Context: an optimization exercise on an open-source flow, tuned for small area. The choices shown serve that exercise and are no tape-out recipe. RTL that was checked went through simulation tests only; none was proved equivalent to the original. The series may have gaps, and a smaller design here may also do less where the tests do not look. For runs 5 and 6, only the layout was checked, not whether the RTL still works.

[flow/run.sh]
#!/bin/bash
# synth_recipe.tcl (not shown) runs the flow's synth.tcl, then flattens the netlist and writes it again
# the make line also repeats each setting of config.mk as NAME=value (left out here)
make -C /OpenROAD-flow-scripts/flow DESIGN_CONFIG=/design/flow/config.mk WORK_HOME=/design/flow/orfs CLKGATE_MAP_FILE= SYNTH_SCRIPT=/design/flow/synth_recipe.tcl finish
[flow/constraint.sdc]
create_clock -name core_clock -period 20.0 [get_ports {CLOCK_50}]
set_input_delay 4.0000 -clock core_clock [delete_from_list [all_inputs] [get_ports {CLOCK_50}]]
set_output_delay 4.0000 -clock core_clock [all_outputs]
set_load 0.01 [all_outputs]
[flow/design.v]
module VGA(
	input CLOCK_50,
	input rst,
	input [11:0] TRI_P1X,
	input [11:0] TRI_P1Y,
	input [11:0] TRI_P2X,
	input [11:0] TRI_P2Y,
	input [11:0] TRI_P3X,
	input [11:0] TRI_P3Y,
	output [3:0] VGA_R,
	output [3:0] VGA_G,
	output [3:0] VGA_B,
   	output [3:0] LEDG,
	output VGA_HS,
	output VGA_VS
);
reg [30:0] h_count;
reg [30:0] v_count;
reg [3:0] R;
reg [3:0] G;
reg [3:0] B;
assign LEDG = 4'b1111;
assign VGA_HS = ~(h_count < 190);
assign VGA_VS = ~(v_count < 2);
wire [12:0] x;
wire [12:0] y;
assign x = h_count - 285;
assign y = v_count - 35;
wire q = (x >= 0) & (x < 1300) & (y >= 0) & (y < 505);
reg [11:0] P1X;
reg [11:0] P1Y;
reg [11:0] P2X;
reg [11:0] P2Y;
reg [11:0] P3X;
reg [11:0] P3Y;
wire [11:0] PTX;
wire [11:0] PTY;
assign PTX = x;
assign PTY = y;
wire InTriangle;
PointInTriangle pt( P1X, P1Y, P2X, P2Y, P3X, P3Y, PTX, PTY, InTriangle);
wire visible;
assign visible = (v_count > 35) & (v_count < 515) & (h_count > 285) & (h_count < 1505);
assign VGA_R = visible ? R : 0;
assign VGA_G = visible ? G : 0;
assign VGA_B = visible ? B : 0;
always @(posedge CLOCK_50) begin
	if(rst || (h_count == 1585 && v_count == 525)) begin
		P1X <= TRI_P1X;
		P1Y <= TRI_P1Y;
		P2X <= TRI_P2X;
		P2Y <= TRI_P2Y;
		P3X <= TRI_P3X;
		P3Y <= TRI_P3Y;
	end
end
always @(posedge CLOCK_50) begin
	if(rst) begin
		h_count <= 0;
		v_count <= 0;
	end
	else if(h_count == 1585) begin
    	h_count <= 0;
    	if(v_count == 525) begin
        	v_count <= 0;
    	end
    	else begin
        	v_count <= v_count + 1;
    	end
	end
	else begin
    	h_count <= h_count + 1;
	end
end
always@(*) begin
	if(InTriangle) begin
		R <= 4'hf;
		G <= 4'h0;
		B <= 4'h0;
	end
	else begin
		R <= 4'hf;
		G <= 4'hf;
		B <= 4'hf;
	end
end
endmodule
module sing(
    input [11:0] PTX,
    input [11:0] PTY,
    input [11:0] P1X,
    input [11:0] P1Y,
    input [11:0] P2X,
    input [11:0] P2Y,
    output sin
);
    wire signed [11:0] Sub1;
    wire signed [11:0] Sub2;
    wire signed [11:0] Sub3;
    wire signed [11:0] Sub4;
    wire signed [22:0] Sub5;
    wire signed [22:0] Mult1;
    wire signed [22:0] Mult2;
    assign Sub1 = PTX - P2X;
    assign Sub2 = P1Y - P2Y;
    assign Sub3 = P1X - P2X;
    assign Sub4 = PTY - P2Y;
    assign Mult1 = Sub1 * Sub2;
    assign Mult2 = Sub3 * Sub4;
    assign Sub5 = Mult1 - Mult2;
    assign sin = (Sub5 >= 0) ? 1 : 0;
endmodule
module PointInTriangle(
    input [11:0] P1X,
    input [11:0] P1Y,
    input [11:0] P2X,
    input [11:0] P2Y,
    input [11:0] P3X,
    input [11:0] P3Y,
    input [11:0] PTX,
    input [11:0] PTY,
    output inTriangle
);
    wire sin1;
    wire sin2;
    wire sin3;
    sing S1(PTX, PTY, P1X, P1Y, P2X, P2Y, sin1);
    sing S2(PTX, PTY, P2X, P2Y, P3X, P3Y, sin2);
    sing S3(PTX, PTY, P3X, P3Y, P1X, P1Y, sin3);
    assign inTriangle = (sin1 == sin2 && sin2 == sin3) ? 1 : 0;
endmodule
[flow/config.mk]
export PLATFORM = sky130hd
export DESIGN_NAME = VGA
export DESIGN_NICKNAME = VGA
export VERILOG_FILES = /design/flow/design.v
export SDC_FILE = /design/flow/constraint.sdc
export NUM_CORES = 4
export LEC_CHECK = 0
export CAP_MARGIN = 20
export CORE_MARGIN = 2
export CORE_UTILIZATION = 40
export SLEW_MARGIN = 20
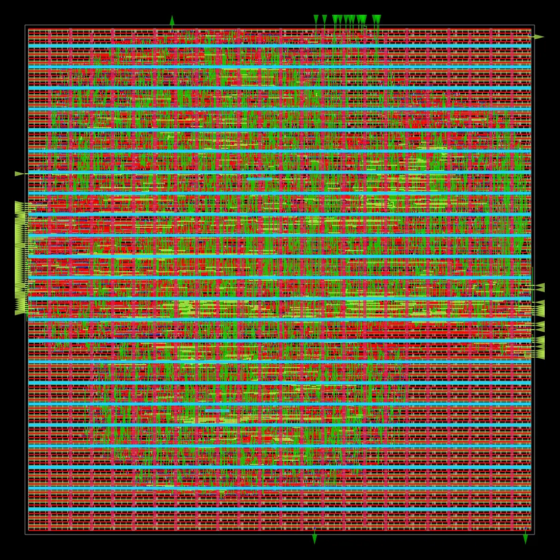
**Above:** run 1 (full-chip view from the flow's report step).
final std cells w/o fill: 5,964
Rows: 119
Die X: 329 um
Detailed Route WL: 115 mm
die area: 108,000 sq um

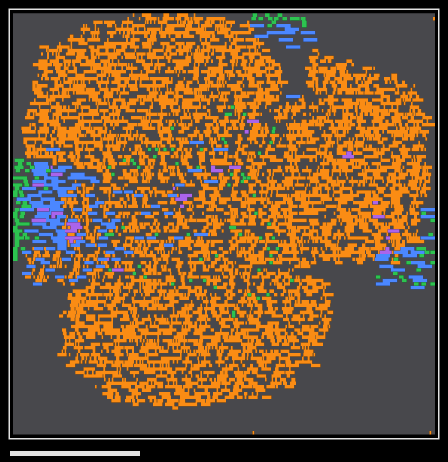
**Above:** run 1 (cell classes on the final placement).
Bar = 100 um. Fill, decap, tap and diode cells in grey.
green -> remaining buffers and delay cells  # cells 151, share of their area 3.1%
purple -> clock drivers and dummy loads  # cells 32, share of their area 1.4%
orange -> combinational and other logic  # cells 4,256, share of their area 88%
blue -> sequential cells  # cells 134, share of their area 7.8%

==> impl_metrics.csv, run 1 <==
group,metric,value,unit
logic_synthesis,synth_most_common_cell,"inv_1",
clock_tree,worstSkewPairLatency,470,ps
clock_tree,cts_buffers,17,
route,wl_met1,52.9,mm
route,dr_total_vias,30000,
global_route,gr-total-overflow,0,
place,hpwl,102,mm
final_layout,multiInputGateArea,34700,sq um
timing,fin_ws,4030,ps
route,drcViolationCount,0,
logic_synthesis,synth_xor_area_share,6.62,%
route,wl_per_cell,19.4,um
setup_path,reg2reg_depth,8,
logic_synthesis,avgSynthCellArea,9.37,sq um
final_layout,syn2layout_area_growth,7.78,%
logic_synthesis,synth-async-reset-ratio,0,%
global_route,globalRouteMet3Util,3.23,%
timing,finalSetupTns,0,ps
logic_synthesis,ys.flop_type,"edfxtp_1",
final_layout,num_antenna_cells,0,
logic_synthesis,ys_types,77,
worst_hold_path,worstHoldPathCells,2,
route,drtPass1Iterations,6,
global_route,use_met2,35.8,%
route,top_layer,"met5",
setup_path,cp-start-kind,"flop",
logic_synthesis,synth_area,42200,sq um
timing,fin_worst_skew,17.8,ps
logic_synthesis,synth-simple-area-share,14.0,%
logic_synthesis,synthDominantCellAreaShare,44.1,%
clock_tree,cts_root_buf,"clkbuf_16",
setup_path,worstPathRequired,16000,ps
timing,tightest_slew,1100,ps
route,vias_per_cell,5.03,
status,run_status,"no timing/DRC/antenna violations",
final_layout,nNetsFinal,5995,
timing,slew_headroom,25.9,%
timing,hold_violations,0,
setup_path,cp_slowest_stage_delay,720,ps
clock_tree,cts_buffer_depth,2,
place,dp_slack,4550,ps
logic_synthesis,synth_area_leader_cell,"fa_1",
logic_synthesis,synth_top_family_by_area,"adder cells",
logic_synthesis,synth-edff-count,72,
final_layout,final_common_cell,"inv_1",
timing,hold_slack,502,ps
clock_tree,cts_sinks,134,
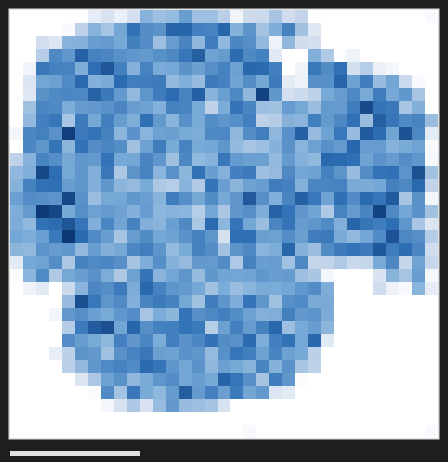
**Above:** run 1 (cell density map).
Bar = 100 um. 33 x 33 tiles, from white (low) to dark blue (high), 0 to 100% covered.
fullest tile = 97%
tiles over 75% full = 5.7%
nearly empty tiles = 24%
emptiest ninth of the die = lower right
Starting Density: 40.2%
core area: 105,000 sq um
final core occ: 43.4%

## run 1: final cells by class
| class | count | share of cell area, % |
|---|---|---|
| Sequential cell | 134 | 7.48 |
| Timing Repair Buffer | 151 | 3.00 |
| Clock buffer | 18 | 0.943 |
| Tap cell | 1391 | 3.82 |
| Inverter | 995 | 8.20 |
| Clock inverter | 14 | 0.357 |
| Multi-Input combinational cell | 3261 | 76.2 |
## run 1: critical path, delay by kind of cell, from the launching register on
| family | cells | cell delay (ps) |
|---|---|---|
| AND/OR/NAND/NOR | 7 | 1850 |
| flip-flops | 1 | 630 |
| XOR/XNOR | 4 | 1360 |
| buffers and inverters | 8 | 1370 |
| AO/OA/AOI/OAI | 7 | 1290 |
| adder cells (fa/ha/maj) | 10 | 5010 |
## run 1: path summary, 6_finish.rpt
check                   start           to  slack, ps
hold / removal    v_count[27]  v_count[27]        500
setup / recovery   h_count[0]     VGA_B[2]       4030
setup reg to reg  h_count[23]       P2Y[5]      16080
hold reg to reg   v_count[27]  v_count[27]        500
## run 1: flip-flops by register name, summed over array words and instances, names as in the netlist
name	cells
P2Y	12
v_count	31
h_count	31
P1Y	12
P1X	12
P3Y	12
P3X	12
P2X	12
==> run 1 -> run 2 <==
==> flow/design.v (replaced) <==
module VGA(
	input CLOCK_50,
	input rst,
	input [11:0] TRI_P1X,
	input [11:0] TRI_P1Y,
	input [11:0] TRI_P2X,
	input [11:0] TRI_P2Y,
	input [11:0] TRI_P3X,
	input [11:0] TRI_P3Y,
	output [3:0] VGA_R,
	output [3:0] VGA_G,
	output [3:0] VGA_B,
	output [3:0] LEDG,
	output VGA_HS,
	output VGA_VS
);
reg [10:0] hx;
reg [9:0]  vy;
wire h_end = (hx == 11'd1300);
wire v_end = (vy == 10'd490);
wire frame_end = h_end & v_end;
always @(posedge CLOCK_50) begin
	if (rst) begin
		hx <= 11'h6e3;           
		vy <= 10'h3dd;           
	end else if (h_end) begin
		hx <= 11'h6e3;
		vy <= v_end ? 10'h3dd : vy + 10'd1;
	end else
		hx <= hx + 11'd1;
end
assign LEDG = 4'b1111;
assign VGA_HS = ~((hx > 11'd1300) & (hx < 11'd1953));
assign VGA_VS = ~((vy > 10'd490) & (vy < 10'd991));
wire visible = (hx != 11'd0) & (hx < 11'd1220) & (vy != 10'd0) & (vy < 10'd480);
reg [9:0] V0X, V0Y, V1X, V1Y, V2X, V2Y;
wire win  = (hx[10:8] == 3'b111);           
wire [2:0] job  = hx[7:5];
wire [4:0] step = hx[4:0];
wire act  = win & (job != 3'd3) & ~job[2];
wire rot  = act & (step == 5'd31);
always @(posedge CLOCK_50) begin
	if (rst | frame_end) begin
		V0X <= TRI_P1X[9:0]; V0Y <= TRI_P1Y[9:0];
		V1X <= TRI_P2X[9:0]; V1Y <= TRI_P2Y[9:0];
		V2X <= TRI_P3X[9:0]; V2Y <= TRI_P3Y[9:0];
	end else if (rot) begin
		V0X <= V1X; V0Y <= V1Y;
		V1X <= V2X; V1Y <= V2Y;
		V2X <= V0X; V2Y <= V0Y;
	end
end
wire signed [10:0] a  = {1'b0, V0Y} - {1'b0, V1Y};
wire signed [10:0] bp = {1'b0, V1X} - {1'b0, V0X};
wire negA = a[10];
reg [21:0] Z;
reg s;
wire mul = (step < 5'd10);
wire yk  = vy[step[3:0]];
wire bk  = V1Y[step[3:0]];
wire [11:0] opm = (yk == bk) ? 12'd0 : (yk ? {bp[10], bp} : -{bp[10], bp});
wire [11:0] X   = (step == 5'd0) ? 12'd0 : Z[21:10];
wire [11:0] S   = X + opm;
wire first = (step == 5'd10);
wire sg    = first ? Z[21] : s;
wire [9:0]  R    = Z[21:12] ^ {10{first & Z[21]}};
wire [10:0] cand = {R, Z[11] ^ sg};
wire [11:0] diff = {1'b0, cand} + ({a[10], a} ^ {12{~negA}}) + {11'd0, ~negA};
wire q = ~diff[11];
wire [9:0] Rn = q ? diff[9:0] : cand[9:0];
always @(posedge CLOCK_50) begin
	if (mul)
		Z <= {S[11], S, Z[9:1]};
	else
		Z <= {Rn, Z[10:0], q};
	if (first)
		s <= Z[21];
end
wire [11:0] Q = Z[11:0];
wire m = s ^ negA;
wire [13:0] Tsum = {4'd0, V1X} + ({2'd0, Q} ^ {14{~m}}) + 14'd1;
wire [10:0] Tc = Tsum[13] ? 11'd0 : ((Tsum[12:11] != 2'd0) ? 11'd2047 : Tsum[10:0]);
wire wr = win & (step == 5'd22);
reg [10:0] T0, T1, T2;
reg inv0, inv1, inv2;
always @(posedge CLOCK_50) begin
	if (wr & (job == 3'd0)) begin T0 <= Tc; inv0 <= negA; end
	if (wr & (job == 3'd1)) begin T1 <= Tc; inv1 <= negA; end
	if (wr & (job == 3'd2)) begin T2 <= Tc; inv2 <= negA; end
end
wire sin0 = (hx >= T0) ^ inv0;
wire sin1 = (hx >= T1) ^ inv1;
wire sin2 = (hx >= T2) ^ inv2;
wire intri = (sin0 == sin1) & (sin1 == sin2);
assign VGA_R = {4{visible}};
assign VGA_G = {4{visible & ~intri}};
assign VGA_B = {4{visible & ~intri}};
endmodule
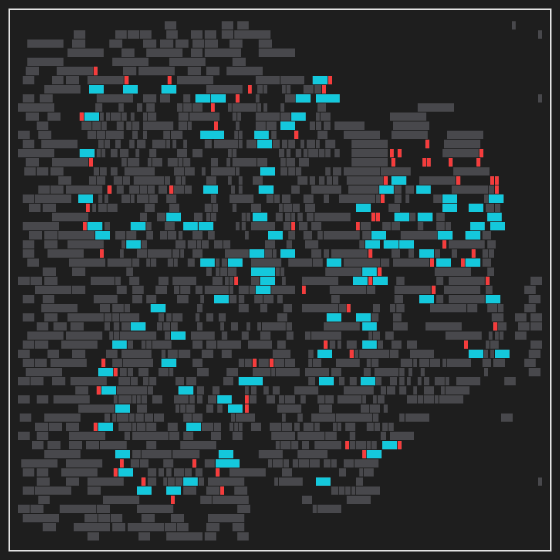
**Above:** run 2 (logic cells by family).
cyan -> fa/ha/maj cells  # cells 97, most used ha_1
red -> inv cells  # cells 70, most used inv_1, where all over the die

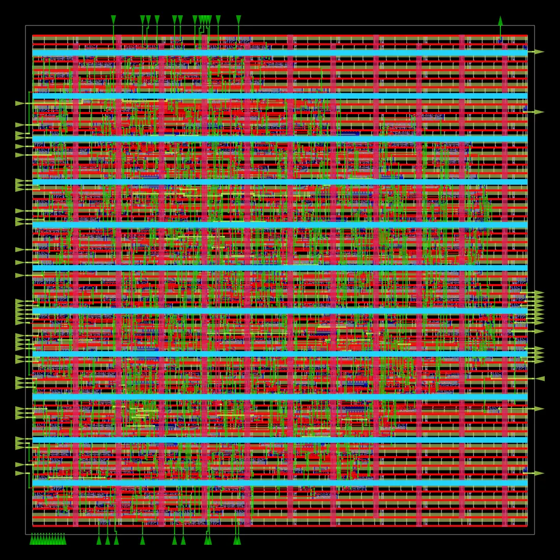
**Above:** run 2 (full-chip view from the flow's report step).
final std cells w/o fill: 1,375
final core occ: 47.3%

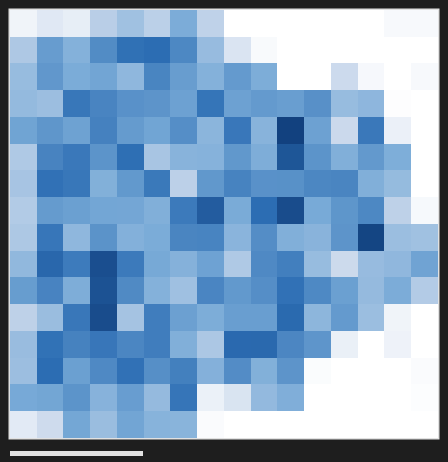
**Above:** run 2 (cell density map).
Bar = 50 um. 16 x 16 tiles, from white (low) to dark blue (high), 0 to 100% covered.
emptiest ninth of the die = lower right
fullest tile = 93%
tiles over 75% full = 5.9%
mean over tiles = 43%
nearly empty tiles = 15%
core area: 24,200 sq um
Starting Density: 40.7%

==> run 2 against run 1 <==
Compared with the run above:
- highest routed layer is now met4
- clock skew fell by 8.5 ps
- global-route usage shrank 5.9 points
- cell count is 77% lower
- still clean on timing, DRC and antenna
- worst hold slack got worse by 41 ps
- critical path depth decreased by 24
- sequential share of layout area increased by 25 points
==> impl_metrics.csv, run 2 <==
group,metric,value,unit
setup_path,cp_slowest_stage_delay,580,ps
timing,tightest_slew,858,ps
worst_hold_path,worstHoldPathCells,2,
status,run_status,"no timing/DRC/antenna violations",
route,drtPass1Iterations,5,
worst_hold_path,hp-start,"Z[0]",
clock_tree,worstSkewPairLatency,430,ps
setup_path,crit_buf_inv,3,
final_layout,largest_reg_flops,22,
final_layout,final_common_cell,"edfxtp_1",
logic_synthesis,synth_area,9860,sq um
logic_synthesis,ys.flop_type,"edfxtp_1",
clock_tree,cts_sinks,140,
route,dr_total_vias,7151,
global_route,gr-total-overflow,0,
timing,fin_ws,12300,ps
logic_synthesis,synth_area_leader_cell,"edfxtp_1",
setup_path,startpoint,"hx[0]",
setup_path,reg2reg_depth,21,
route,wl_per_cell,14.9,um
timing,hold_slack,461,ps
setup_path,worstPathRequired,16000,ps
run 2: cell types whose count changed after synthesis, sizes merged, moves of 56 or more:
cell,before,now
xor2,113,40
nand2,457,89
ha,431,92
nor2b,69,9
xnor2,201,50
and2,91,14
clkbuf,97,23
mux2,0,63
nor2,413,41
fa,930,5
nand2b,72,16
inv,993,70
run 2: kinds of logic (layout without fill, tap and decap cells):
family / Yosys count / count (layout) / share of synthesized area (%)
AO/OA/AOI/OAI: 187 / 187 / 12.7
XOR/XNOR: 90 / 90 / 8.00
adder cells (fa/ha/maj): 97 / 97 / 12.7
buffers and inverters: 118 / 186 / 5.27
flip-flops: 140 / 140 / 38.2
multiplexers: 80 / 80 / 9.47
other: 1 / 4 / 0.0380
AND/OR/NAND/NOR: 267 / 267 / 13.6
run 2: layer usage:
metal,GRT usage (%),vias to the layer above,share of wire [%]
li1,-,3632,-
met1,22.0,3374,48
met2,27.8,121,47
met3,2.52,24,2.9
met4,5.40,0,1.6
met5,0,-,0
run 2: final cells by class:
type	instances	area, sq um
Clock buffer	20	437
Clock inverter	12	171
Fill cell	2345	12800
Inverter	70	263
Multi-Input combinational cell	725	5600
Sequential cell	140	3760
Tap cell	324	405
Timing Repair Buffer	84	818
==> run 2 -> run 3 <==
--- a/flow/design.v
+++ b/flow/design.v
@@ -15,4 +15,43 @@
 	output VGA_VS
 );
+function automatic [11:0] add12(input [11:0] x, input [11:0] y, input ci);
+	integer i; reg c;
+	begin
+		c = ci;
+		for (i = 0; i < 12; i = i + 1) begin
+			add12[i] = x[i] ^ y[i] ^ c;
+			c = (x[i] & y[i]) | (c & (x[i] ^ y[i]));
+		end
+	end
+endfunction
+function automatic [13:0] add14(input [13:0] x, input [13:0] y, input ci);
+	integer i; reg c;
+	begin
+		c = ci;
+		for (i = 0; i < 14; i = i + 1) begin
+			add14[i] = x[i] ^ y[i] ^ c;
+			c = (x[i] & y[i]) | (c & (x[i] ^ y[i]));
+		end
+	end
+endfunction
+function automatic ge11(input [10:0] x, input [10:0] yn);
+	integer i; reg c;
+	begin
+		c = 1'b1;
+		for (i = 0; i < 11; i = i + 1)
+			c = (x[i] & yn[i]) | (x[i] & c) | (yn[i] & c);
+		ge11 = c;
+	end
+endfunction
+function automatic [10:0] inc11(input [10:0] x);
+	integer i; reg c;
+	begin
+		c = 1'b1;
+		for (i = 0; i < 11; i = i + 1) begin
+			inc11[i] = x[i] ^ c;
+			c = c & x[i];
+		end
+	end
+endfunction
 reg [10:0] hx;
 reg [9:0]  vy;
@@ -20,4 +59,5 @@
 wire v_end = (vy == 10'd490);
 wire frame_end = h_end & v_end;
+wire [10:0] vy1 = inc11({1'b0, vy});
 always @(posedge CLOCK_50) begin
 	if (rst) begin
@@ -26,7 +66,7 @@
 	end else if (h_end) begin
 		hx <= 11'h6e3;
-		vy <= v_end ? 10'h3dd : vy + 10'd1;
+		vy <= v_end ? 10'h3dd : vy1[9:0];
 	end else
-		hx <= hx + 11'd1;
+		hx <= inc11(hx);
 end
 assign LEDG = 4'b1111;
@@ -51,6 +91,8 @@
 	end
 end
-wire signed [10:0] a  = {1'b0, V0Y} - {1'b0, V1Y};
-wire signed [10:0] bp = {1'b0, V1X} - {1'b0, V0X};
+wire [11:0] a_w  = add12({2'b0, V0Y}, ~{2'b0, V1Y}, 1'b1);
+wire [11:0] bp_w = add12({2'b0, V1X}, ~{2'b0, V0X}, 1'b1);
+wire [10:0] a  = a_w[10:0];
+wire [10:0] bp = bp_w[10:0];
 wire negA = a[10];
 reg [21:0] Z;
@@ -59,12 +101,14 @@
 wire yk  = vy[step[3:0]];
 wire bk  = V1Y[step[3:0]];
-wire [11:0] opm = (yk == bk) ? 12'd0 : (yk ? {bp[10], bp} : -{bp[10], bp});
+wire nz  = yk ^ bk;
+wire ng  = bk;                        
+wire [11:0] opm = ({bp[10], bp} ^ {12{ng}}) & {12{nz}};
 wire [11:0] X   = (step == 5'd0) ? 12'd0 : Z[21:10];
-wire [11:0] S   = X + opm;
+wire [11:0] S   = add12(X, opm, nz & ng);
 wire first = (step == 5'd10);
 wire sg    = first ? Z[21] : s;
 wire [9:0]  R    = Z[21:12] ^ {10{first & Z[21]}};
 wire [10:0] cand = {R, Z[11] ^ sg};
-wire [11:0] diff = {1'b0, cand} + ({a[10], a} ^ {12{~negA}}) + {11'd0, ~negA};
+wire [11:0] diff = add12({1'b0, cand}, {a[10], a} ^ {12{~negA}}, ~negA);
 wire q = ~diff[11];
 wire [9:0] Rn = q ? diff[9:0] : cand[9:0];
@@ -79,17 +123,17 @@
 wire [11:0] Q = Z[11:0];
 wire m = s ^ negA;
-wire [13:0] Tsum = {4'd0, V1X} + ({2'd0, Q} ^ {14{~m}}) + 14'd1;
+wire [13:0] Tsum = add14({4'd0, V1X}, {2'd0, Q} ^ {14{~m}}, 1'b1);
 wire [10:0] Tc = Tsum[13] ? 11'd0 : ((Tsum[12:11] != 2'd0) ? 11'd2047 : Tsum[10:0]);
 wire wr = win & (step == 5'd22);
-reg [10:0] T0, T1, T2;
+reg [10:0] T0, T1, T2;       
 reg inv0, inv1, inv2;
 always @(posedge CLOCK_50) begin
-	if (wr & (job == 3'd0)) begin T0 <= Tc; inv0 <= negA; end
-	if (wr & (job == 3'd1)) begin T1 <= Tc; inv1 <= negA; end
-	if (wr & (job == 3'd2)) begin T2 <= Tc; inv2 <= negA; end
+	if (wr & (job == 3'd0)) begin T0 <= ~Tc; inv0 <= negA; end
+	if (wr & (job == 3'd1)) begin T1 <= ~Tc; inv1 <= negA; end
+	if (wr & (job == 3'd2)) begin T2 <= ~Tc; inv2 <= negA; end
 end
-wire sin0 = (hx >= T0) ^ inv0;
-wire sin1 = (hx >= T1) ^ inv1;
-wire sin2 = (hx >= T2) ^ inv2;
+wire sin0 = ge11(hx, T0) ^ inv0;
+wire sin1 = ge11(hx, T1) ^ inv1;
+wire sin2 = ge11(hx, T2) ^ inv2;
 wire intri = (sin0 == sin1) & (sin1 == sin2);
 assign VGA_R = {4{visible}};
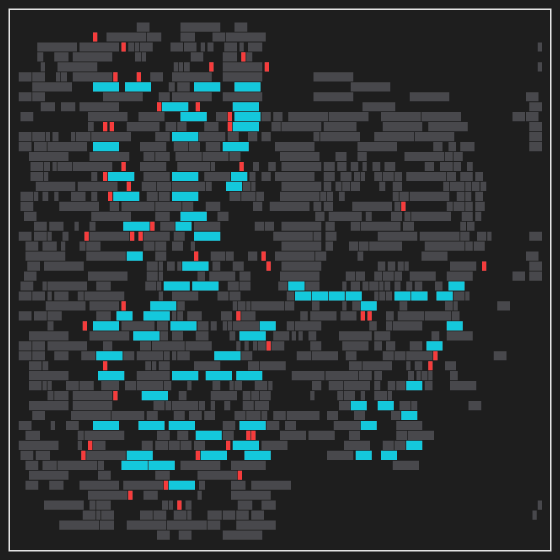
**Above:** run 3 (logic cells by family).
cyan -> fa/ha/maj cells  # cells 73, most used fa_1
red -> inv cells  # cells 47, most used inv_1

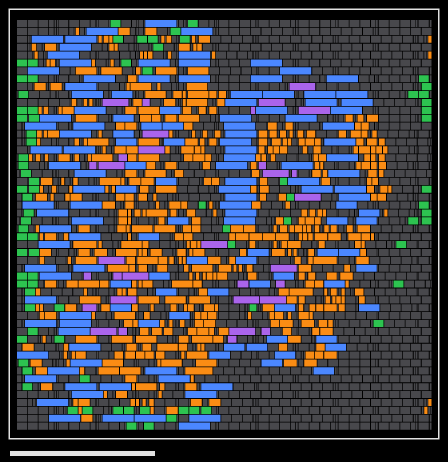
**Above:** run 3 (cell classes on the final placement).
Bar = 50 um. Fill, decap, tap and diode cells in grey.
purple -> clock drivers and dummy loads  # cells 32, share of their area 6.1%
blue -> sequential cells  # cells 140, share of their area 40%
orange -> combinational and other logic  # cells 501, share of their area 45%
green -> remaining buffers and delay cells  # cells 82, share of their area 8.6%

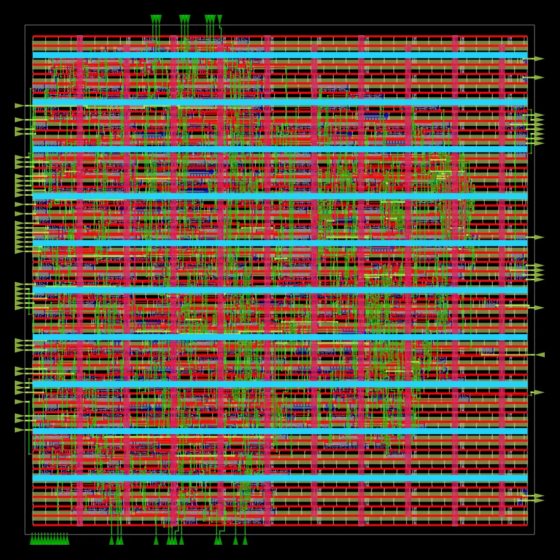
**Above:** run 3 (full-chip view from the flow's report step).
Die X: 147 um
IO Count: 92
die area: 21,700 sq um
chip height: 147 um

==> run 3 against run 2 <==
Compared with the run above:
- sequential share of layout area rose by 6.1 points
- clock skew increased by 0.73 ps
- cell area fell by 16%
- cell count shrank 25%
- worst hold slack gained 47 ps
- critical path depth rose by 19
- largest cell class unchanged
==> impl_metrics.csv, run 3 <==
group,metric,value,unit
final_layout,nonClkBufAreaFrac,8.30,%
logic_synthesis,synth.area.mux_share,9.29,%
final_layout,final_util,47.8,%
route,met3WireLength,617,um
clock_tree,cts_buffers,17,
status,run_status,"no timing/DRC/antenna violations",
global_route,grtUsageMet1,20.4,%
die,tap-cell-count,270,
final_layout,multiInputGateArea,4020,sq um
final_layout,num_antenna_cells,0,
logic_synthesis,synth-simple-area-share,9.20,%
final_layout,seq_share,38.9,%
logic_synthesis,synthDominantCellAreaShare,35.0,%
global_route,gr-total-overflow,0,
die,start_util,40.7,%
place,dp_slack,10300,ps
timing,fin_worst_skew,10.0,ps
route,top_layer,"met4",
logic_synthesis,synth_area_leader_cell,"edfxtp_1",
final_layout,regArea,3760,sq um
worst_hold_path,min_to,"Z[1]",
timing,hold_violations,0,
route,wl_met1,7.71,mm
final_layout,final_common_cell,"edfxtp_1",
final_layout,multi_input_area_share,41.6,%
route,drtPass1Iterations,4,
place,hpwl,12.3,mm
route,drcViolationCount,0,
global_route,use_met2,27.0,%
die,rows,52,
timing,finalSetupTns,0,ps
final_layout,largest_reg_flops,22,
final_layout,nonClockBufferCount,82,
worst_hold_path,worstHoldPathCells,1,
global_route,globalRouteMet3Util,3.15,%
final_layout,multi_input_cells,454,
setup_path,r2r-start,"V1Y[0]",
route,dr_total_vias,5251,
logic_synthesis,avgSynthCellArea,12.0,sq um
logic_synthesis,synth-edff-count,96,
clock_tree,worstSkewPairLatency,420,ps
clock_tree,cts_root_buf,"clkbuf_16",
logic_synthesis,synth_compound_area_share,9.55,%
setup_path,rr_endpoint,"T2[9]",
final_layout,stdcell_count,1025,
final_layout,nNetsFinal,889,
final_layout,largestClassByArea,"multi-input combinational cells",
timing,tightest_slew,898,ps
logic_synthesis,synth_top_family_by_area,"adder cells",
logic_synthesis,ys_types,61,
die,coreArea,20200,sq um
route,vias_per_cell,5.12,
clock_tree,cts_buffer_depth,2,
logic_synthesis,synth_fa_ha_area_share,15.4,%
setup_path,cp-start-kind,"flop",
final_layout,n_clock_buffer,18,
-- run 3: changes by cell type after synthesis, sizes merged, moves of 12 or more --
cell	before	now
ha	92	26
a21oi	57	10
fa	5	47
nand2	89	47
xor2	40	11
inv	70	47
nand3	20	3
nor2	41	24
mux2	63	48
o21ai	31	44
xnor2	50	38
-- run 3: worst max-delay path, delay by kind of cell (launching register included) --
kind	cells	cell delay (ps)
adders and majority gates	21	7280
buffers and inverters	5	540
DFF	1	410
and+or+nand+nor	1	410
muxes	1	360
xor gates and xnor gates	2	290
AOI/OAI and AO/OA	1	260
-- run 3: worst max-delay path by stage --
stage	start	to	slack [ps]	cells after the start
after CTS	V1Y[0]	T0[7]	10250	31
after global placement	V1Y[0]	T0[9]	10430	31
after global routing	V1Y[0]	T0[6]	9770	31
after floorplan	V1Y[0]	T0[0]	11010	31
after detailed placement	V1Y[0]	T2[7]	10300	31
final	V1Y[0]	T2[9]	10270	31
==> run 3 -> run 4 <==
==> flow/flow/run.sh (new file) <==
#!/bin/bash
# Standard ORFS layout (standard.sh), with two changes:
#  - port buffers use the smallest buffer cell (buf_1) instead of clkdlybuf4s50_1
#  - clock tree built from small clock buffers, without dummy loads
set -euo pipefail
export BUFFER_PORTS_ARGS="-buffer_cell sky130_fd_sc_hd__buf_1"
export CTS_ARGS="-sink_clustering_enable -repair_clock_nets -dont_use_dummy_load -buf_list {sky130_fd_sc_hd__clkbuf_2 sky130_fd_sc_hd__clkbuf_4 sky130_fd_sc_hd__clkbuf_8}"
bash standard.sh > standard.log 2>&1
==> flow/standard.sh (new file) <==
#!/bin/bash
# synth_recipe.tcl (not shown) runs the flow's synth.tcl, then flattens the netlist and writes it again
# the make line also repeats each setting of config.mk as NAME=value (left out here)
make -C /OpenROAD-flow-scripts/flow DESIGN_CONFIG=/design/flow/config.mk WORK_HOME=/design/flow/orfs CLKGATE_MAP_FILE= SYNTH_SCRIPT=/design/flow/synth_recipe.tcl "${@:-finish}"
removed: flow/run.sh
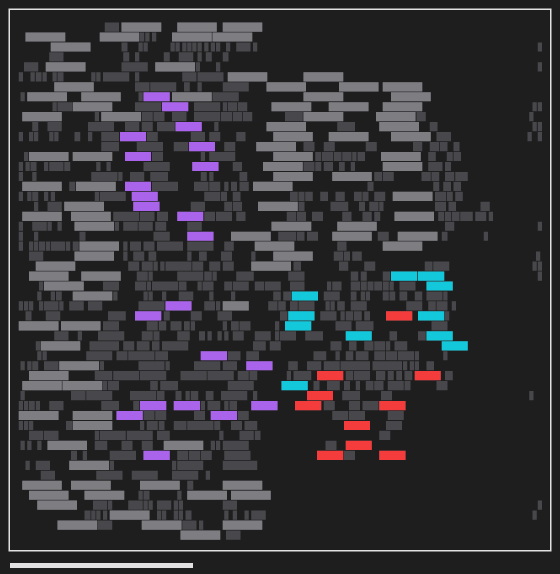
**Above:** run 4 (sequential cells coloured by netlist name).
Bar = 50 um.
purple -> Z  # flops 22
red -> vy  # flops 10
cyan -> hx  # flops 11, where middle right

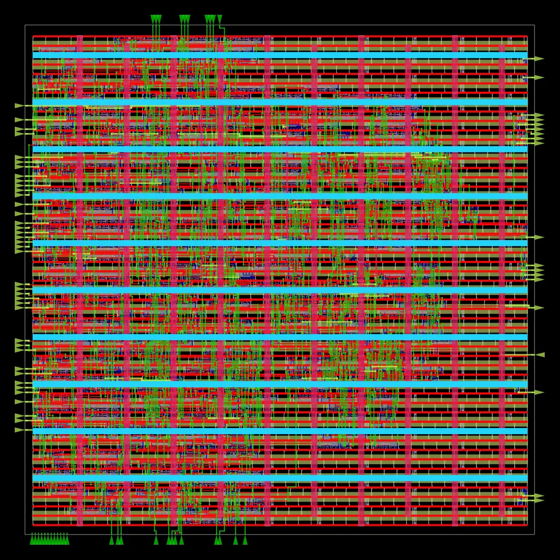
**Above:** run 4 (full-chip view from the flow's report step).
Final Cell Area: 8870 sq um
final std cells w/o fill: 1,010
Rows: 52
final core occ: 43.8%

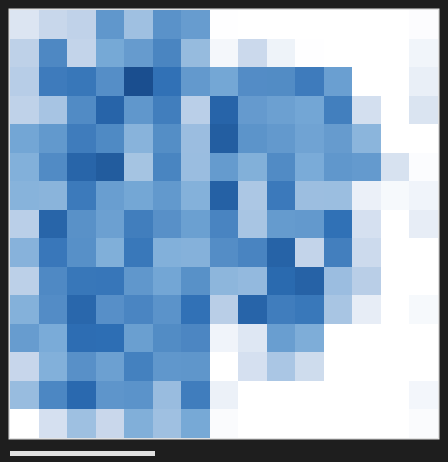
**Above:** run 4 (cell density map).
Bar = 50 um. 15 x 15 tiles, from white (low) to dark blue (high), 0 to 100% covered.
mean over tiles = 39%
emptiest ninth of the die = lower right
tiles over 75% full = 7.1%

==> run 4 against run 3 <==
Compared with the run above:
- still clean
- routed wire length down 3.8%
- die area unchanged
- global-route usage down 0.30 points
- worst setup slack better by 40 ps
- core utilization down 4.0 points
- critical endpoint is now T1[7]
==> impl_metrics.csv, run 4 <==
group,metric,value,unit
status,run_status,"no timing/DRC/antenna violations",
logic_synthesis,synth_area,8230,sq um
final_layout,regArea,3760,sq um
timing,tightest_slew,898,ps
final_layout,multi_input_cells,454,
clock_tree,cts_root_buf,"clkbuf_8",
route,vias_per_cell,5.06,
final_layout,nonClockBufferCount,82,
global_route,use_met2,26.6,%
setup_path,worstPathRequired,20270,ps
setup_path,cp-start-kind,"flop",
global_route,grtUsageMet1,20.7,%
clock_tree,cts_buffer_depth,2,
logic_synthesis,synth_area_leader_cell,"edfxtp_1",
die,io_pins,92,
die,tap-cell-count,270,
clock_tree,cts_buffers,17,
logic_synthesis,synth_xor_area_share,5.21,%
final_layout,syn2layout_area_growth,7.72,%
final_layout,n_all_inverters,47,
route,drtPass1Iterations,4,
logic_synthesis,synthDominantCellAreaShare,35.0,%
logic_synthesis,synth.area.mux_share,9.29,%
timing,fin_worst_skew,33.9,ps
clock_tree,cts_sinks,140,
setup_path,critPathCapture,"T1[7]",
setup_path,r2r-start,"V1Y[0]",
setup_path,rr_endpoint,"T1[7]",
setup_path,startpoint,"V1Y[0]",
timing,hold_slack,525,ps
setup_path,reg2reg_depth,31,
final_layout,clock_area_share,2.64,%
die,coreArea,20200,sq um
logic_synthesis,synth-edff-count,96,
place,hpwl,12.0,mm
final_layout,nNetsFinal,889,
logic_synthesis,synth_compound_area_share,9.55,%
logic_synthesis,synth_most_common_cell,"edfxtp_1",
die,die_area,21700,sq um
run 4: cell counts after synthesis:
Identical to the previous run, type by type.
run 4: logic make-up (layout without fill, tap and decap cells):
group / Yosys count / count (layout)
compound gates: 117 / 117
fa+ha+maj: 73 / 73
simple gates: 146 / 146
other cells: 1 / 4
xor+xnor: 49 / 49
buf+inv: 95 / 146
flops: 140 / 140
mux: 65 / 65
run 4: metrics by stage:
stage | setup WS (ps) | util, % | cell area, sq um
final | 10310 | 43.8 | 8870
after global routing | 9810 | 43.8 | 8870
after detailed placement | 10340 | 42.7 | 8630
after floorplan | 11010 | - | 8240
after CTS | 10320 | 43.8 | 8870
after global placement | 10400 | 42.7 | 8630
run 4: metal layers:
| layer | vias up | routed length [um] | share of wire, % |
|---|---|---|---|
| li1 | 2507 | - | - |
| met1 | 2474 | 7530 | 47 |
| met2 | 112 | 7900 | 49 |
| met3 | 14 | 506 | 3.1 |
| met4 | 0 | 198 | 1.2 |
| met5 | - | 0 | 0 |
==> run 4 -> run 5 <==
--- a/flow/design.v
+++ b/flow/design.v
@@ -74,54 +74,54 @@
 assign VGA_VS = ~((vy > 10'd490) & (vy < 10'd991));
 wire visible = (hx != 11'd0) & (hx < 11'd1220) & (vy != 10'd0) & (vy < 10'd480);
-reg [9:0] V0X, V0Y, V1X, V1Y, V2X, V2Y;
+reg [9:0] C0, C1, C2, C3, C4, C5;
 wire win  = (hx[10:8] == 3'b111);           
 wire [2:0] job  = hx[7:5];
 wire [4:0] step = hx[4:0];
 wire act  = win & (job != 3'd3) & ~job[2];
-wire rot  = act & (step == 5'd31);
+wire rot  = act & ((step == 5'd9) | (step == 5'd22));
+wire ld  = rst | frame_end;
+wire [9:0] mld = {10{ld}};
+wire [9:0] mrt = {10{~ld & rot}};
+wire [9:0] mhd = {10{~ld & ~rot}};
 always @(posedge CLOCK_50) begin
-	if (rst | frame_end) begin
-		V0X <= TRI_P1X[9:0]; V0Y <= TRI_P1Y[9:0];
-		V1X <= TRI_P2X[9:0]; V1Y <= TRI_P2Y[9:0];
-		V2X <= TRI_P3X[9:0]; V2Y <= TRI_P3Y[9:0];
-	end else if (rot) begin
-		V0X <= V1X; V0Y <= V1Y;
-		V1X <= V2X; V1Y <= V2Y;
-		V2X <= V0X; V2Y <= V0Y;
-	end
+	C0 <= (mld & TRI_P1X[9:0]) | (mrt & C1) | (mhd & C0);
+	C1 <= (mld & TRI_P1Y[9:0]) | (mrt & C2) | (mhd & C1);
+	C2 <= (mld & TRI_P2X[9:0]) | (mrt & C3) | (mhd & C2);
+	C3 <= (mld & TRI_P2Y[9:0]) | (mrt & C4) | (mhd & C3);
+	C4 <= (mld & TRI_P3X[9:0]) | (mrt & C5) | (mhd & C4);
+	C5 <= (mld & TRI_P3Y[9:0]) | (mrt & C0) | (mhd & C5);
 end
-wire [11:0] a_w  = add12({2'b0, V0Y}, ~{2'b0, V1Y}, 1'b1);
-wire [11:0] bp_w = add12({2'b0, V1X}, ~{2'b0, V0X}, 1'b1);
-wire [10:0] a  = a_w[10:0];
-wire [10:0] bp = bp_w[10:0];
-wire negA = a[10];
-reg [21:0] Z;
+wire [11:0] df_w = add12({2'b0, C2}, ~{2'b0, C0}, 1'b1);
+wire [10:0] df = df_w[10:0];        
+wire nap  = df[10];                 
+wire negA = ~nap;                   
+reg [22:0] Z;
 reg s;
 wire mul = (step < 5'd10);
 wire yk  = vy[step[3:0]];
-wire bk  = V1Y[step[3:0]];
+wire bk  = C3[step[3:0]];
 wire nz  = yk ^ bk;
 wire ng  = bk;                        
-wire [11:0] opm = ({bp[10], bp} ^ {12{ng}}) & {12{nz}};
+wire [11:0] opm = ({df[10], df} ^ {12{ng}}) & {12{nz}};
 wire [11:0] X   = (step == 5'd0) ? 12'd0 : Z[21:10];
 wire [11:0] S   = add12(X, opm, nz & ng);
 wire first = (step == 5'd10);
-wire sg    = first ? Z[21] : s;
-wire [9:0]  R    = Z[21:12] ^ {10{first & Z[21]}};
-wire [10:0] cand = {R, Z[11] ^ sg};
-wire [11:0] diff = add12({1'b0, cand}, {a[10], a} ^ {12{~negA}}, ~negA);
+wire sg    = first ? Z[22] : s;
+wire [10:0] R    = Z[22:12] ^ {11{first & Z[22]}};
+wire [11:0] cand = {R, Z[11] ^ sg};
+wire sub  = ~(R[10] ^ nap);
+wire [11:0] diff = add12(cand, {df[10], df} ^ {12{sub}}, sub);
 wire q = ~diff[11];
-wire [9:0] Rn = q ? diff[9:0] : cand[9:0];
 always @(posedge CLOCK_50) begin
 	if (mul)
-		Z <= {S[11], S, Z[9:1]};
+		Z <= {S[11], S[11], S, Z[9:1]};
 	else
-		Z <= {Rn, Z[10:0], q};
+		Z <= {diff[10:0], Z[10:0], q};
 	if (first)
-		s <= Z[21];
+		s <= Z[22];
 end
 wire [11:0] Q = Z[11:0];
 wire m = s ^ negA;
-wire [13:0] Tsum = add14({4'd0, V1X}, {2'd0, Q} ^ {14{~m}}, 1'b1);
+wire [13:0] Tsum = add14({4'd0, C1}, {2'd0, Q} ^ {14{~m}}, 1'b1);
 wire [10:0] Tc = Tsum[13] ? 11'd0 : ((Tsum[12:11] != 2'd0) ? 11'd2047 : Tsum[10:0]);
 wire wr = win & (step == 5'd22);
==> flow/flow/run.sh (replaced) <==
#!/bin/bash
# Standard ORFS layout (standard.sh), with two changes:
#  - port buffers use the smallest buffer cell (buf_1) instead of clkdlybuf4s50_1
#  - clock tree built from small clock buffers in large sink clusters, without dummy loads
set -euo pipefail
export BUFFER_PORTS_ARGS="-buffer_cell sky130_fd_sc_hd__buf_1"
export CTS_ARGS="-sink_clustering_enable -repair_clock_nets -dont_use_dummy_load -sink_clustering_size 50 -sink_clustering_max_diameter 150 -buf_list {sky130_fd_sc_hd__clkbuf_8 sky130_fd_sc_hd__clkbuf_16}"
bash standard.sh > standard.log 2>&1
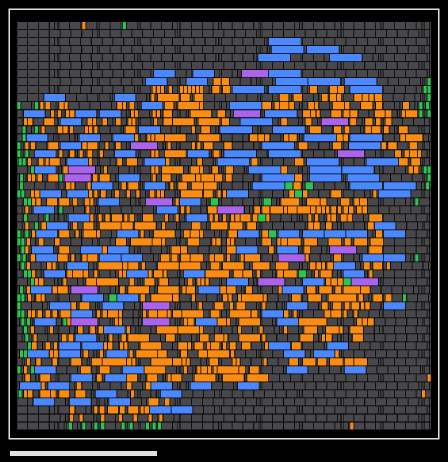
**Above:** run 5 (cell classes on the final placement).
Bar = 50 um. Fill, decap, tap and diode cells in grey.
green -> remaining buffers and delay cells  # cells 85, share of their area 4.2%
orange -> combinational and other logic  # cells 633, share of their area 53%
purple -> clock drivers  # cells 17, share of their area 5.0%
blue -> sequential cells  # cells 141, share of their area 37%
Final Cell Area: 8830 sq um
fraction of area in registers: 36.0%
core area: 19,500 sq um
Rows: 51
final core occ: 45.2%

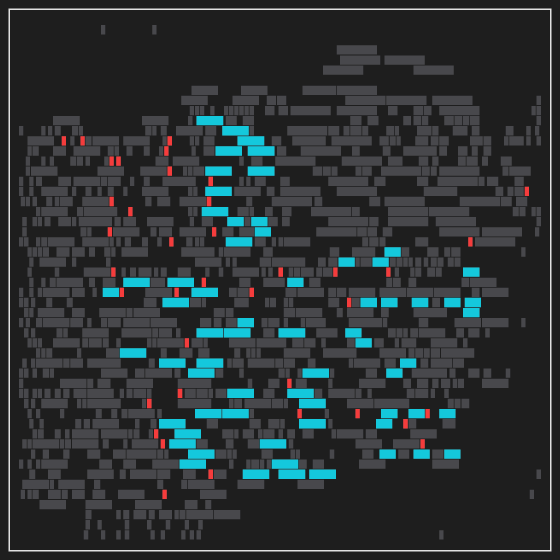
**Above:** run 5 (logic cells by family).
cyan -> fa/ha/maj cells  # cells 65, most used fa_1
red -> inv cells  # cells 38, most used inv_1
commonest non-fill, non-tap cell in the layout: dfxtp_1
multi-input gate share of total cell area: 49.7%
final std cells w/o fill: 1,141

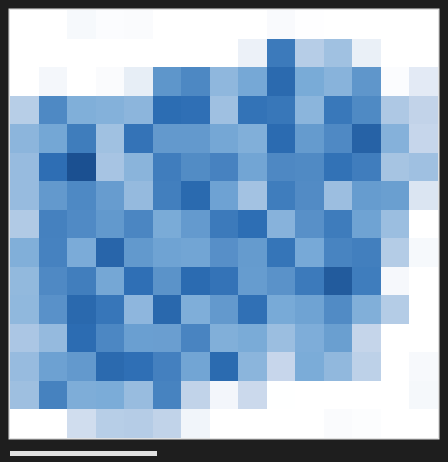
**Above:** run 5 (cell density map).
Bar = 50 um. 15 x 15 tiles, from white (low) to dark blue (high), 0 to 100% covered.
tiles over 75% full = 6.7%
emptiest ninth of the die = lower right
nearly empty tiles = 20%
Starting Density: 41.0%

==> run 5 against run 4 <==
Compared with the run above:
- largest cell class unchanged
- critical path depth increased by 1
- first-iteration DRC count grew 6.1%
- cell count rose by 13%
- fmax is 0.95% lower
- critical path type unchanged
- still clean
- via count increased by 14%
- synthesized cell count grew 21%
- die area down 2.8%
==> impl_metrics.csv, run 5 <==
group,metric,value,unit
timing,slew_headroom,30.5,%
route,vias_per_cell,5.11,
route,drcViolationCount,0,
die,fp.dieW,145,um
global_route,grt_pass1_wl,28.7,mm
final_layout,num_antenna_cells,0,
global_route,gr-total-overflow,0,
logic_synthesis,synth_xor_area_share,5.46,%
clock_tree,cts_buffer_depth,2,
route,wl_per_cell,15.4,um
route,drtPass1Iterations,5,
final_layout,regMostFlops,"Z",
logic_synthesis,synth_seq_cells,141,
timing,tightest_slew,1040,ps
logic_synthesis,synth.area.mux_share,7.32,%
setup_path,crit_family,"adder cells",
logic_synthesis,synth_area,8000,sq um
clock_tree,cts_root_buf,"clkbuf_16",
logic_synthesis,synth_fa_ha_area_share,13.7,%
route,wirelength,17.6,mm
status,run_status,"no timing/DRC/antenna violations",
clock_tree,worstSkewPairLatency,430,ps
logic_synthesis,synth-edff-count,36,
final_layout,largest_reg_flops,23,
final_layout,nNetsFinal,1017,
clock_tree,cts_buffers,17,
place,hpwl,12.6,mm
logic_synthesis,synth_top_family_by_area,"simple AND/OR/NAND/NOR gates",
clock_tree,cts_sinks,141,
logic_synthesis,synth_compound_area_share,13.3,%
logic_synthesis,synth-simple-area-share,14.6,%
logic_synthesis,synth_area_leader_cell,"dfxtp_1",
die,io_pins,92,
logic_synthesis,ys.flop_type,"dfxtp_1",
route,top_layer,"met4",
die,die_area,21100,sq um
logic_synthesis,ys_types,60,
timing,hold_slack,454,ps
timing,hold_violations,0,
die,fp.dieH,145,um
setup_path,cp_slowest_stage_delay,430,ps
logic_synthesis,syn_inst,833,
route,met3WireLength,765,um
setup_path,cp-start-kind,"flop",
final_layout,syn2layout_area_growth,10.4,%
logic_synthesis,avgSynthCellArea,9.60,sq um
place,placed_cell_area,8400,sq um
setup_path,crit_buf_inv,6,
place,dp_slack,10290,ps
timing,fin_worst_skew,23.8,ps
timing,fin_ws,10220,ps
route,wl_met1,8.43,mm
[run 5: cell count changes in the layout (fill, tap and decap cells not counted), moves of 31 or more]
cell	previous run	this run
a21oi_1	10	90
o21ai_0	38	7
dfxtp_1	44	105
edfxtp_1	96	36
nor2_1	20	102
mux2_1	33	0
[run 5: path summary, 6_finish.rpt]
check / from / end / cells past startpoint / slack [ps]
worst max-delay path: C0[0] / T1[9] / 32 / 10220
worst min-delay path: Z[4] / Z[3] / 2 / 450
worst max register to register: C0[0] / T1[9] / 32 / 10220
worst min register to register: Z[4] / Z[3] / 2 / 450
[run 5: layout make-up]
type	instances	area, sq um
fill	1960	10700
clock buffer	17	425
multi-input combinational	595	4390
tap	265	332
timing repair buffer	85	357
sequential	141	3180
inverter	38	143
[run 5: metal layers]
layer,GRT usage [%],vias to the layer above
met4,6.37,0
met2,27.8,144
met1,22.9,2745
met5,0,-
met3,3.29,21
li1,-,2922
==> run 5 -> run 6 <==
==> flow/flow/run.sh (replaced) <==
#!/bin/bash
# Standard ORFS layout (standard.sh), with two changes:
#  - port buffers use the smallest buffer cell (buf_1) instead of clkdlybuf4s50_1
#  - clock tree built from small clock buffers in large sink clusters, without dummy loads
set -euo pipefail
export BUFFER_PORTS_ARGS="-buffer_cell sky130_fd_sc_hd__buf_1"
export CTS_ARGS="-sink_clustering_enable -repair_clock_nets -dont_use_dummy_load -sink_clustering_size 30 -sink_clustering_max_diameter 80 -buf_list {sky130_fd_sc_hd__clkbuf_4 sky130_fd_sc_hd__clkbuf_8}"
bash standard.sh > standard.log 2>&1
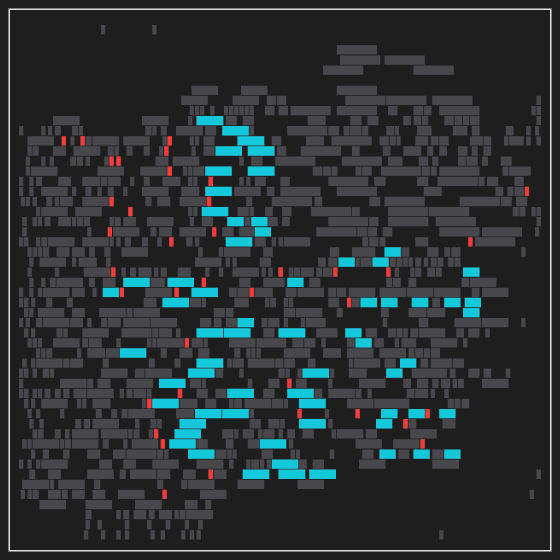
**Above:** run 6 (logic cells by family).
cyan -> fa/ha/maj cells  # cells 65, most used fa_1
red -> inv cells  # cells 38, most used inv_1

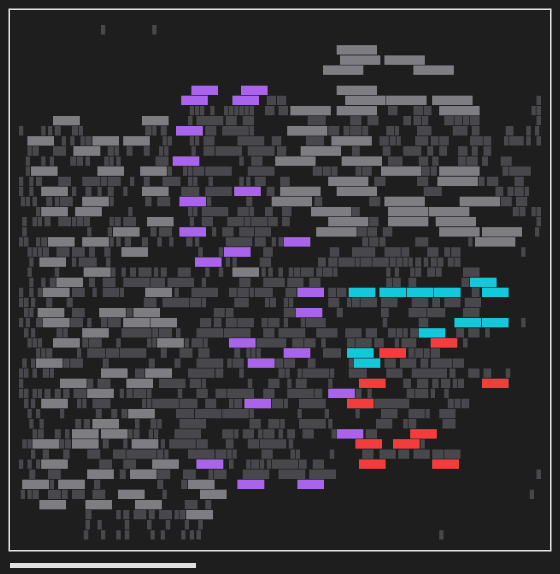
**Above:** run 6 (sequential cells coloured by netlist name).
Bar = 50 um.
purple -> Z  # flops 23
cyan -> hx  # flops 11, where middle right
red -> vy  # flops 10, where lower right
not coloured = 97
fraction of area in registers: 36.8%
final core occ: 44.2%
register area: 3180 sq um

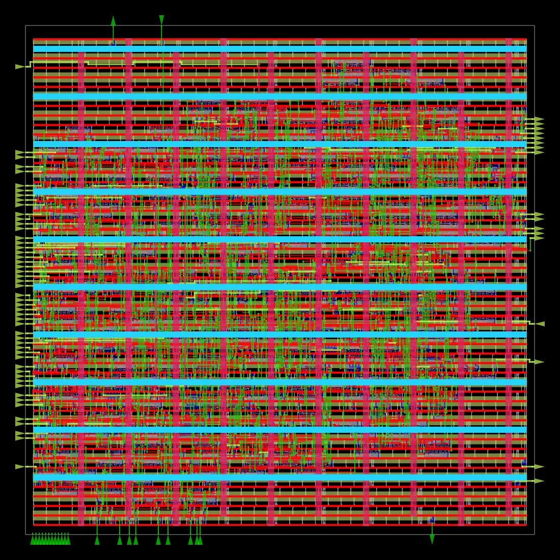
**Above:** run 6 (full-chip view from the flow's report step).
Detailed Route WL: 17.4 mm
Die X: 145 um

==> run 6 against run 5 <==
Compared with the run above:
- global-route usage is 0.16 points lower
- die area unchanged
- synthesized cell count unchanged
- count of clock-buffer cells in the layout stayed put
- first-iteration DRC count down 8.2%
- flip-flop and latch count is the same
- largest cell class unchanged
- highest routed layer unchanged
==> impl_metrics.csv, run 6 <==
group,metric,value,unit
logic_synthesis,synth-edff-count,36,
logic_synthesis,synth-async-reset-ratio,0,%
clock_tree,cts_root_buf,"clkbuf_8",
setup_path,r2r-start,"C0[0]",
die,die_area,21100,sq um
logic_synthesis,avgSynthCellArea,9.60,sq um
final_layout,nonClockBufferCount,85,
timing,tightest_slew,1030,ps
route,dr_total_vias,5829,
logic_synthesis,ys.flop_type,"dfxtp_1",
timing,hold_slack,443,ps
logic_synthesis,synth_seq_cells,141,
setup_path,startpoint,"C0[0]",
logic_synthesis,synth_area,8000,sq um
final_layout,n_all_inverters,38,
route,wl_per_cell,15.2,um
logic_synthesis,synth_area_leader_cell,"dfxtp_1",
setup_path,critPathCapture,"T1[9]",
route,drcViolationCount,0,
final_layout,multi_input_area_share,50.8,%
final_layout,clock_area_share,2.71,%
die,coreArea,19500,sq um
final_layout,n_clock_buffer,17,
setup_path,crit_family,"adder cells",
timing,slew_headroom,31.2,%
status,run_status,"no timing/DRC/antenna violations",
logic_synthesis,ys_types,60,
logic_synthesis,syn_inst,833,
setup_path,cp_slowest_stage_delay,430,ps
final_layout,largestClassByArea,"multi-input combinational cells",
clock_tree,cts_buffer_depth,2,
final_layout,regMostFlops,"Z",
logic_synthesis,synth_most_common_cell,"dfxtp_1",
final_layout,nNetsFinal,1017,
[run 6: logic make-up (layout without fill, tap and decap cells)]
kind of cell	count (synthesis)	count (layout)	share of synthesized area (%)
XOR/XNOR	49	49	5.46
AND/OR/NAND/NOR	257	257	14.6
AO/OA/AOI/OAI	169	169	13.3
adder cells (fa/ha/maj)	65	65	13.7
buffers and inverters	100	140	5.77
flip-flops	141	141	39.8
multiplexers	51	51	7.32
other	1	4	0.0469
[run 6: per-stage QoR]
stage | cells | worst slack (ps) | instance area (sq um)
5_1_grt | 1141 | 9820 | 8640
2_1_floorplan | 836 | 10790 | 8010
3_3_place_gp | 1124 | 10380 | 8400
4_1_cts | 1141 | 10260 | 8640
6_report | 1141 | 10240 | 8640
3_5_place_dp | 1124 | 10290 | 8400
[run 6: layer usage]
| layer | vias to the layer above | global-route usage (%) | routed length [um] |
|---|---|---|---|
| li1 | 2922 | - | - |
| met1 | 2741 | 22.8 | 8240 |
| met2 | 151 | 27.7 | 7980 |
| met3 | 15 | 3.29 | 906 |
| met4 | 0 | 5.69 | 267 |
| met5 | - | 0 | 0 |
--- run 7 (changed files replaced; the others as in run 6) ---
==> flow/design.v <==
module VGA(
	input CLOCK_50,
	input rst,
	input [11:0] TRI_P1X,
	input [11:0] TRI_P1Y,
	input [11:0] TRI_P2X,
	input [11:0] TRI_P2Y,
	input [11:0] TRI_P3X,
	input [11:0] TRI_P3Y,
	output [3:0] VGA_R,
	output [3:0] VGA_G,
	output [3:0] VGA_B,
	output [3:0] LEDG,
	output VGA_HS,
	output VGA_VS
);
function automatic [11:0] add12(input [11:0] x, input [11:0] y, input ci);
	integer i; reg c;
	begin
		c = ci;
		for (i = 0; i < 12; i = i + 1) begin
			add12[i] = x[i] ^ y[i] ^ c;
			c = (x[i] & y[i]) | (c & (x[i] ^ y[i]));
		end
	end
endfunction
function automatic [13:0] add14(input [13:0] x, input [13:0] y, input ci);
	integer i; reg c;
	begin
		c = ci;
		for (i = 0; i < 14; i = i + 1) begin
			add14[i] = x[i] ^ y[i] ^ c;
			c = (x[i] & y[i]) | (c & (x[i] ^ y[i]));
		end
	end
endfunction
function automatic ge11(input [10:0] x, input [10:0] yn);
	integer i; reg c;
	begin
		c = 1'b1;
		for (i = 0; i < 11; i = i + 1)
			c = (x[i] & yn[i]) | (x[i] & c) | (yn[i] & c);
		ge11 = c;
	end
endfunction
function automatic [10:0] inc11(input [10:0] x);
	integer i; reg c;
	begin
		c = 1'b1;
		for (i = 0; i < 11; i = i + 1) begin
			inc11[i] = x[i] ^ c;
			c = c & x[i];
		end
	end
endfunction
reg [10:0] hx;
reg [9:0]  vy;
wire h_end = (hx == 11'd1300);
wire v_end = (vy == 10'd490);
wire frame_end = h_end & v_end;
wire [10:0] vy1 = inc11({1'b0, vy});
always @(posedge CLOCK_50) begin
	if (rst) begin
		hx <= 11'h6e3;           
		vy <= 10'h3dd;           
	end else if (h_end) begin
		hx <= 11'h6e3;
		vy <= v_end ? 10'h3dd : vy1[9:0];
	end else
		hx <= inc11(hx);
end
assign LEDG = 4'b1111;
assign VGA_HS = ~((hx > 11'd1300) & (hx < 11'd1953));
assign VGA_VS = ~((vy > 10'd490) & (vy < 10'd991));
wire visible = (hx != 11'd0) & (hx < 11'd1220) & (vy != 10'd0) & (vy < 10'd480);
wire [9:0] C0, C1, C2, C3, C4, C5;
wire win  = (hx[10:8] == 3'b111);           
wire [2:0] job  = hx[7:5];
wire [4:0] step = hx[4:0];
wire busy = win & (job[1:0] != 2'd0) & (step < 5'd23);
wire rot  = win & (((step == 5'd31) & (job[1:0] != 2'd3)) |
                   ((step == 5'd10) & (job[1:0] != 2'd0)));
wire ld  = rst | frame_end;
wire [9:0] mld = {10{ld}};
wire [9:0] mrt = {10{~ld & rot}};
wire [9:0] mhd = {10{~ld & ~rot}};
reg [9:0] C0n, C1n, C2n, C3n, C4n, C5n;
always @(posedge CLOCK_50) begin
	C0n <= ~((mld & TRI_P1Y[9:0]) | (mrt & C1) | (mhd & C0));
	C1n <= ~((mld & TRI_P2X[9:0]) | (mrt & C2) | (mhd & C1));
	C2n <= ~((mld & TRI_P2Y[9:0]) | (mrt & C3) | (mhd & C2));
	C3n <= ~((mld & TRI_P3X[9:0]) | (mrt & C4) | (mhd & C3));
	C4n <= ~((mld & TRI_P3Y[9:0]) | (mrt & C5) | (mhd & C4));
	C5n <= ~((mld & TRI_P1X[9:0]) | (mrt & C0) | (mhd & C5));
end
assign C0 = ~C0n; assign C1 = ~C1n; assign C2 = ~C2n;
assign C3 = ~C3n; assign C4 = ~C4n; assign C5 = ~C5n;
wire [11:0] df_w = add12({2'b0, C2}, ~{2'b0, C0}, 1'b1);
wire [10:0] df = df_w[10:0];        
wire nap  = df[10];                 
wire negA = ~nap;                   
reg [22:12] Zh;
reg [11:0]  Zl;
wire [22:0] Z = {Zh, Zl};
reg s;
wire mul = (step < 5'd11);
wire yk  = vy[step[3:0]] & ~step[3] | vy[{2'b10, step[1:0]}] & step[3] & ~step[1];
wire bk  = C3[step[3:0]] & ~step[3] | C3[{2'b10, step[1:0]}] & step[3] & ~step[1];
wire [11:0] U = Z[22:11];
wire sub = ~(U[11] ^ nap);                
wire inv = mul ? bk : sub;                
wire en  = ~mul | (yk ^ bk);
wire [11:0] A = (step == 5'd0) ? 12'd0 : U;
wire [11:0] S = add12(A, ({df[10], df} ^ {12{inv}}) & {12{en}}, inv & en);
wire q = ~S[11];
wire first = (step == 5'd11);
always @(posedge CLOCK_50) begin
	if (mul)
		Zh <= {S[11], S[11:2]};
	else
		Zh <= S[10:0];
	if (busy) begin
		if (mul)
			Zl <= {S[1:0], Z[10:1]};
		else
			Zl <= {Z[10:0], q};
	end
	if (first & busy)
		s <= Z[22];
end
wire [11:0] F = Z[11:0];
wire o = F[11] ^ s;
wire [13:0] Tsum = add14({4'd0, C1}, {{2{F[11]}}, F} ^ {14{~negA}}, 1'b1);
wire [10:0] Tc = o ? {11{s ^ negA}} :
                 Tsum[13] ? 11'd0 : ((Tsum[12:11] != 2'd0) ? 11'd2047 : Tsum[10:0]);
wire wr = win & (step == 5'd23);
reg [10:0] T1, T2;       
reg inv1, inv2;
always @(posedge CLOCK_50) begin
	if (wr & (job == 3'd1)) begin T1 <= ~Tc; inv1 <= negA; end
	if (wr & (job == 3'd2)) begin T2 <= ~Tc; inv2 <= negA; end
end
wire [10:0] T0 = ~Tc;
wire inv0 = negA;
wire sin0 = ge11(hx, T0) ^ inv0;
wire sin1 = ge11(hx, T1) ^ inv1;
wire sin2 = ge11(hx, T2) ^ inv2;
wire intri = (sin0 == sin1) & (sin1 == sin2);
assign VGA_R = {4{visible}};
assign VGA_G = {4{visible & ~intri}};
assign VGA_B = {4{visible & ~intri}};
endmodule
==> flow/flow/run.sh <==
#!/bin/bash
# Standard ORFS layout (standard.sh), with two changes:
#  - port buffers use the smallest buffer cell (buf_1) instead of clkdlybuf4s50_1
#  - clock tree built from small clock buffers, without dummy loads
set -euo pipefail
export BUFFER_PORTS_ARGS="-buffer_cell sky130_fd_sc_hd__buf_1"
export CTS_ARGS="-repair_clock_nets -dont_use_dummy_load -buf_list {sky130_fd_sc_hd__clkbuf_8}"
bash standard.sh > standard.log 2>&1
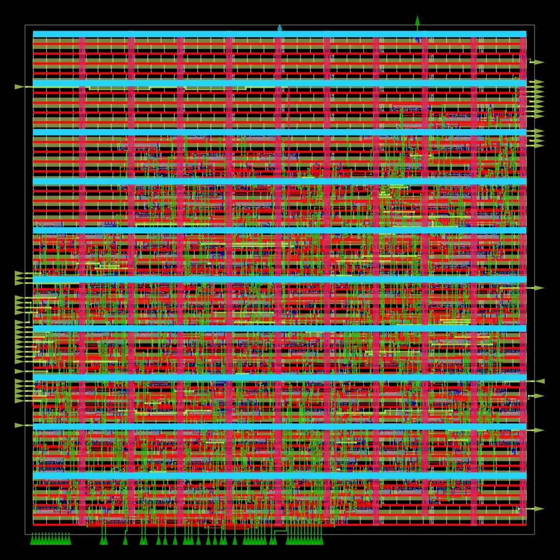
**Above:** run 7 (full-chip view from the flow's report step).
Final Cell Area: 8080 sq um
final std cells w/o fill: 1,063
Detailed Route WL: 17.1 mm

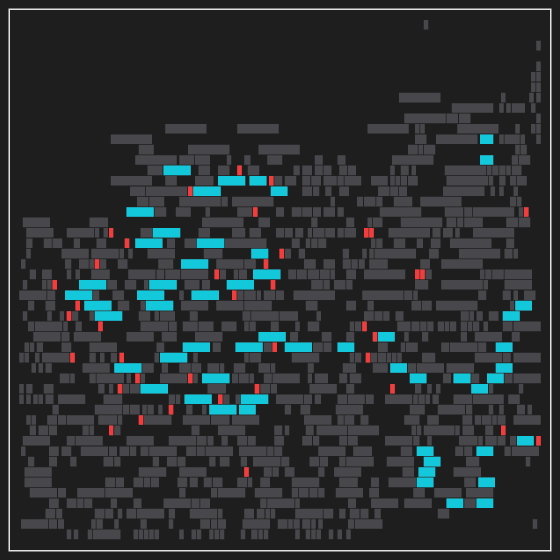
**Above:** run 7 (logic cells by family).
cyan -> fa/ha/maj cells  # cells 55, most used fa_1
red -> inv cells  # cells 39, most used inv_1

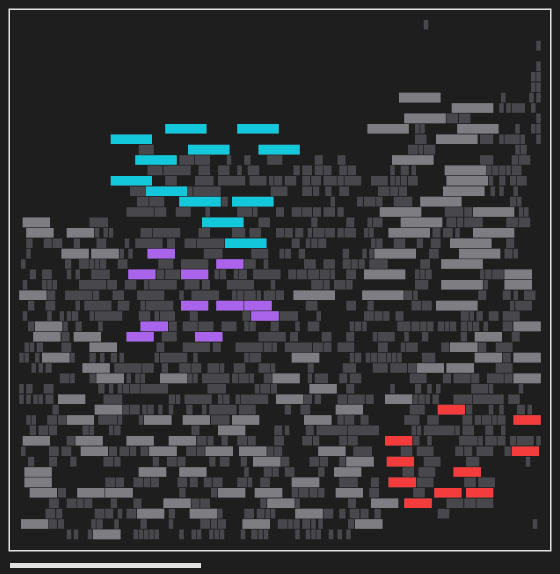
**Above:** run 7 (sequential cells coloured by netlist name).
Bar = 50 um.
cyan -> Zl  # flops 12
purple -> Zh  # flops 11
red -> vy  # flops 10, where lower right
not coloured = 96
register area: 2950 sq um
fraction of area in registers: 36.5%
final core occ: 43.5%

==> run 7 against run 6 <==
Compared with the run above:
- still clean on timing, DRC and antenna
- worst hold slack better by 67 ps
- flip-flop and latch count down 12
- die area down 5.6%
- global-route usage up 1.0 points
- critical path depth up 8
- fmax down 36%
- sequential share of layout area down 0.32 points
- core utilization down 0.73 points
- synthesized cell count down 4.4%
- critical path type is now reg2out
- critical endpoint is now VGA_G[0]
==> impl_metrics.csv, run 7 <==
group,metric,value,unit
logic_synthesis,synth-simple-area-share,15.3,%
die,fp.dieW,141,um
logic_synthesis,synth-edff-count,37,
logic_synthesis,synth.area.mux_share,4.27,%
worst_hold_path,worstHoldPathCells,0,
setup_path,reg2reg_depth,33,
clock_tree,cts_buffer_depth,2,
logic_synthesis,synth_top_family_by_area,"compound AO/OA/AOI/OAI gates",
clock_tree,worstSkewPairLatency,450,ps
die,start_util,40.5,%
setup_path,cp-start-kind,"flop",
route,wl_met1,8.59,mm
route,dr_total_vias,5696,
setup_path,crit_family,"adder cells",
clock_tree,cts_root_buf,"clkbuf_8",
die,fp.dieH,141,um
setup_path,rr_endpoint,"Zl[0]",
final_layout,multi_input_area_share,51.0,%
die,tap-cell-count,234,
final_layout,nFlopsAndLatches,129,
worst_hold_path,min_to,"s",
final_layout,largest_reg_flops,12,
route,vias_per_cell,5.36,
die,io_pins,92,
status,run_status,"no timing/DRC/antenna violations",
global_route,globalRouteMet3Util,3.80,%
logic_synthesis,synthDominantCellAreaShare,24.4,%
route,drtPass1Iterations,5,
global_route,grt_pass1_wl,28.1,mm
global_route,grt_busiest_layer,"met2",
global_route,grtUsageMet1,26.2,%
final_layout,n_all_inverters,39,
logic_synthesis,ys.flop_type,"dfxtp_1",
logic_synthesis,synth_fa_ha_area_share,12.0,%
setup_path,worstPathRequired,16000,ps
final_layout,multi_input_cells,562,
route,wl_per_cell,16.1,um
final_layout,clock_area_share,2.89,%
die,rows,50,
logic_synthesis,synth_area,7530,sq um
route,dr_wl_met2,7.65,mm
[run 7: cell count changes in the layout (fill, tap and decap cells not counted), sizes merged, moves of 8 or more]
| cell | before | now |
|---|---|---|
| a211oi | 0 | 57 |
| a21o | 9 | 1 |
| dfxtp | 105 | 92 |
| fa | 38 | 29 |
| mux2 | 4 | 17 |
| mux2i | 42 | 4 |
| nand2 | 73 | 44 |
| nor2 | 102 | 59 |
| nor2b | 5 | 51 |
| o21ai | 14 | 28 |
| xnor2 | 33 | 17 |
[run 7: per-stage QoR]
stage	hold slack, ps	setup slack [ps]	instance area, sq um	instances
4_1_cts	509	4690	8080	1063
2_1_floorplan	450	6010	7540	799
3_5_place_dp	486	5210	7850	1046
6_report	510	4750	8080	1063
5_1_grt	527	4040	8080	1063
3_3_place_gp	471	5320	7850	1046
[run 7: how the worst max path moves through the flow]
stage | start | end | cells past startpoint
2_1_floorplan | C0n[0] | VGA_B[1] | 40
3_3_place_gp | C0n[0] | VGA_B[3] | 40
3_5_place_dp | C0n[0] | VGA_G[3] | 40
4_1_cts | C0n[0] | VGA_G[3] | 40
5_1_grt | C0n[0] | VGA_G[1] | 40
6_report | C0n[0] | VGA_G[0] | 40
==> run 7 -> run 8 <==
--- a/flow/flow/run.sh
+++ b/flow/flow/run.sh
@@ -5,4 +5,4 @@
 set -euo pipefail
 export BUFFER_PORTS_ARGS="-buffer_cell sky130_fd_sc_hd__buf_1"
-export CTS_ARGS="-repair_clock_nets -dont_use_dummy_load -buf_list {sky130_fd_sc_hd__clkbuf_8}"
+export CTS_ARGS="-repair_clock_nets -dont_use_dummy_load -sink_clustering_enable -sink_clustering_size 20 -sink_clustering_max_diameter 200 -sink_clustering_levels 1 -buf_list {sky130_fd_sc_hd__clkbuf_8}"
 bash standard.sh > standard.log 2>&1
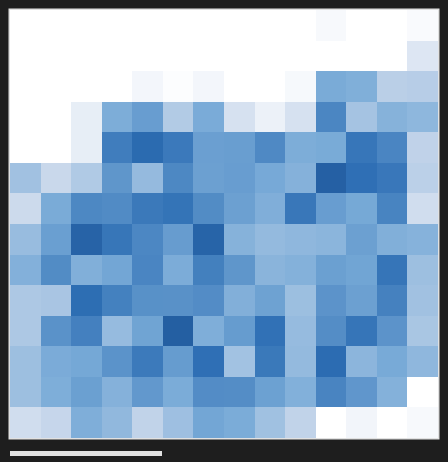
**Above:** run 8 (cell density map).
Bar = 50 um. 14 x 14 tiles, from white (low) to dark blue (high), 0 to 100% covered.
mean over tiles = 39%
emptiest ninth of the die = upper left
tiles over 75% full = 3.6%
fullest tile = 81%
Starting Density: 40.5%
core area: 18,600 sq um

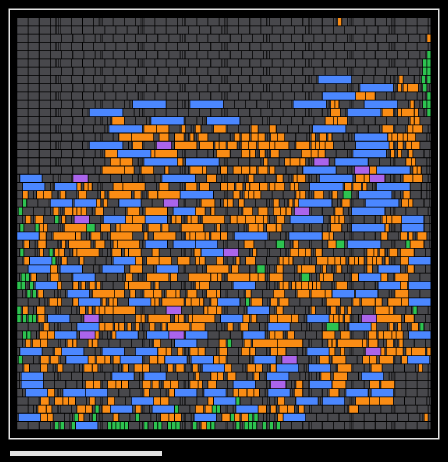
**Above:** run 8 (cell classes on the final placement).
Bar = 50 um. Fill, decap, tap and diode cells in grey.
green -> remaining buffers and delay cells  # cells 82, share of their area 4.3%
orange -> combinational and other logic  # cells 601, share of their area 55%
purple -> clock drivers  # cells 17, share of their area 3.0%
blue -> sequential cells  # cells 129, share of their area 38%
Rows: 50

==> run 8 against run 7 <==
Compared with the run above:
- worst hold slack is the same
- count of clock-buffer cells in the layout unchanged
- critical path depth did not move
- non-clock buffer count did not move
- worst setup slack is the same
- fmax unchanged
- die area is the same
- global-route usage is the same
- flip-flop and latch count did not move
- critical endpoint unchanged
- highest routed layer unchanged
==> impl_metrics.csv, run 8 <==
group,metric,value,unit
die,io_pins,92,
worst_hold_path,min_to,"s",
route,wirelength,17.1,mm
die,fp.dieW,141,um
final_layout,num_antenna_cells,0,
final_layout,syn2layout_area_growth,7.31,%
clock_tree,cts_sinks,129,
final_layout,regMostFlops,"Zl",
final_layout,final_area,8080,sq um
setup_path,startpoint,"C0n[0]",
final_layout,nNetsFinal,958,
logic_synthesis,synth_area_leader_cell,"dfxtp_1",
timing,hold_slack,510,ps
setup_path,r2r-start,"C0n[0]",
timing,hold_violations,0,
route,drcViolationCount,0,
timing,tightest_slew,1110,ps
setup_path,cp_slowest_stage_delay,490,ps
worst_hold_path,worstHoldPathCells,0,
final_layout,final_common_cell,"dfxtp_1",
final_layout,largest_reg_flops,12,
status,run_status,"no timing/DRC/antenna violations",
logic_synthesis,ys_types,68,
logic_synthesis,synth_most_common_cell,"dfxtp_1",
==> run 8: cell counts after synthesis <==
Identical to the previous run, type by type.
==> run 8: critical path: cells and delay by family (launching register included) <==
kind	cells	cell delay, ps
buffers and inverters	8	830
muxes	1	390
adders and majority gates	22	7360
AOI/OAI and AO/OA	6	1100
xor gates and xnor gates	2	430
DFF	1	340
and+or+nand+nor	1	320
==> run 8: layout make-up <==
type,instances,area [sq um]
flip-flops and latches,129,2950
clock buffers,17,234
fillers,1820,10500
inverters,39,146
well taps,234,293
multi-input cells,562,4120
repair buffers,82,338
==> run 8: metal layers <==
layer / GRT usage [%] / part of all wire (%) / vias up
met5: 0 / 0 / -
met4: 5.21 / 1.0 / 0
met3: 3.80 / 4.2 / 14
met2: 27.0 / 45 / 132
met1: 26.2 / 50 / 2686
li1: - / - / 2864
==> run 8 -> run 9 <==
==> flow/flow/run.sh (replaced) <==
#!/bin/bash
# Standard ORFS layout (standard.sh), with two changes:
#  - port buffers use the smallest buffer cell (buf_1) instead of clkdlybuf4s50_1
#  - clock tree built from small clock buffers in large sink clusters, without dummy loads
set -euo pipefail
export BUFFER_PORTS_ARGS="-buffer_cell sky130_fd_sc_hd__buf_1"
export CTS_ARGS="-sink_clustering_enable -repair_clock_nets -dont_use_dummy_load -sink_clustering_size 30 -sink_clustering_max_diameter 80 -buf_list {sky130_fd_sc_hd__clkbuf_4 sky130_fd_sc_hd__clkbuf_8}"
bash standard.sh > standard.log 2>&1
==> run 9 against run 8 <==
Compared with the run above:
- still clean on timing, DRC and antenna
- cell count stayed put
- core utilization unchanged
- critical path depth unchanged
- fmax is the same
- register-to-register slack about the same
- synthesized cell count unchanged
- critical endpoint unchanged
- highest routed layer unchanged
==> impl_metrics.csv, run 9 <==
group,metric,value,unit
status,run_status,"no timing/DRC/antenna violations",
route,wirelength,17.1,mm
final_layout,final_area,8080,sq um
route,drcViolationCount,0,
clock_tree,cts_sinks,129,
clock_tree,worstSkewPairLatency,450,ps
die,fp.dieH,141,um
setup_path,rr_endpoint,"Zl[0]",
setup_path,worstPathRequired,16000,ps
final_layout,stdcell_count,1063,
global_route,grt_busiest_layer,"met2",
global_route,use_met2,27.0,%
global_route,gr-total-overflow,0,
place,hpwl,12.2,mm
setup_path,cp_slowest_stage_delay,490,ps
global_route,grtUsageMet1,26.2,%
place,dp_slack,5210,ps
setup_path,r2r-start,"C0n[0]",
route,dr_total_vias,5696,
final_layout,fillers,1820,
global_route,globalRouteMet3Util,3.80,%
final_layout,regMostFlops,"Zl",
route,met3WireLength,724,um
route,wl_per_cell,16.1,um
timing,hold_slack,510,ps
final_layout,multiInputGateArea,4120,sq um
place,placed_cell_area,7850,sq um
final_layout,syn2layout_area_growth,7.31,%
final_layout,final_util,43.5,%
clock_tree,cts_buffer_depth,2,
route,vias_per_cell,5.36,
setup_path,startpoint,"C0n[0]",
die,start_util,40.5,%
-- run 9: cell counts after synthesis --
Identical to the previous run, type by type.
-- run 9: area by class of cell --
type,count,share of cell area [%]
clock buffers,17,2.89
flip-flops and latches,129,36.5
inverters,39,1.81
repair buffers,82,4.18
well taps,234,3.62
multi-input cells,562,51.0
-- run 9: cell families (layout without fill, tap and decap cells) --
group                    count (synthesis)  after routing  share of synthesized area, %
buffers and inverters                  108            138                          6.46
other                                    1              4                        0.0498
AND/OR/NAND/NOR                        222            222                          15.3
XOR/XNOR                                34             34                          3.95
flip-flops                             129            129                          39.2
multiplexers                            25             25                          4.27
AO/OA/AOI/OAI                          222            222                          18.8
adder cells (fa/ha/maj)                 55             55                          12.0
-- run 9: worst max-delay path, delay by kind of cell (launching register included) --
kind | cells | cell delay, ps
mux | 1 | 390
fa+ha+maj | 22 | 7360
buf+inv | 8 | 830
xor+xnor | 2 | 430
simple gates | 1 | 320
compound gates | 6 | 1100
flops | 1 | 340
==> run 9 -> run 10 <==
--- a/flow/design.v
+++ b/flow/design.v
@@ -25,10 +25,10 @@
 	end
 endfunction
-function automatic [13:0] add14(input [13:0] x, input [13:0] y, input ci);
+function automatic [12:0] add13(input [12:0] x, input [12:0] y, input ci);
 	integer i; reg c;
 	begin
 		c = ci;
-		for (i = 0; i < 14; i = i + 1) begin
-			add14[i] = x[i] ^ y[i] ^ c;
+		for (i = 0; i < 13; i = i + 1) begin
+			add13[i] = x[i] ^ y[i] ^ c;
 			c = (x[i] & y[i]) | (c & (x[i] ^ y[i]));
 		end
@@ -131,7 +131,7 @@
 wire [11:0] F = Z[11:0];
 wire o = F[11] ^ s;
-wire [13:0] Tsum = add14({4'd0, C1}, {{2{F[11]}}, F} ^ {14{~negA}}, 1'b1);
+wire [12:0] Tsum = add13({3'd0, C1}, {F[11], F} ^ {13{~negA}}, 1'b1);    
 wire [10:0] Tc = o ? {11{s ^ negA}} :
-                 Tsum[13] ? 11'd0 : ((Tsum[12:11] != 2'd0) ? 11'd2047 : Tsum[10:0]);
+                 Tsum[12] ? 11'd0 : (Tsum[11] ? 11'd2047 : Tsum[10:0]);
 wire wr = win & (step == 5'd23);
 reg [10:0] T1, T2;       
==> run 10 against run 9 <==
Compared with the run above:
- still clean on timing, DRC and antenna
- synthesized cell count unchanged
- area after synthesis stayed put
- count of clock-buffer cells in the layout is the same
- sequential share of layout area unchanged
- die area unchanged
- critical path depth stayed put
- fmax did not move
- cell area unchanged
- clock skew is the same
- critical endpoint unchanged
==> impl_metrics.csv, run 10 <==
group,metric,value,unit
die,io_pins,92,
logic_synthesis,synth-simple-area-share,15.3,%
setup_path,cp-start-kind,"flop",
final_layout,final_area,8080,sq um
die,fp.dieW,141,um
logic_synthesis,synth_area,7530,sq um
logic_synthesis,synth_area_leader_cell,"dfxtp_1",
logic_synthesis,synth_most_common_cell,"dfxtp_1",
die,coreArea,18600,sq um
final_layout,syn2layout_area_growth,7.31,%
place,dp_cells,1046,
timing,hold_violations,0,
route,dr_wl_met2,7.65,mm
logic_synthesis,synth_xor_area_share,3.95,%
setup_path,worstPathRequired,16000,ps
route,wirelength,17.1,mm
logic_synthesis,syn_inst,796,
final_layout,largest_reg_flops,12,
logic_synthesis,synthDominantCellAreaShare,24.4,%
final_layout,final_common_cell,"dfxtp_1",
route,drcViolationCount,0,
logic_synthesis,synth-edff-count,37,
logic_synthesis,synth_seq_cells,129,
global_route,gr-total-overflow,0,
logic_synthesis,ys.flop_type,"dfxtp_1",
final_layout,num_antenna_cells,0,
clock_tree,cts_buffers,17,
setup_path,cp_slowest_stage_delay,490,ps
route,dr_total_vias,5696,
timing,finalSetupTns,0,ps
final_layout,regMostFlops,"Zl",
place,placed_cell_area,7850,sq um
setup_path,r2r_setup_slack,9740,ps
global_route,grt_pass1_wl,28.1,mm
die,start_util,40.5,%
timing,tightest_slew,1110,ps
logic_synthesis,synth_fa_ha_area_share,12.0,%
final_layout,stdcell_count,1063,
place,dp_slack,5210,ps
final_layout,regArea,2950,sq um
logic_synthesis,synth-async-reset-ratio,0,%
place,hpwl,12.2,mm
final_layout,multiInputGateArea,4120,sq um
logic_synthesis,ys_types,68,
route,top_layer,"met4",
final_layout,fillers,1820,
timing,slew_headroom,25.8,%
status,run_status,"no timing/DRC/antenna violations",
logic_synthesis,synth.area.mux_share,4.27,%
final_layout,nNetsFinal,958,
clock_tree,cts_sinks,129,
-- run 10: cell type report --
type / count / area share, %
multi-input cells: 562 / 51.0
inverters: 39 / 1.81
repair buffers: 82 / 4.18
well taps: 234 / 3.62
clock buffers: 17 / 2.89
flip-flops and latches: 129 / 36.5
-- run 10: cell families after synthesis --
family,count (synthesis)
AOI/OAI and AO/OA,222
and+or+nand+nor,222
DFF,129
buffers and inverters,108
adders and majority gates,55
xor gates and xnor gates,34
muxes,25
other,1
-- run 10: path summary, 6_finish.rpt --
kind         startpoint  endpoint  cells after the start
max              C0n[0]  VGA_G[0]                     40
min              Zh[22]         s                      0
max reg2reg      C0n[0]     Zl[0]                     33
min reg2reg      Zh[22]         s                      0
-- run 10: critical path, delay by kind of cell, from the launching register on --
family / cells / cell delay (ps)
AOI/OAI and AO/OA: 6 / 1100
xor gates and xnor gates: 2 / 430
adders and majority gates: 22 / 7360
DFF: 1 / 340
buffers and inverters: 8 / 830
and+or+nand+nor: 1 / 320
muxes: 1 / 390
==> run 10 -> run 11 <==
--- a/flow/config.mk
+++ b/flow/config.mk
@@ -8,4 +8,5 @@
 export CAP_MARGIN = 20
 export CORE_MARGIN = 2
-export CORE_UTILIZATION = 40
+export CORE_UTILIZATION = 65
+export PLACE_DENSITY = 0.75
 export SLEW_MARGIN = 20
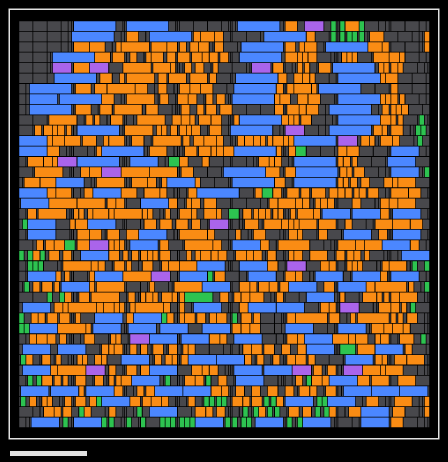
**Above:** run 11 (cell classes on the final placement).
Bar = 20 um. Fill, decap, tap and diode cells in grey.
green -> remaining buffers and delay cells  # cells 82, share of their area 4.5%
blue -> sequential cells  # cells 129, share of their area 38%
orange -> combinational and other logic  # cells 601, share of their area 55%
purple -> clock drivers  # cells 17, share of their area 3.0%
final core occ: 70.2%
core area: 11,400 sq um
Final Cell Area: 7980 sq um
Rows: 39
fraction of area in registers: 37.0%

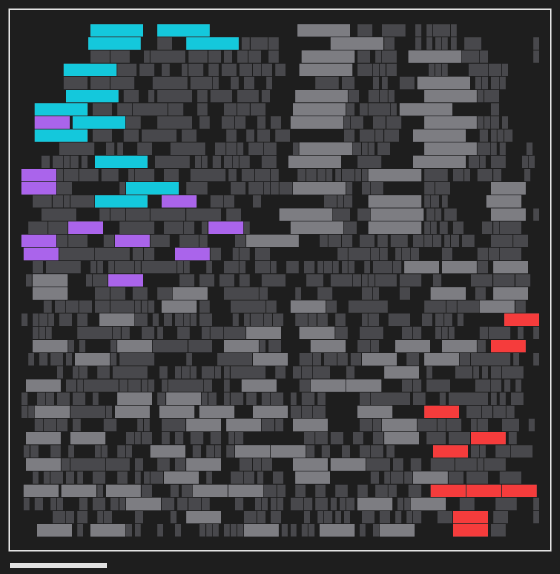
**Above:** run 11 (sequential cells coloured by netlist name).
Bar = 20 um.
red -> vy  # flops 10, where lower right
cyan -> Zl  # flops 12, where upper left
purple -> Zh  # flops 11, where middle left
not coloured = 96

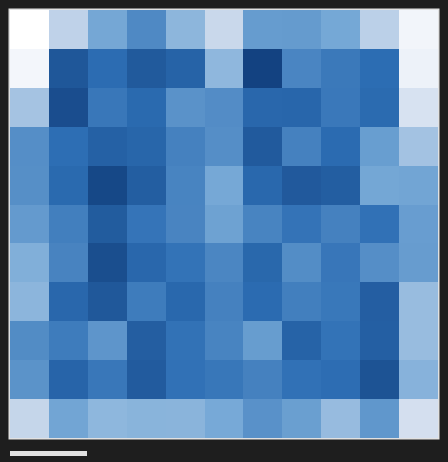
**Above:** run 11 (cell density map).
Bar = 20 um. 11 x 11 tiles, from white (low) to dark blue (high), 0 to 100% covered.
mean over tiles = 63%
emptiest ninth of the die = upper right
nearly empty tiles = 0.80%
fullest tile = 93%
tiles over 75% full = 31%
Starting Density: 66.3%

==> run 11 against run 10 <==
Compared with the run above:
- still clean
- routed wire length is 5.9% lower
- critical path depth unchanged
- die area shrank 38%
- cell count decreased by 8.6%
- first-iteration DRC count rose by 12%
- non-clock buffer count unchanged
- largest cell class unchanged
==> impl_metrics.csv, run 11 <==
group,metric,value,unit
place,placed_cell_area,7720,sq um
route,wl_per_cell,16.6,um
logic_synthesis,synth_seq_cells,129,
status,run_status,"no timing/DRC/antenna violations",
global_route,grt_pass1_wl,26.7,mm
die,io_pins,92,
timing,fin_worst_skew,21.5,ps
logic_synthesis,synth-async-reset-ratio,0,%
die,fp.dieH,112,um
clock_tree,cts_sinks,129,
logic_synthesis,synth_xor_area_share,3.95,%
final_layout,syn2layout_area_growth,5.96,%
route,vias_per_cell,5.88,
place,hpwl,11.8,mm
logic_synthesis,ys_types,68,
setup_path,reg2reg_depth,33,
place,dp_slack,5430,ps
setup_path,cp-start-kind,"flop",
logic_synthesis,synth_fa_ha_area_share,12.0,%
final_layout,largest_reg_flops,12,
place,dp_cells,954,
logic_synthesis,ys.flop_type,"dfxtp_1",
logic_synthesis,synth.area.mux_share,4.27,%
logic_synthesis,synth-simple-area-share,15.3,%
route,drtPass1Iterations,5,
logic_synthesis,avgSynthCellArea,9.46,sq um
setup_path,crit_family,"adder cells",
clock_tree,cts_root_buf,"clkbuf_8",
[run 11: cell types whose count changed in the layout (fill, tap and decap cells not counted)]
cell and change:
buf_12 +1, buf_4 -1
[run 11: layout make-up]
cell class	count	area (sq um)
well taps	143	179
clock buffers	17	234
fillers	902	3390
repair buffers	82	350
inverters	39	146
multi-input cells	562	4120
flip-flops and latches	129	2950
[run 11: path summary, 6_finish.rpt]
kind / from / to / slack [ps]
setup / recovery: C0n[0] / VGA_G[0] / 4940
hold / removal: C4n[2] / C3n[2] / 510
setup reg to reg: C0n[0] / Zl[0] / 9750
hold reg to reg: C4n[2] / C3n[2] / 510
[run 11: metal layers]
metal / vias up / GRT usage, % / share of wire (%)
li1: 2849 / - / -
met1: 2668 / 36.5 / 46
met2: 167 / 44.2 / 48
met3: 31 / 5.77 / 4.3
met4: 0 / 8.56 / 1.8
met5: - / 0 / 0
[run 11: logic make-up (layout without fill, tap and decap cells)]
family	Yosys count	count (layout)
compound gates	222	222
xor+xnor	34	34
fa+ha+maj	55	55
buf+inv	108	138
flops	129	129
mux	25	25
other cells	1	4
simple gates	222	222
==> run 11 -> run 12 <==
==> flow/flow/run.sh (replaced) <==
#!/bin/bash
# The standard layout (standard.sh) with three changes:
#  - synthesis maps logic with an area-oriented ABC script (flow/synth.tcl,
#    flow/abc_area.script); registers are mapped exactly as in standard synthesis
#  - port buffers use the smallest buffer cell (buf_1) instead of clkdlybuf4s50_1
#  - clock tree built from clkbuf_8 cells, without dummy loads
set -euo pipefail
here=$(pwd)
export BUFFER_PORTS_ARGS="-buffer_cell sky130_fd_sc_hd__buf_1"
export CTS_ARGS="-sink_clustering_enable -repair_clock_nets -dont_use_dummy_load -sink_clustering_size 30 -sink_clustering_max_diameter 80 -buf_list {sky130_fd_sc_hd__clkbuf_4 sky130_fd_sc_hd__clkbuf_8}"
export FLOW_ABC_SCRIPT="$here/flow/abc_area.script"
sed "s#SYNTH_SCRIPT=[^ ]*#SYNTH_SCRIPT=$here/flow/synth.tcl#" standard.sh > standard_area.sh
grep -q "SYNTH_SCRIPT=$here/flow/synth.tcl" standard_area.sh
bash standard_area.sh > standard.log 2>&1
==> flow/flow/abc_area.script (new file) <==
strash
balance
rewrite
refactor
balance
rewrite
rewrite -z
balance
refactor -z
rewrite -z
balance
dch
amap
topo
==> flow/flow/synth.tcl (new file) <==
# The standard flow's synth_recipe.tcl (ORFS synthesis, -nofsm -noshare, flattened, function
# nets renamed), with one change: ABC maps the combinational logic with an
# area-oriented script (flow/abc_area.script) instead of ORFS's delay-oriented
# one.  Flip-flops are mapped by dfflibmap before ABC and are not touched.
proc synth {args} { yosys synth -nofsm -noshare {*}$args }
proc abc {args} {
  set i [lsearch -exact $args -script]
  if { $i >= 0 } { lset args [expr {$i + 1}] $::env(FLOW_ABC_SCRIPT) }
  set j [lsearch -exact $args -D]
  if { $j >= 0 } { set args [lreplace $args $j [expr {$j + 1}]] }
  yosys abc {*}$args
}
source $::env(SCRIPTS_DIR)/synth.tcl
# left out here: clear keep_hierarchy, flatten, clean up, hide names made inside functions, write 1_2_yosys.v
--- a/flow/config.mk
+++ b/flow/config.mk
@@ -8,5 +8,4 @@
 export CAP_MARGIN = 20
 export CORE_MARGIN = 2
-export CORE_UTILIZATION = 65
-export PLACE_DENSITY = 0.75
+export CORE_UTILIZATION = 40
 export SLEW_MARGIN = 20
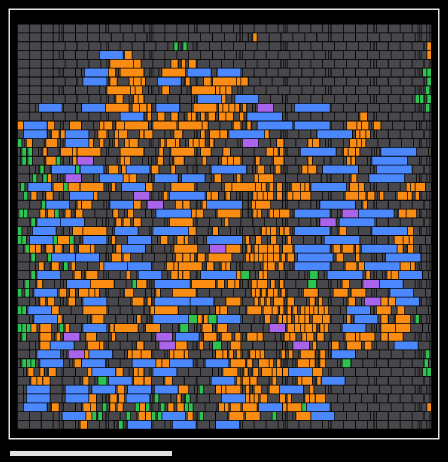
**Above:** run 12 (cell classes on the final placement).
Bar = 50 um. Fill, decap, tap and diode cells in grey.
orange -> combinational and other logic  # cells 546, share of their area 50%
purple -> clock drivers  # cells 17, share of their area 3.3%
green -> remaining buffers and delay cells  # cells 84, share of their area 4.9%
blue -> sequential cells  # cells 129, share of their area 42%
Final Cell Area: 7340 sq um
core area: 16,000 sq um
fraction of area in registers: 40.2%
final core occ: 45.9%

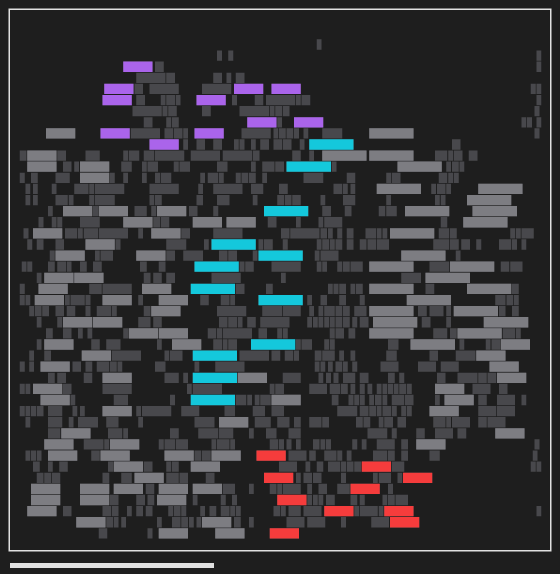
**Above:** run 12 (sequential cells coloured by netlist name).
Bar = 50 um.
cyan -> Zl  # flops 12, where centre
purple -> Zh  # flops 11
red -> vy  # flops 10
not coloured = 96

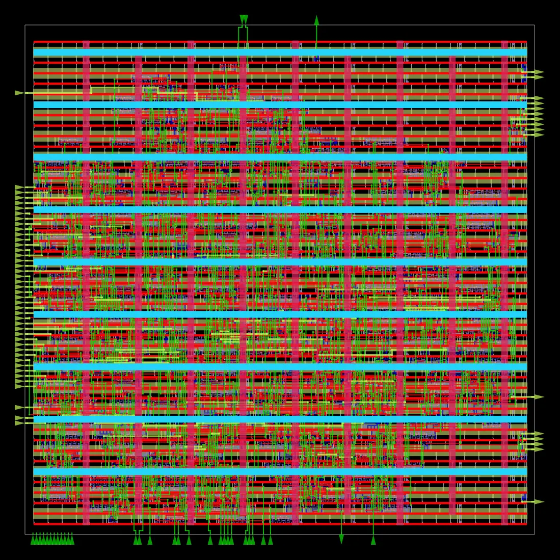
**Above:** run 12 (full-chip view from the flow's report step).
final std cells w/o fill: 992
chip height: 132 um

==> run 12 against run 11 <==
Compared with the run above:
- clock skew grew 3.5 ps
- global-route usage shrank 7.5 points
- still clean on timing, DRC and antenna
- flip-flop and latch count is the same
- routed wire length grew 2.6%
- synthesized cell count shrank 14%
- worst hold slack lost 28 ps
- area after synthesis shrank 13%
- die area grew 40%
- cell count grew 2.1%
- count of clock-buffer cells in the layout is the same
- critical path type unchanged
- register-to-register slack lost 990 ps
- cell area shrank 8.0%
==> impl_metrics.csv, run 12 <==
group,metric,value,unit
place,dp_slack,3440,ps
setup_path,startpoint,"C0n[0]",
setup_path,critPathCapture,"VGA_B[2]",
final_layout,final_common_cell,"dfxtp_1",
logic_synthesis,synth-edff-count,37,
route,dr_total_vias,5492,
timing,hold_slack,485,ps
timing,finalSetupTns,0,ps
logic_synthesis,synth-async-reset-ratio,0,%
logic_synthesis,synth_compound_area_share,23.3,%
logic_synthesis,synth_most_common_cell,"dfxtp_1",
logic_synthesis,avgSynthCellArea,9.57,sq um
logic_synthesis,synth_fa_ha_area_share,13.4,%
die,fp.dieW,132,um
logic_synthesis,synth-simple-area-share,11.8,%
status,run_status,"no timing/DRC/antenna violations",
route,drcViolationCount,0,
logic_synthesis,synth_area_leader_cell,"dfxtp_1",
die,die_area,17500,sq um
clock_tree,cts_sinks,129,
worst_hold_path,hp-start,"Zh[22]",
timing,fin_ws,2950,ps
clock_tree,cts_buffer_depth,2,
logic_synthesis,synth_seq_cells,129,
worst_hold_path,min_to,"s",
setup_path,rr_endpoint,"Zh[21]",
final_layout,nNetsFinal,905,
global_route,gr-total-overflow,0,
logic_synthesis,synthDominantCellAreaShare,28.0,%
timing,tightest_slew,809,ps
route,vias_per_cell,5.54,
logic_synthesis,ys.flop_type,"dfxtp_1",
clock_tree,cts_buffers,17,
timing,slew_headroom,45.9,%
logic_synthesis,synth_area,6580,sq um
global_route,grt_pass1_wl,27.5,mm
logic_synthesis,ys_types,41,
place,hpwl,12.3,mm
setup_path,crit_buf_inv,9,
setup_path,r2r_setup_slack,8760,ps
final_layout,num_antenna_cells,0,
die,start_util,41.1,%
route,wl_per_cell,16.7,um
final_layout,regMostFlops,"Zl",
worst_hold_path,worstHoldPathCells,0,
clock_tree,cts_root_buf,"clkbuf_8",
logic_synthesis,synth.area.mux_share,0,%
route,drtPass1Iterations,4,
logic_synthesis,synth_xor_area_share,0,%
==> run 12: worst reg2reg max path: cells and delay by family (launching register included) <==
| family | cells | cell delay, ps |
|---|---|---|
| AO/OA/AOI/OAI | 6 | 1310 |
| buffers and inverters | 4 | 920 |
| flip-flops | 1 | 320 |
| adder cells (fa/ha/maj) | 21 | 8310 |
| AND/OR/NAND/NOR | 2 | 220 |
==> run 12: per-layer routing <==
metal	global-route usage [%]	vias up	share of wire (%)	wire [um]
met4	5.20	0	1.2	205
li1	-	2714	-	-
met5	0	-	0	0
met3	5.04	13	5.4	901
met2	33.1	154	48	7930
met1	25.1	2611	45	7500
==> run 12: stage by stage <==
step                std cells  utilization [%]  instance area, sq um
floorplan                 690                -                  6590
global placement          975             44.4                  7110
detailed placement        975             44.4                  7110
CTS                       992             45.9                  7340
global route              992             45.9                  7340
finish                    992             45.9                  7340
==> run 12: cell type report <==
cell class | count | area, sq um
Timing Repair Buffer | 84 | 349
Clock buffer | 17 | 234
Inverter | 86 | 323
Fill cell | 1609 | 8660
Multi-Input combinational cell | 460 | 3220
Sequential cell | 129 | 2950
Tap cell | 216 | 270
==> run 12 -> run 13 <==
==> flow/flow/abc_area.script (replaced) <==
strash
balance
rewrite
refactor
balance
rewrite
rewrite -z
balance
refactor -z
rewrite -z
balance
dch
map -a
topo
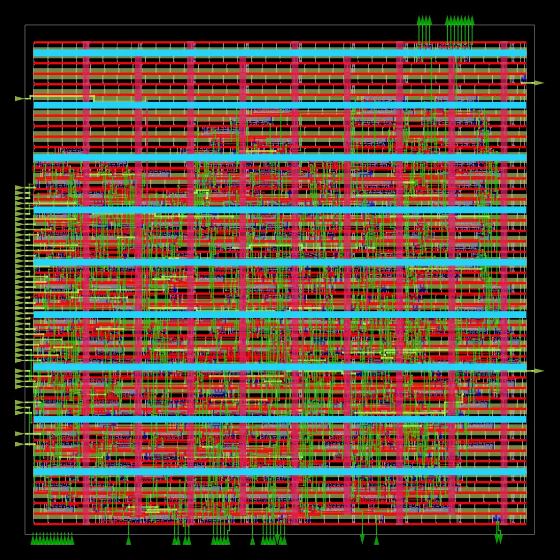
**Above:** run 13 (full-chip view from the flow's report step).
Die X: 132 um
chip height: 132 um

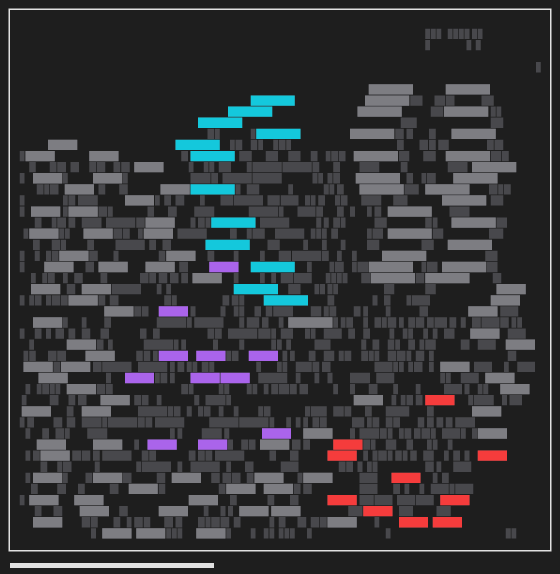
**Above:** run 13 (sequential cells coloured by netlist name).
Bar = 50 um.
red -> vy  # flops 10, where lower right
cyan -> Zl  # flops 12
purple -> Zh  # flops 11

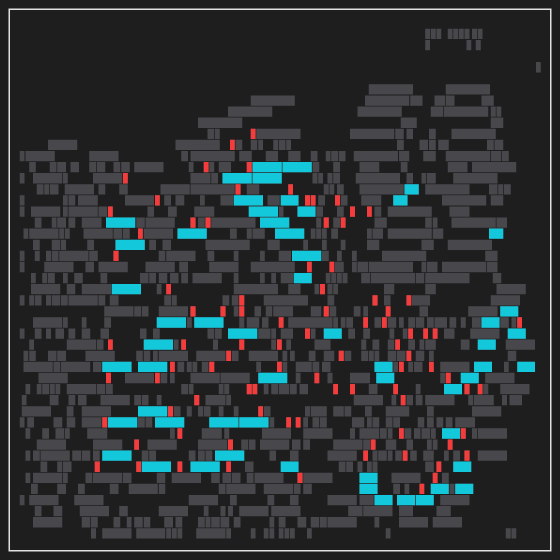
**Above:** run 13 (logic cells by family).
red -> inv cells  # cells 89, most used clkinv_1
cyan -> fa/ha/maj cells  # cells 56, most used fa_1
multi-input gate share of total cell area: 43.9%
commonest non-fill, non-tap cell in the layout: a21oi_1
final std cells w/o fill: 1,018

==> run 13 against run 12 <==
Compared with the run above:
- die area rose by 0.22%
- still clean
- fmax rose by 6.3%
- largest cell class unchanged
- non-clock buffer count down 3
- global-route usage is 1.3 points lower
- worst setup slack better by 1000 ps
==> impl_metrics.csv, run 13 <==
group,metric,value,unit
logic_synthesis,synth-edff-count,37,
timing,slew_headroom,33.3,%
die,coreArea,16000,sq um
final_layout,syn2layout_area_growth,11.4,%
die,io_pins,92,
logic_synthesis,synthDominantCellAreaShare,27.9,%
logic_synthesis,synth_top_family_by_area,"compound AO/OA/AOI/OAI gates",
status,run_status,"no timing/DRC/antenna violations",
setup_path,reg2reg_depth,34,
die,die_area,17500,sq um
logic_synthesis,ys.flop_type,"dfxtp_1",
global_route,globalRouteMet3Util,4.81,%
logic_synthesis,synth_xor_area_share,2.53,%
setup_path,cp_slowest_stage_delay,830,ps
timing,fin_worst_skew,29.0,ps
die,rows,46,
setup_path,r2r_setup_slack,9110,ps
route,drtPass1Iterations,5,
clock_tree,worstSkewPairLatency,440,ps
logic_synthesis,ys_types,33,
die,start_util,41.2,%
global_route,grt_pass1_wl,26.0,mm
final_layout,regMostFlops,"Zl",
global_route,grtUsageMet1,25.7,%
worst_hold_path,worstHoldPathCells,0,
route,drcViolationCount,0,
worst_hold_path,min_to,"s",
setup_path,worstPathRequired,16000,ps
place,dp_cells,1001,
setup_path,critPathCapture,"VGA_G[2]",
final_layout,fillers,1678,
setup_path,crit_buf_inv,8,
logic_synthesis,synth_fa_ha_area_share,13.8,%
setup_path,rr_endpoint,"Zh[22]",
setup_path,r2r-start,"C0n[0]",
setup_path,crit_family,"adder cells",
final_layout,num_antenna_cells,0,
clock_tree,cts_root_buf,"clkbuf_8",
setup_path,startpoint,"C0n[0]",
place,hpwl,10.9,mm
timing,tightest_slew,998,ps
setup_path,cp-start-kind,"flop",
## run 13: cell count changes in the layout (fill, tap and decap cells not counted), sizes merged, moves of 7 or more
cell,previous run,this run
a21oi,57,102
nand2,24,59
nor2,90,57
o21ai,26,55
a221oi,23,3
a222oi,15,0
nor2b,15,0
xnor2,0,12
o22ai,76,68
xor2,0,7
## run 13: per-stage QoR
| stage | worst slack [ps] | hold slack [ps] | utilization, % | area [sq um] |
|---|---|---|---|---|
| global route | 2950 | 523 | 45.9 | 7340 |
| detailed placement | 4330 | 471 | 44.4 | 7110 |
| finish | 3960 | 500 | 45.9 | 7340 |
| CTS | 3840 | 498 | 45.9 | 7340 |
| global placement | 4400 | 473 | 44.4 | 7110 |
| floorplan | 5310 | 451 | - | 6600 |
## run 13: cell type report
| cell class | count | area (sq um) | share of cell area, % |
|---|---|---|---|
| Inverter | 89 | 334 | 4.55 |
| Clock buffer | 17 | 234 | 3.19 |
| Timing Repair Buffer | 81 | 327 | 4.45 |
| Sequential cell | 129 | 2950 | 40.2 |
| Tap cell | 216 | 270 | 3.68 |
| Multi-Input combinational cell | 486 | 3230 | 43.9 |
==> run 13 -> run 14 <==
--- a/flow/design.v
+++ b/flow/design.v
@@ -114,4 +114,5 @@
 wire [11:0] S = add12(A, ({df[10], df} ^ {12{inv}}) & {12{en}}, inv & en);
 wire q = ~S[11];
+wire qs = S[11] ^ negA;                   
 wire first = (step == 5'd11);
 always @(posedge CLOCK_50) begin
@@ -124,14 +125,15 @@
 			Zl <= {S[1:0], Z[10:1]};
 		else
-			Zl <= {Z[10:0], q};
+			Zl <= {Z[10:0], qs};
 	end
 	if (first & busy)
 		s <= Z[22];
 end
-wire [11:0] F = Z[11:0];
-wire o = F[11] ^ s;
-wire [12:0] Tsum = add13({3'd0, C1}, {F[11], F} ^ {13{~negA}}, 1'b1);    
-wire [10:0] Tc = o ? {11{s ^ negA}} :
-                 Tsum[12] ? 11'd0 : (Tsum[11] ? 11'd2047 : Tsum[10:0]);
+wire [11:0] Fs = Z[11:0];
+wire o = Fs[11] ^ nap ^ s;
+wire [12:0] Tsum = add13({3'd0, C1}, {Fs[11], Fs}, 1'b1);    
+wire lo = o ? ~(s ^ negA) : Tsum[12];     
+wire hi = o ? (s ^ negA) : Tsum[11];      
+wire [10:0] Tc = {11{~lo}} & ({11{hi}} | Tsum[10:0]);
 wire wr = win & (step == 5'd23);
 reg [10:0] T1, T2;       
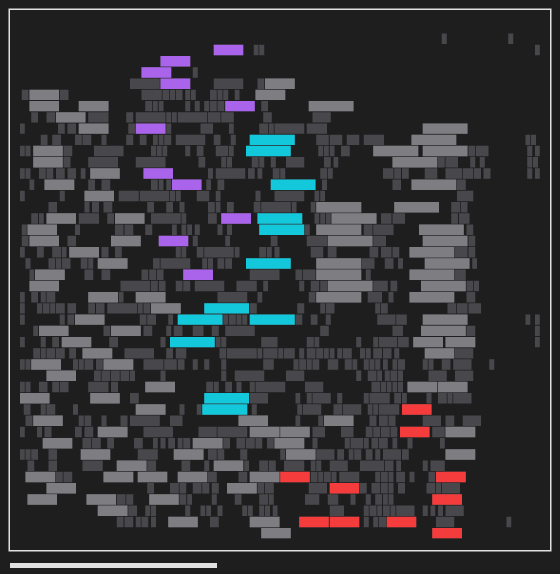
**Above:** run 14 (sequential cells coloured by netlist name).
Bar = 50 um.
cyan -> Zl  # flops 12, where centre
purple -> Zh  # flops 11
red -> vy  # flops 10, where lower right

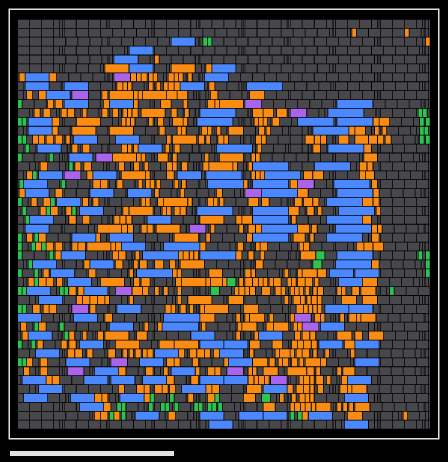
**Above:** run 14 (cell classes on the final placement).
Bar = 50 um. Fill, decap, tap and diode cells in grey.
green -> remaining buffers and delay cells  # cells 80, share of their area 4.6%
blue -> sequential cells  # cells 129, share of their area 43%
purple -> clock drivers  # cells 17, share of their area 3.4%
orange -> combinational and other logic  # cells 543, share of their area 49%
core area: 15,800 sq um
Rows: 46
fraction of area in registers: 41.1%
final core occ: 45.5%

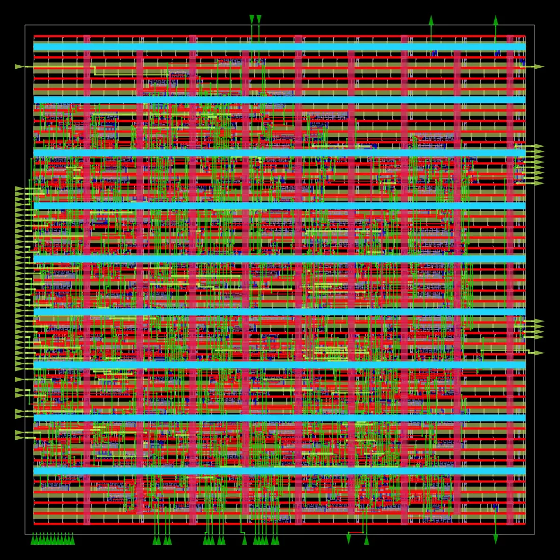
**Above:** run 14 (full-chip view from the flow's report step).
Detailed Route WL: 15.5 mm
final std cells w/o fill: 985
die area: 17,100 sq um
Final Cell Area: 7180 sq um
chip height: 131 um

==> run 14 against run 13 <==
Compared with the run above:
- critical path depth fell by 17
- sequential share of layout area up 0.92 points
- area after synthesis shrank 2.5%
- routed wire length grew 1.7%
- clock skew is 6.1 ps lower
- worst hold slack improved by 11 ps
- cell area down 2.2%
- cell count down 3.2%
- global-route usage grew 1.2 points
==> impl_metrics.csv, run 14 <==
group,metric,value,unit
logic_synthesis,synth-edff-count,37,
route,met3WireLength,842,um
final_layout,num_antenna_cells,0,
route,drtPass1Iterations,7,
logic_synthesis,synth.area.mux_share,0,%
logic_synthesis,ys.flop_type,"dfxtp_1",
logic_synthesis,synth_area_leader_cell,"dfxtp_1",
route,dr_wl_met2,7.40,mm
place,hpwl,11.3,mm
logic_synthesis,synth_seq_cells,129,
global_route,grt_pass1_wl,25.8,mm
final_layout,regArea,2950,sq um
logic_synthesis,avgSynthCellArea,9.39,sq um
final_layout,nNetsFinal,898,
final_layout,fillers,1557,
logic_synthesis,ys_types,34,
status,run_status,"no timing/DRC/antenna violations",
setup_path,worstPathRequired,16000,ps
route,wl_per_cell,15.7,um
logic_synthesis,synth_xor_area_share,1.64,%
final_layout,regMostFlops,"Zl",
timing,fin_worst_skew,22.9,ps
clock_tree,cts_root_buf,"clkbuf_8",
route,drcViolationCount,0,
route,dr_total_vias,5338,
final_layout,multiInputGateArea,3110,sq um
die,start_util,40.7,%
timing,finalSetupTns,0,ps
clock_tree,cts_sinks,129,
die,io_pins,92,
setup_path,cp_slowest_stage_delay,450,ps
clock_tree,cts_buffers,17,
place,dp_cells,968,
timing,tightest_slew,1050,ps
[run 14: final cells by class]
cell class,count,area share (%)
sequential,129,41.1
clock buffer,17,3.26
multi-input combinational,464,43.3
inverter,79,4.13
timing repair buffer,80,4.44
tap,216,3.76
[run 14: metal layers]
metal	track usage, %	vias up
met5	0	-
met4	7.82	0
met3	4.19	22
met2	32.6	178
met1	24.8	2528
li1	-	2610
[run 14: per-stage QoR]
stage / area [sq um] / setup WS, ps
after floorplan: 6430 / 9190
after global placement: 6940 / 8590
after detailed placement: 6940 / 8520
after CTS: 7180 / 8000
after global routing: 7180 / 7330
final: 7180 / 8060
[run 14: path summary, 6_finish.rpt]
kind	from	to	slack, ps	depth (start not counted)
hold / removal	C5n[6]	C4n[6]	510	2
hold reg to reg	C5n[6]	C4n[6]	510	2
setup reg to reg	C0n[0]	Zl[0]	9100	32
setup / recovery	C0n[0]	VGA_G[1]	8060	31
==> run 14 -> run 15 <==
--- a/flow/design.v
+++ b/flow/design.v
@@ -121,10 +121,6 @@
 	else
 		Zh <= S[10:0];
-	if (busy) begin
-		if (mul)
-			Zl <= {S[1:0], Z[10:1]};
-		else
-			Zl <= {Z[10:0], qs};
-	end
+	Zl <= ({12{busy & mul}} & {S[1:0], Z[10:1]}) | ({12{busy & ~mul}} & {Z[10:0], qs}) |
+	      ({12{~busy}} & Zl);
 	if (first & busy)
 		s <= Z[22];
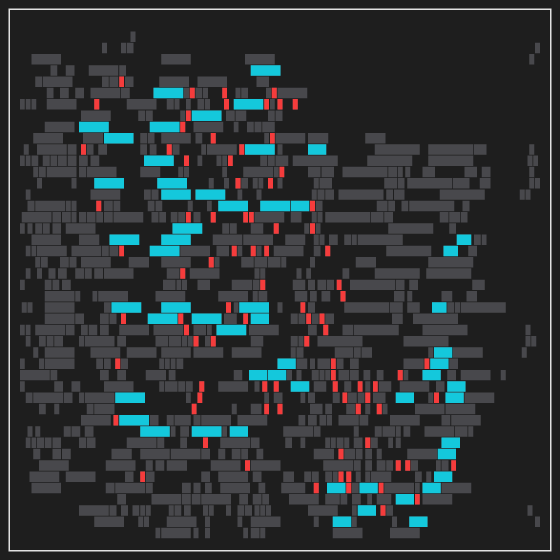
**Above:** run 15 (logic cells by family).
cyan -> fa/ha/maj cells  # cells 56, most used fa_1
red -> inv cells  # cells 87, most used clkinv_1
final std cells w/o fill: 992
commonest non-fill, non-tap cell in the layout: dfxtp_1
multi-input gate share of total cell area: 43.9%

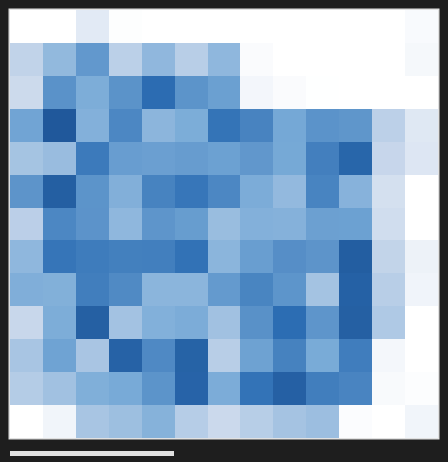
**Above:** run 15 (cell density map).
Bar = 50 um. 13 x 13 tiles, from white (low) to dark blue (high), 0 to 100% covered.
mean over tiles = 41%
nearly empty tiles = 16%
emptiest ninth of the die = upper right
tiles over 75% full = 7.7%
fullest tile = 84%
core area: 15,700 sq um
final core occ: 45.4%
Starting Density: 40.5%

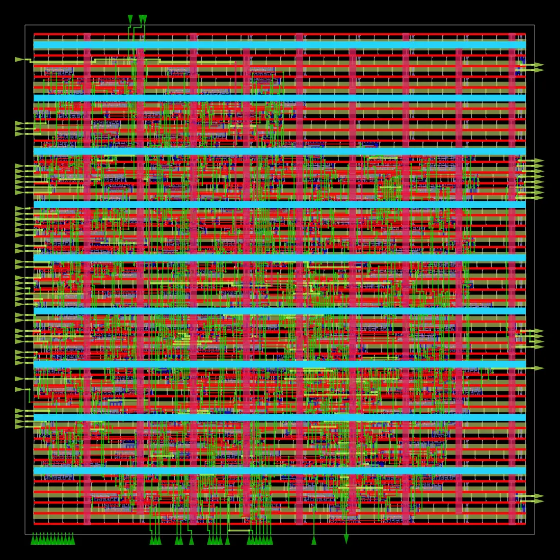
**Above:** run 15 (full-chip view from the flow's report step).
die area: 16,900 sq um
Die X: 130 um
chip height: 130 um

==> run 15 against run 14 <==
Compared with the run above:
- global-route usage is 0.26 points lower
- critical path depth is the same
- synthesized cell count increased by 0.88%
- via count rose by 0.84%
==> impl_metrics.csv, run 15 <==
group,metric,value,unit
place,placed_cell_area,6880,sq um
timing,finalSetupTns,0,ps
setup_path,critPathCapture,"VGA_G[2]",
global_route,gr-total-overflow,0,
logic_synthesis,synth_most_common_cell,"dfxtp_1",
setup_path,cp_slowest_stage_delay,460,ps
setup_path,r2r-start,"C0n[0]",
logic_synthesis,syn_inst,690,
timing,hold_violations,0,
setup_path,worstPathRequired,16000,ps
status,run_status,"no timing/DRC/antenna violations",
final_layout,syn2layout_area_growth,12.0,%
clock_tree,cts_buffer_depth,2,
worst_hold_path,min_to,"Zl[9]",
final_layout,regMostFlops,"Zl",
place,hpwl,11.2,mm
route,drtPass1Iterations,5,
setup_path,cp-start-kind,"flop",
place,dp_slack,8480,ps
timing,tightest_slew,873,ps
die,rows,46,
final_layout,final_area,7130,sq um
route,drcViolationCount,0,
timing,hold_slack,474,ps
route,dr_wl_met2,7.03,mm
setup_path,r2r_setup_slack,9410,ps
setup_path,crit_buf_inv,4,
route,ant_nets,0,
clock_tree,cts_sinks,129,
final_layout,fillers,1530,
timing,slew_headroom,41.6,%
logic_synthesis,synth_area_leader_cell,"dfxtp_1",
global_route,globalRouteMet3Util,4.18,%
clock_tree,cts_root_buf,"clkbuf_8",
logic_synthesis,synth_seq_cells,129,
route,wl_per_cell,15.3,um
route,dr_total_vias,5383,
final_layout,nNetsFinal,905,
logic_synthesis,ys_types,36,
global_route,grt_busiest_layer,"met2",
die,io_pins,92,
timing,fin_worst_skew,18.1,ps
clock_tree,cts_buffers,17,
setup_path,reg2reg_depth,33,
final_layout,multiInputGateArea,3130,sq um
logic_synthesis,synth_area,6370,sq um
global_route,use_met2,30.5,%
final_layout,num_antenna_cells,0,
global_route,grtUsageMet1,25.7,%
route,wirelength,15.1,mm
logic_synthesis,avgSynthCellArea,9.23,sq um
timing,fin_ws,7990,ps
final_layout,regArea,2830,sq um
worst_hold_path,worstHoldPathCells,2,
global_route,grt_pass1_wl,25.4,mm
logic_synthesis,ys.flop_type,"dfxtp_1",
setup_path,path_depth,31,
final_layout,largest_reg_flops,12,
[run 15: logic make-up (layout without fill, tap and decap cells)]
family | count (synthesis) | count (layout) | synth area share, %
AOI/OAI and AO/OA | 252 | 252 | 23.6
and+or+nand+nor | 139 | 139 | 9.17
DFF | 129 | 129 | 44.5
buffers and inverters | 102 | 185 | 6.89
adders and majority gates | 56 | 56 | 14.3
xor gates and xnor gates | 11 | 11 | 1.51
other | 1 | 4 | 0.0589
[run 15: final cells by class]
cell class,instances,share of cell area (%)
Multi-Input combinational cell,462,43.9
Sequential cell,129,39.7
Timing Repair Buffer,81,4.75
Inverter,87,4.58
Tap cell,216,3.79
Clock buffer,17,3.28
[run 15: worst register-to-register path, delay by kind of cell, from the launching register on]
family | cells | cell delay [ps]
adder cells (fa/ha/maj) | 20 | 7800
AND/OR/NAND/NOR | 2 | 190
AO/OA/AOI/OAI | 4 | 870
flip-flops | 1 | 360
XOR/XNOR | 3 | 560
buffers and inverters | 4 | 640

## Gallery

Sequential cells coloured by netlist name.
image #1
Bar = 50 um.
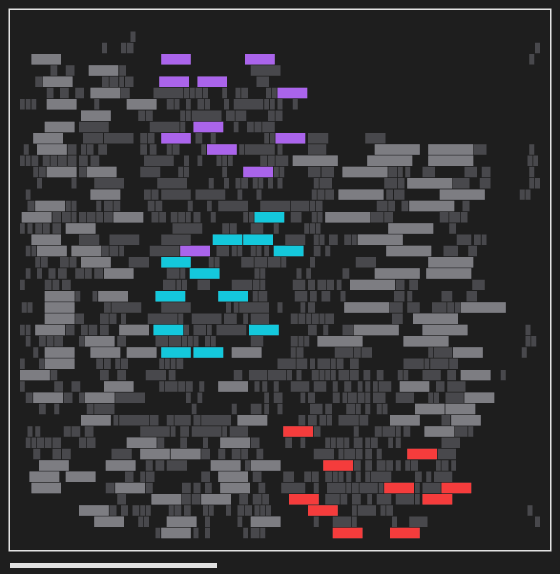
image #2
Bar = 100 um.
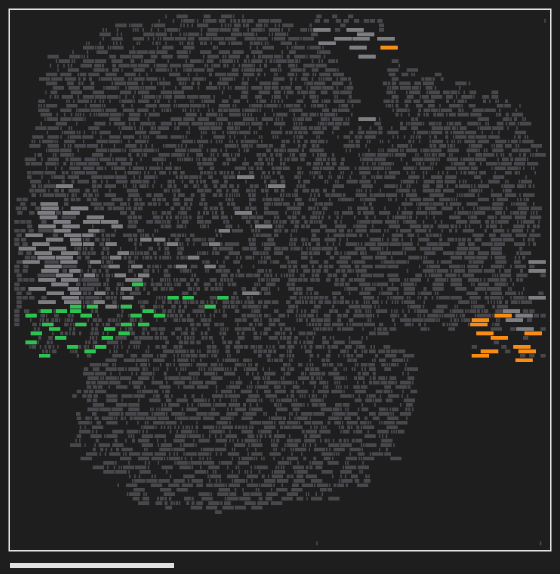
image #3
Bar = 50 um.
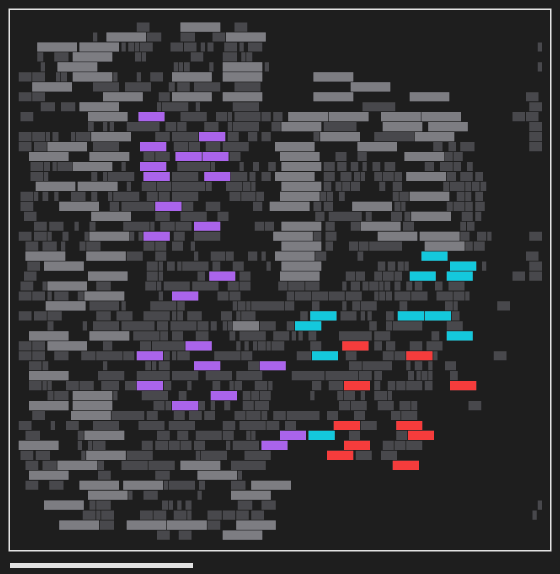
image #4
Bar = 50 um.
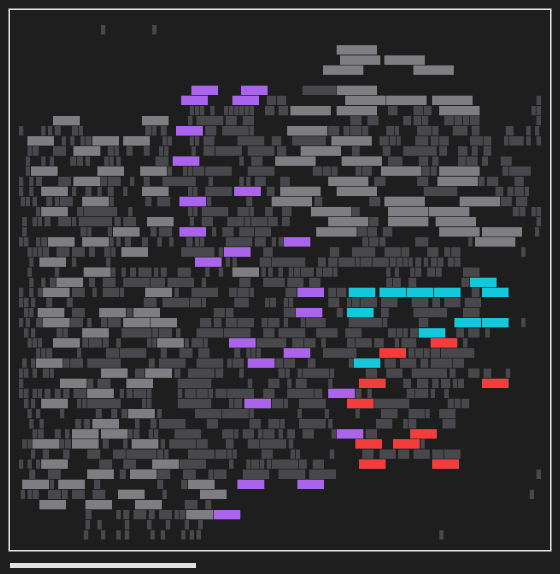
image #5
Bar = 50 um.
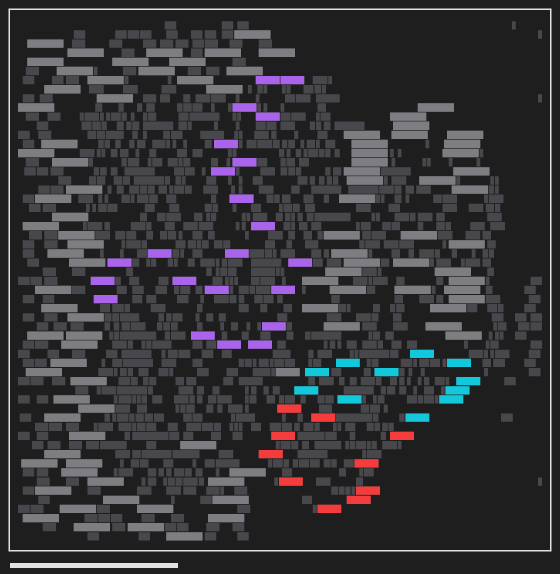
The one with the smallest die is image #1.
The one with the most cells is image #2.
| picture | from |
|---|---|
| image #1 | run 15 |
| image #4 | run 5 |
| image #5 | run 2 |
| image #3 | run 3 |
| image #2 | run 1 |


==> gallery <==
Cell density map.
Plate I
Bar = 50 um. 13 x 13 tiles, from white (low) to dark blue (high), 0 to 100% covered.
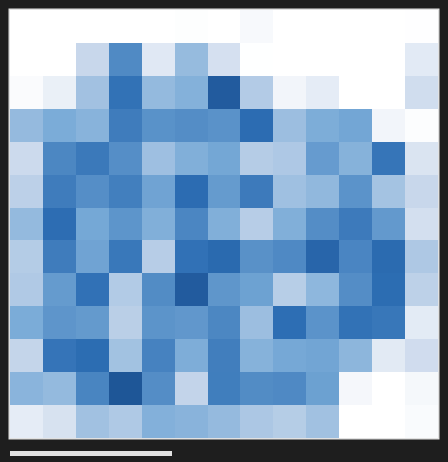
Plate II
Bar = 50 um. 15 x 15 tiles, from white (low) to dark blue (high), 0 to 100% covered.
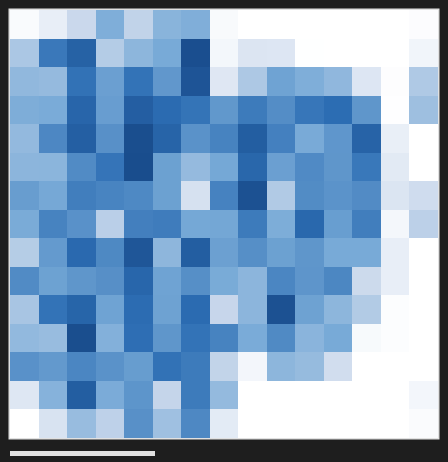
Plate III
Bar = 50 um. 13 x 13 tiles, from white (low) to dark blue (high), 0 to 100% covered.
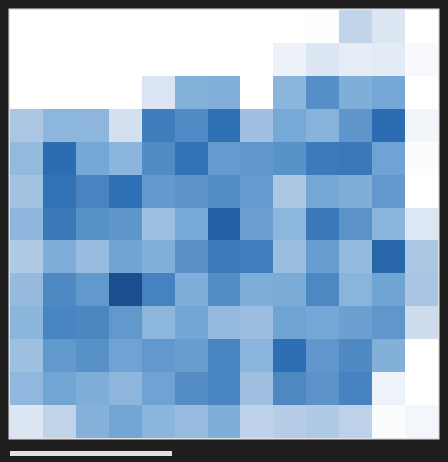
Plate IV
Bar = 50 um. 15 x 15 tiles, from white (low) to dark blue (high), 0 to 100% covered.
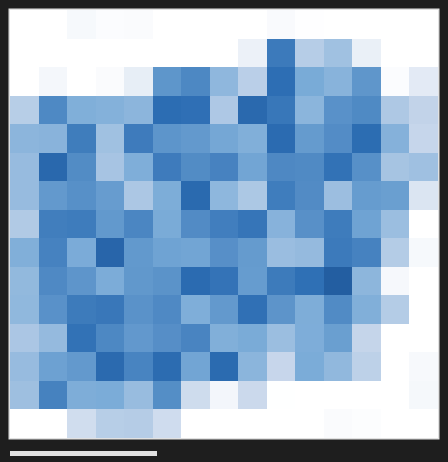
Plate V
Bar = 50 um. 13 x 13 tiles, from white (low) to dark blue (high), 0 to 100% covered.
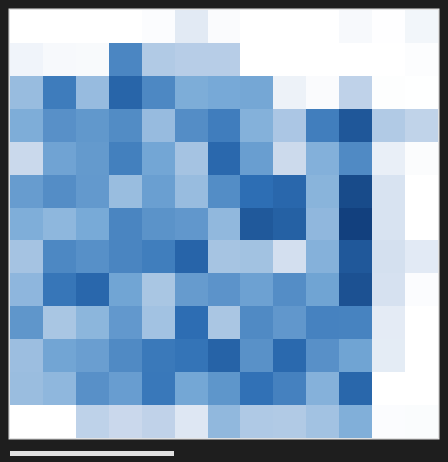
Plate II -> run 3
Plate III -> run 13
Plate IV -> run 6
Plate I -> run 12
Plate V -> run 14

## static timing again, ports no longer ideal
No port has a modelled driver above. Below, the same layouts with a new extraction and two added sets of constraints. Step 1 assumes that a clkbuf_16 drives the clock port and a buf_2 every other input. Step 2 moves the port delays by t, midway between the first and last clock arrival at a register: inputs arrive t later, outputs are due t later. That takes back most of the time a late clock gives input paths. Slacks: ideal / step 1 / step 2; pairs: ideal / step 1.
| run | shift t [ns] | slack for setup (ns) | hold slack, ns | slew at the worst register clock pin (ns) | cell pins on the clock port's net |
|---|---|---|---|---|---|
| run 1 | 0.521 | 4.026 / 3.969 / 4.490 | 0.502 / 0.502 / 0.502 | 0.08 / 0.08 | 1 |
| run 2 | 0.467 | 12.305 / 12.261 / 12.728 | 0.461 / 0.461 / 0.461 | 0.06 / 0.06 | 1 |
| run 3 | 0.457 | 10.268 / 10.268 / 10.268 | 0.508 / 0.508 / 0.508 | 0.06 / 0.06 | 1 |
| run 4 | 0.464 | 10.308 / 10.308 / 10.308 | 0.525 / 0.525 / 0.525 | 0.08 / 0.08 | 1 |
| run 5 | 0.457 | 10.215 / 10.215 / 10.215 | 0.454 / 0.454 / 0.454 | 0.07 / 0.07 | 1 |
| run 6 | 0.478 | 10.239 / 10.239 / 10.239 | 0.443 / 0.443 / 0.443 | 0.09 / 0.09 | 1 |
| run 7 | 0.479 | 4.750 / 4.712 / 5.191 | 0.510 / 0.510 / 0.510 | 0.08 / 0.08 | 1 |
| run 8 | 0.479 | 4.750 / 4.712 / 5.191 | 0.510 / 0.510 / 0.510 | 0.08 / 0.08 | 1 |
| run 9 | 0.479 | 4.750 / 4.712 / 5.191 | 0.510 / 0.510 / 0.510 | 0.08 / 0.08 | 1 |
| run 10 | 0.479 | 4.750 / 4.712 / 5.191 | 0.510 / 0.510 / 0.510 | 0.08 / 0.08 | 1 |
| run 11 | 0.477 | 4.935 / 4.899 / 5.376 | 0.513 / 0.513 / 0.513 | 0.07 / 0.07 | 1 |
| run 12 | 0.468 | 2.954 / 2.916 / 3.383 | 0.485 / 0.485 / 0.485 | 0.08 / 0.08 | 1 |
| run 13 | 0.464 | 3.960 / 3.922 / 4.385 | 0.500 / 0.500 / 0.500 | 0.08 / 0.08 | 1 |
| run 14 | 0.475 | 8.058 / 8.022 / 8.497 | 0.511 / 0.511 / 0.511 | 0.07 / 0.07 | 1 |
| run 15 | 0.466 | 7.986 / 7.953 / 8.419 | 0.474 / 0.474 / 0.474 | 0.07 / 0.07 | 1 |
After both steps every run listed still meets setup and hold.
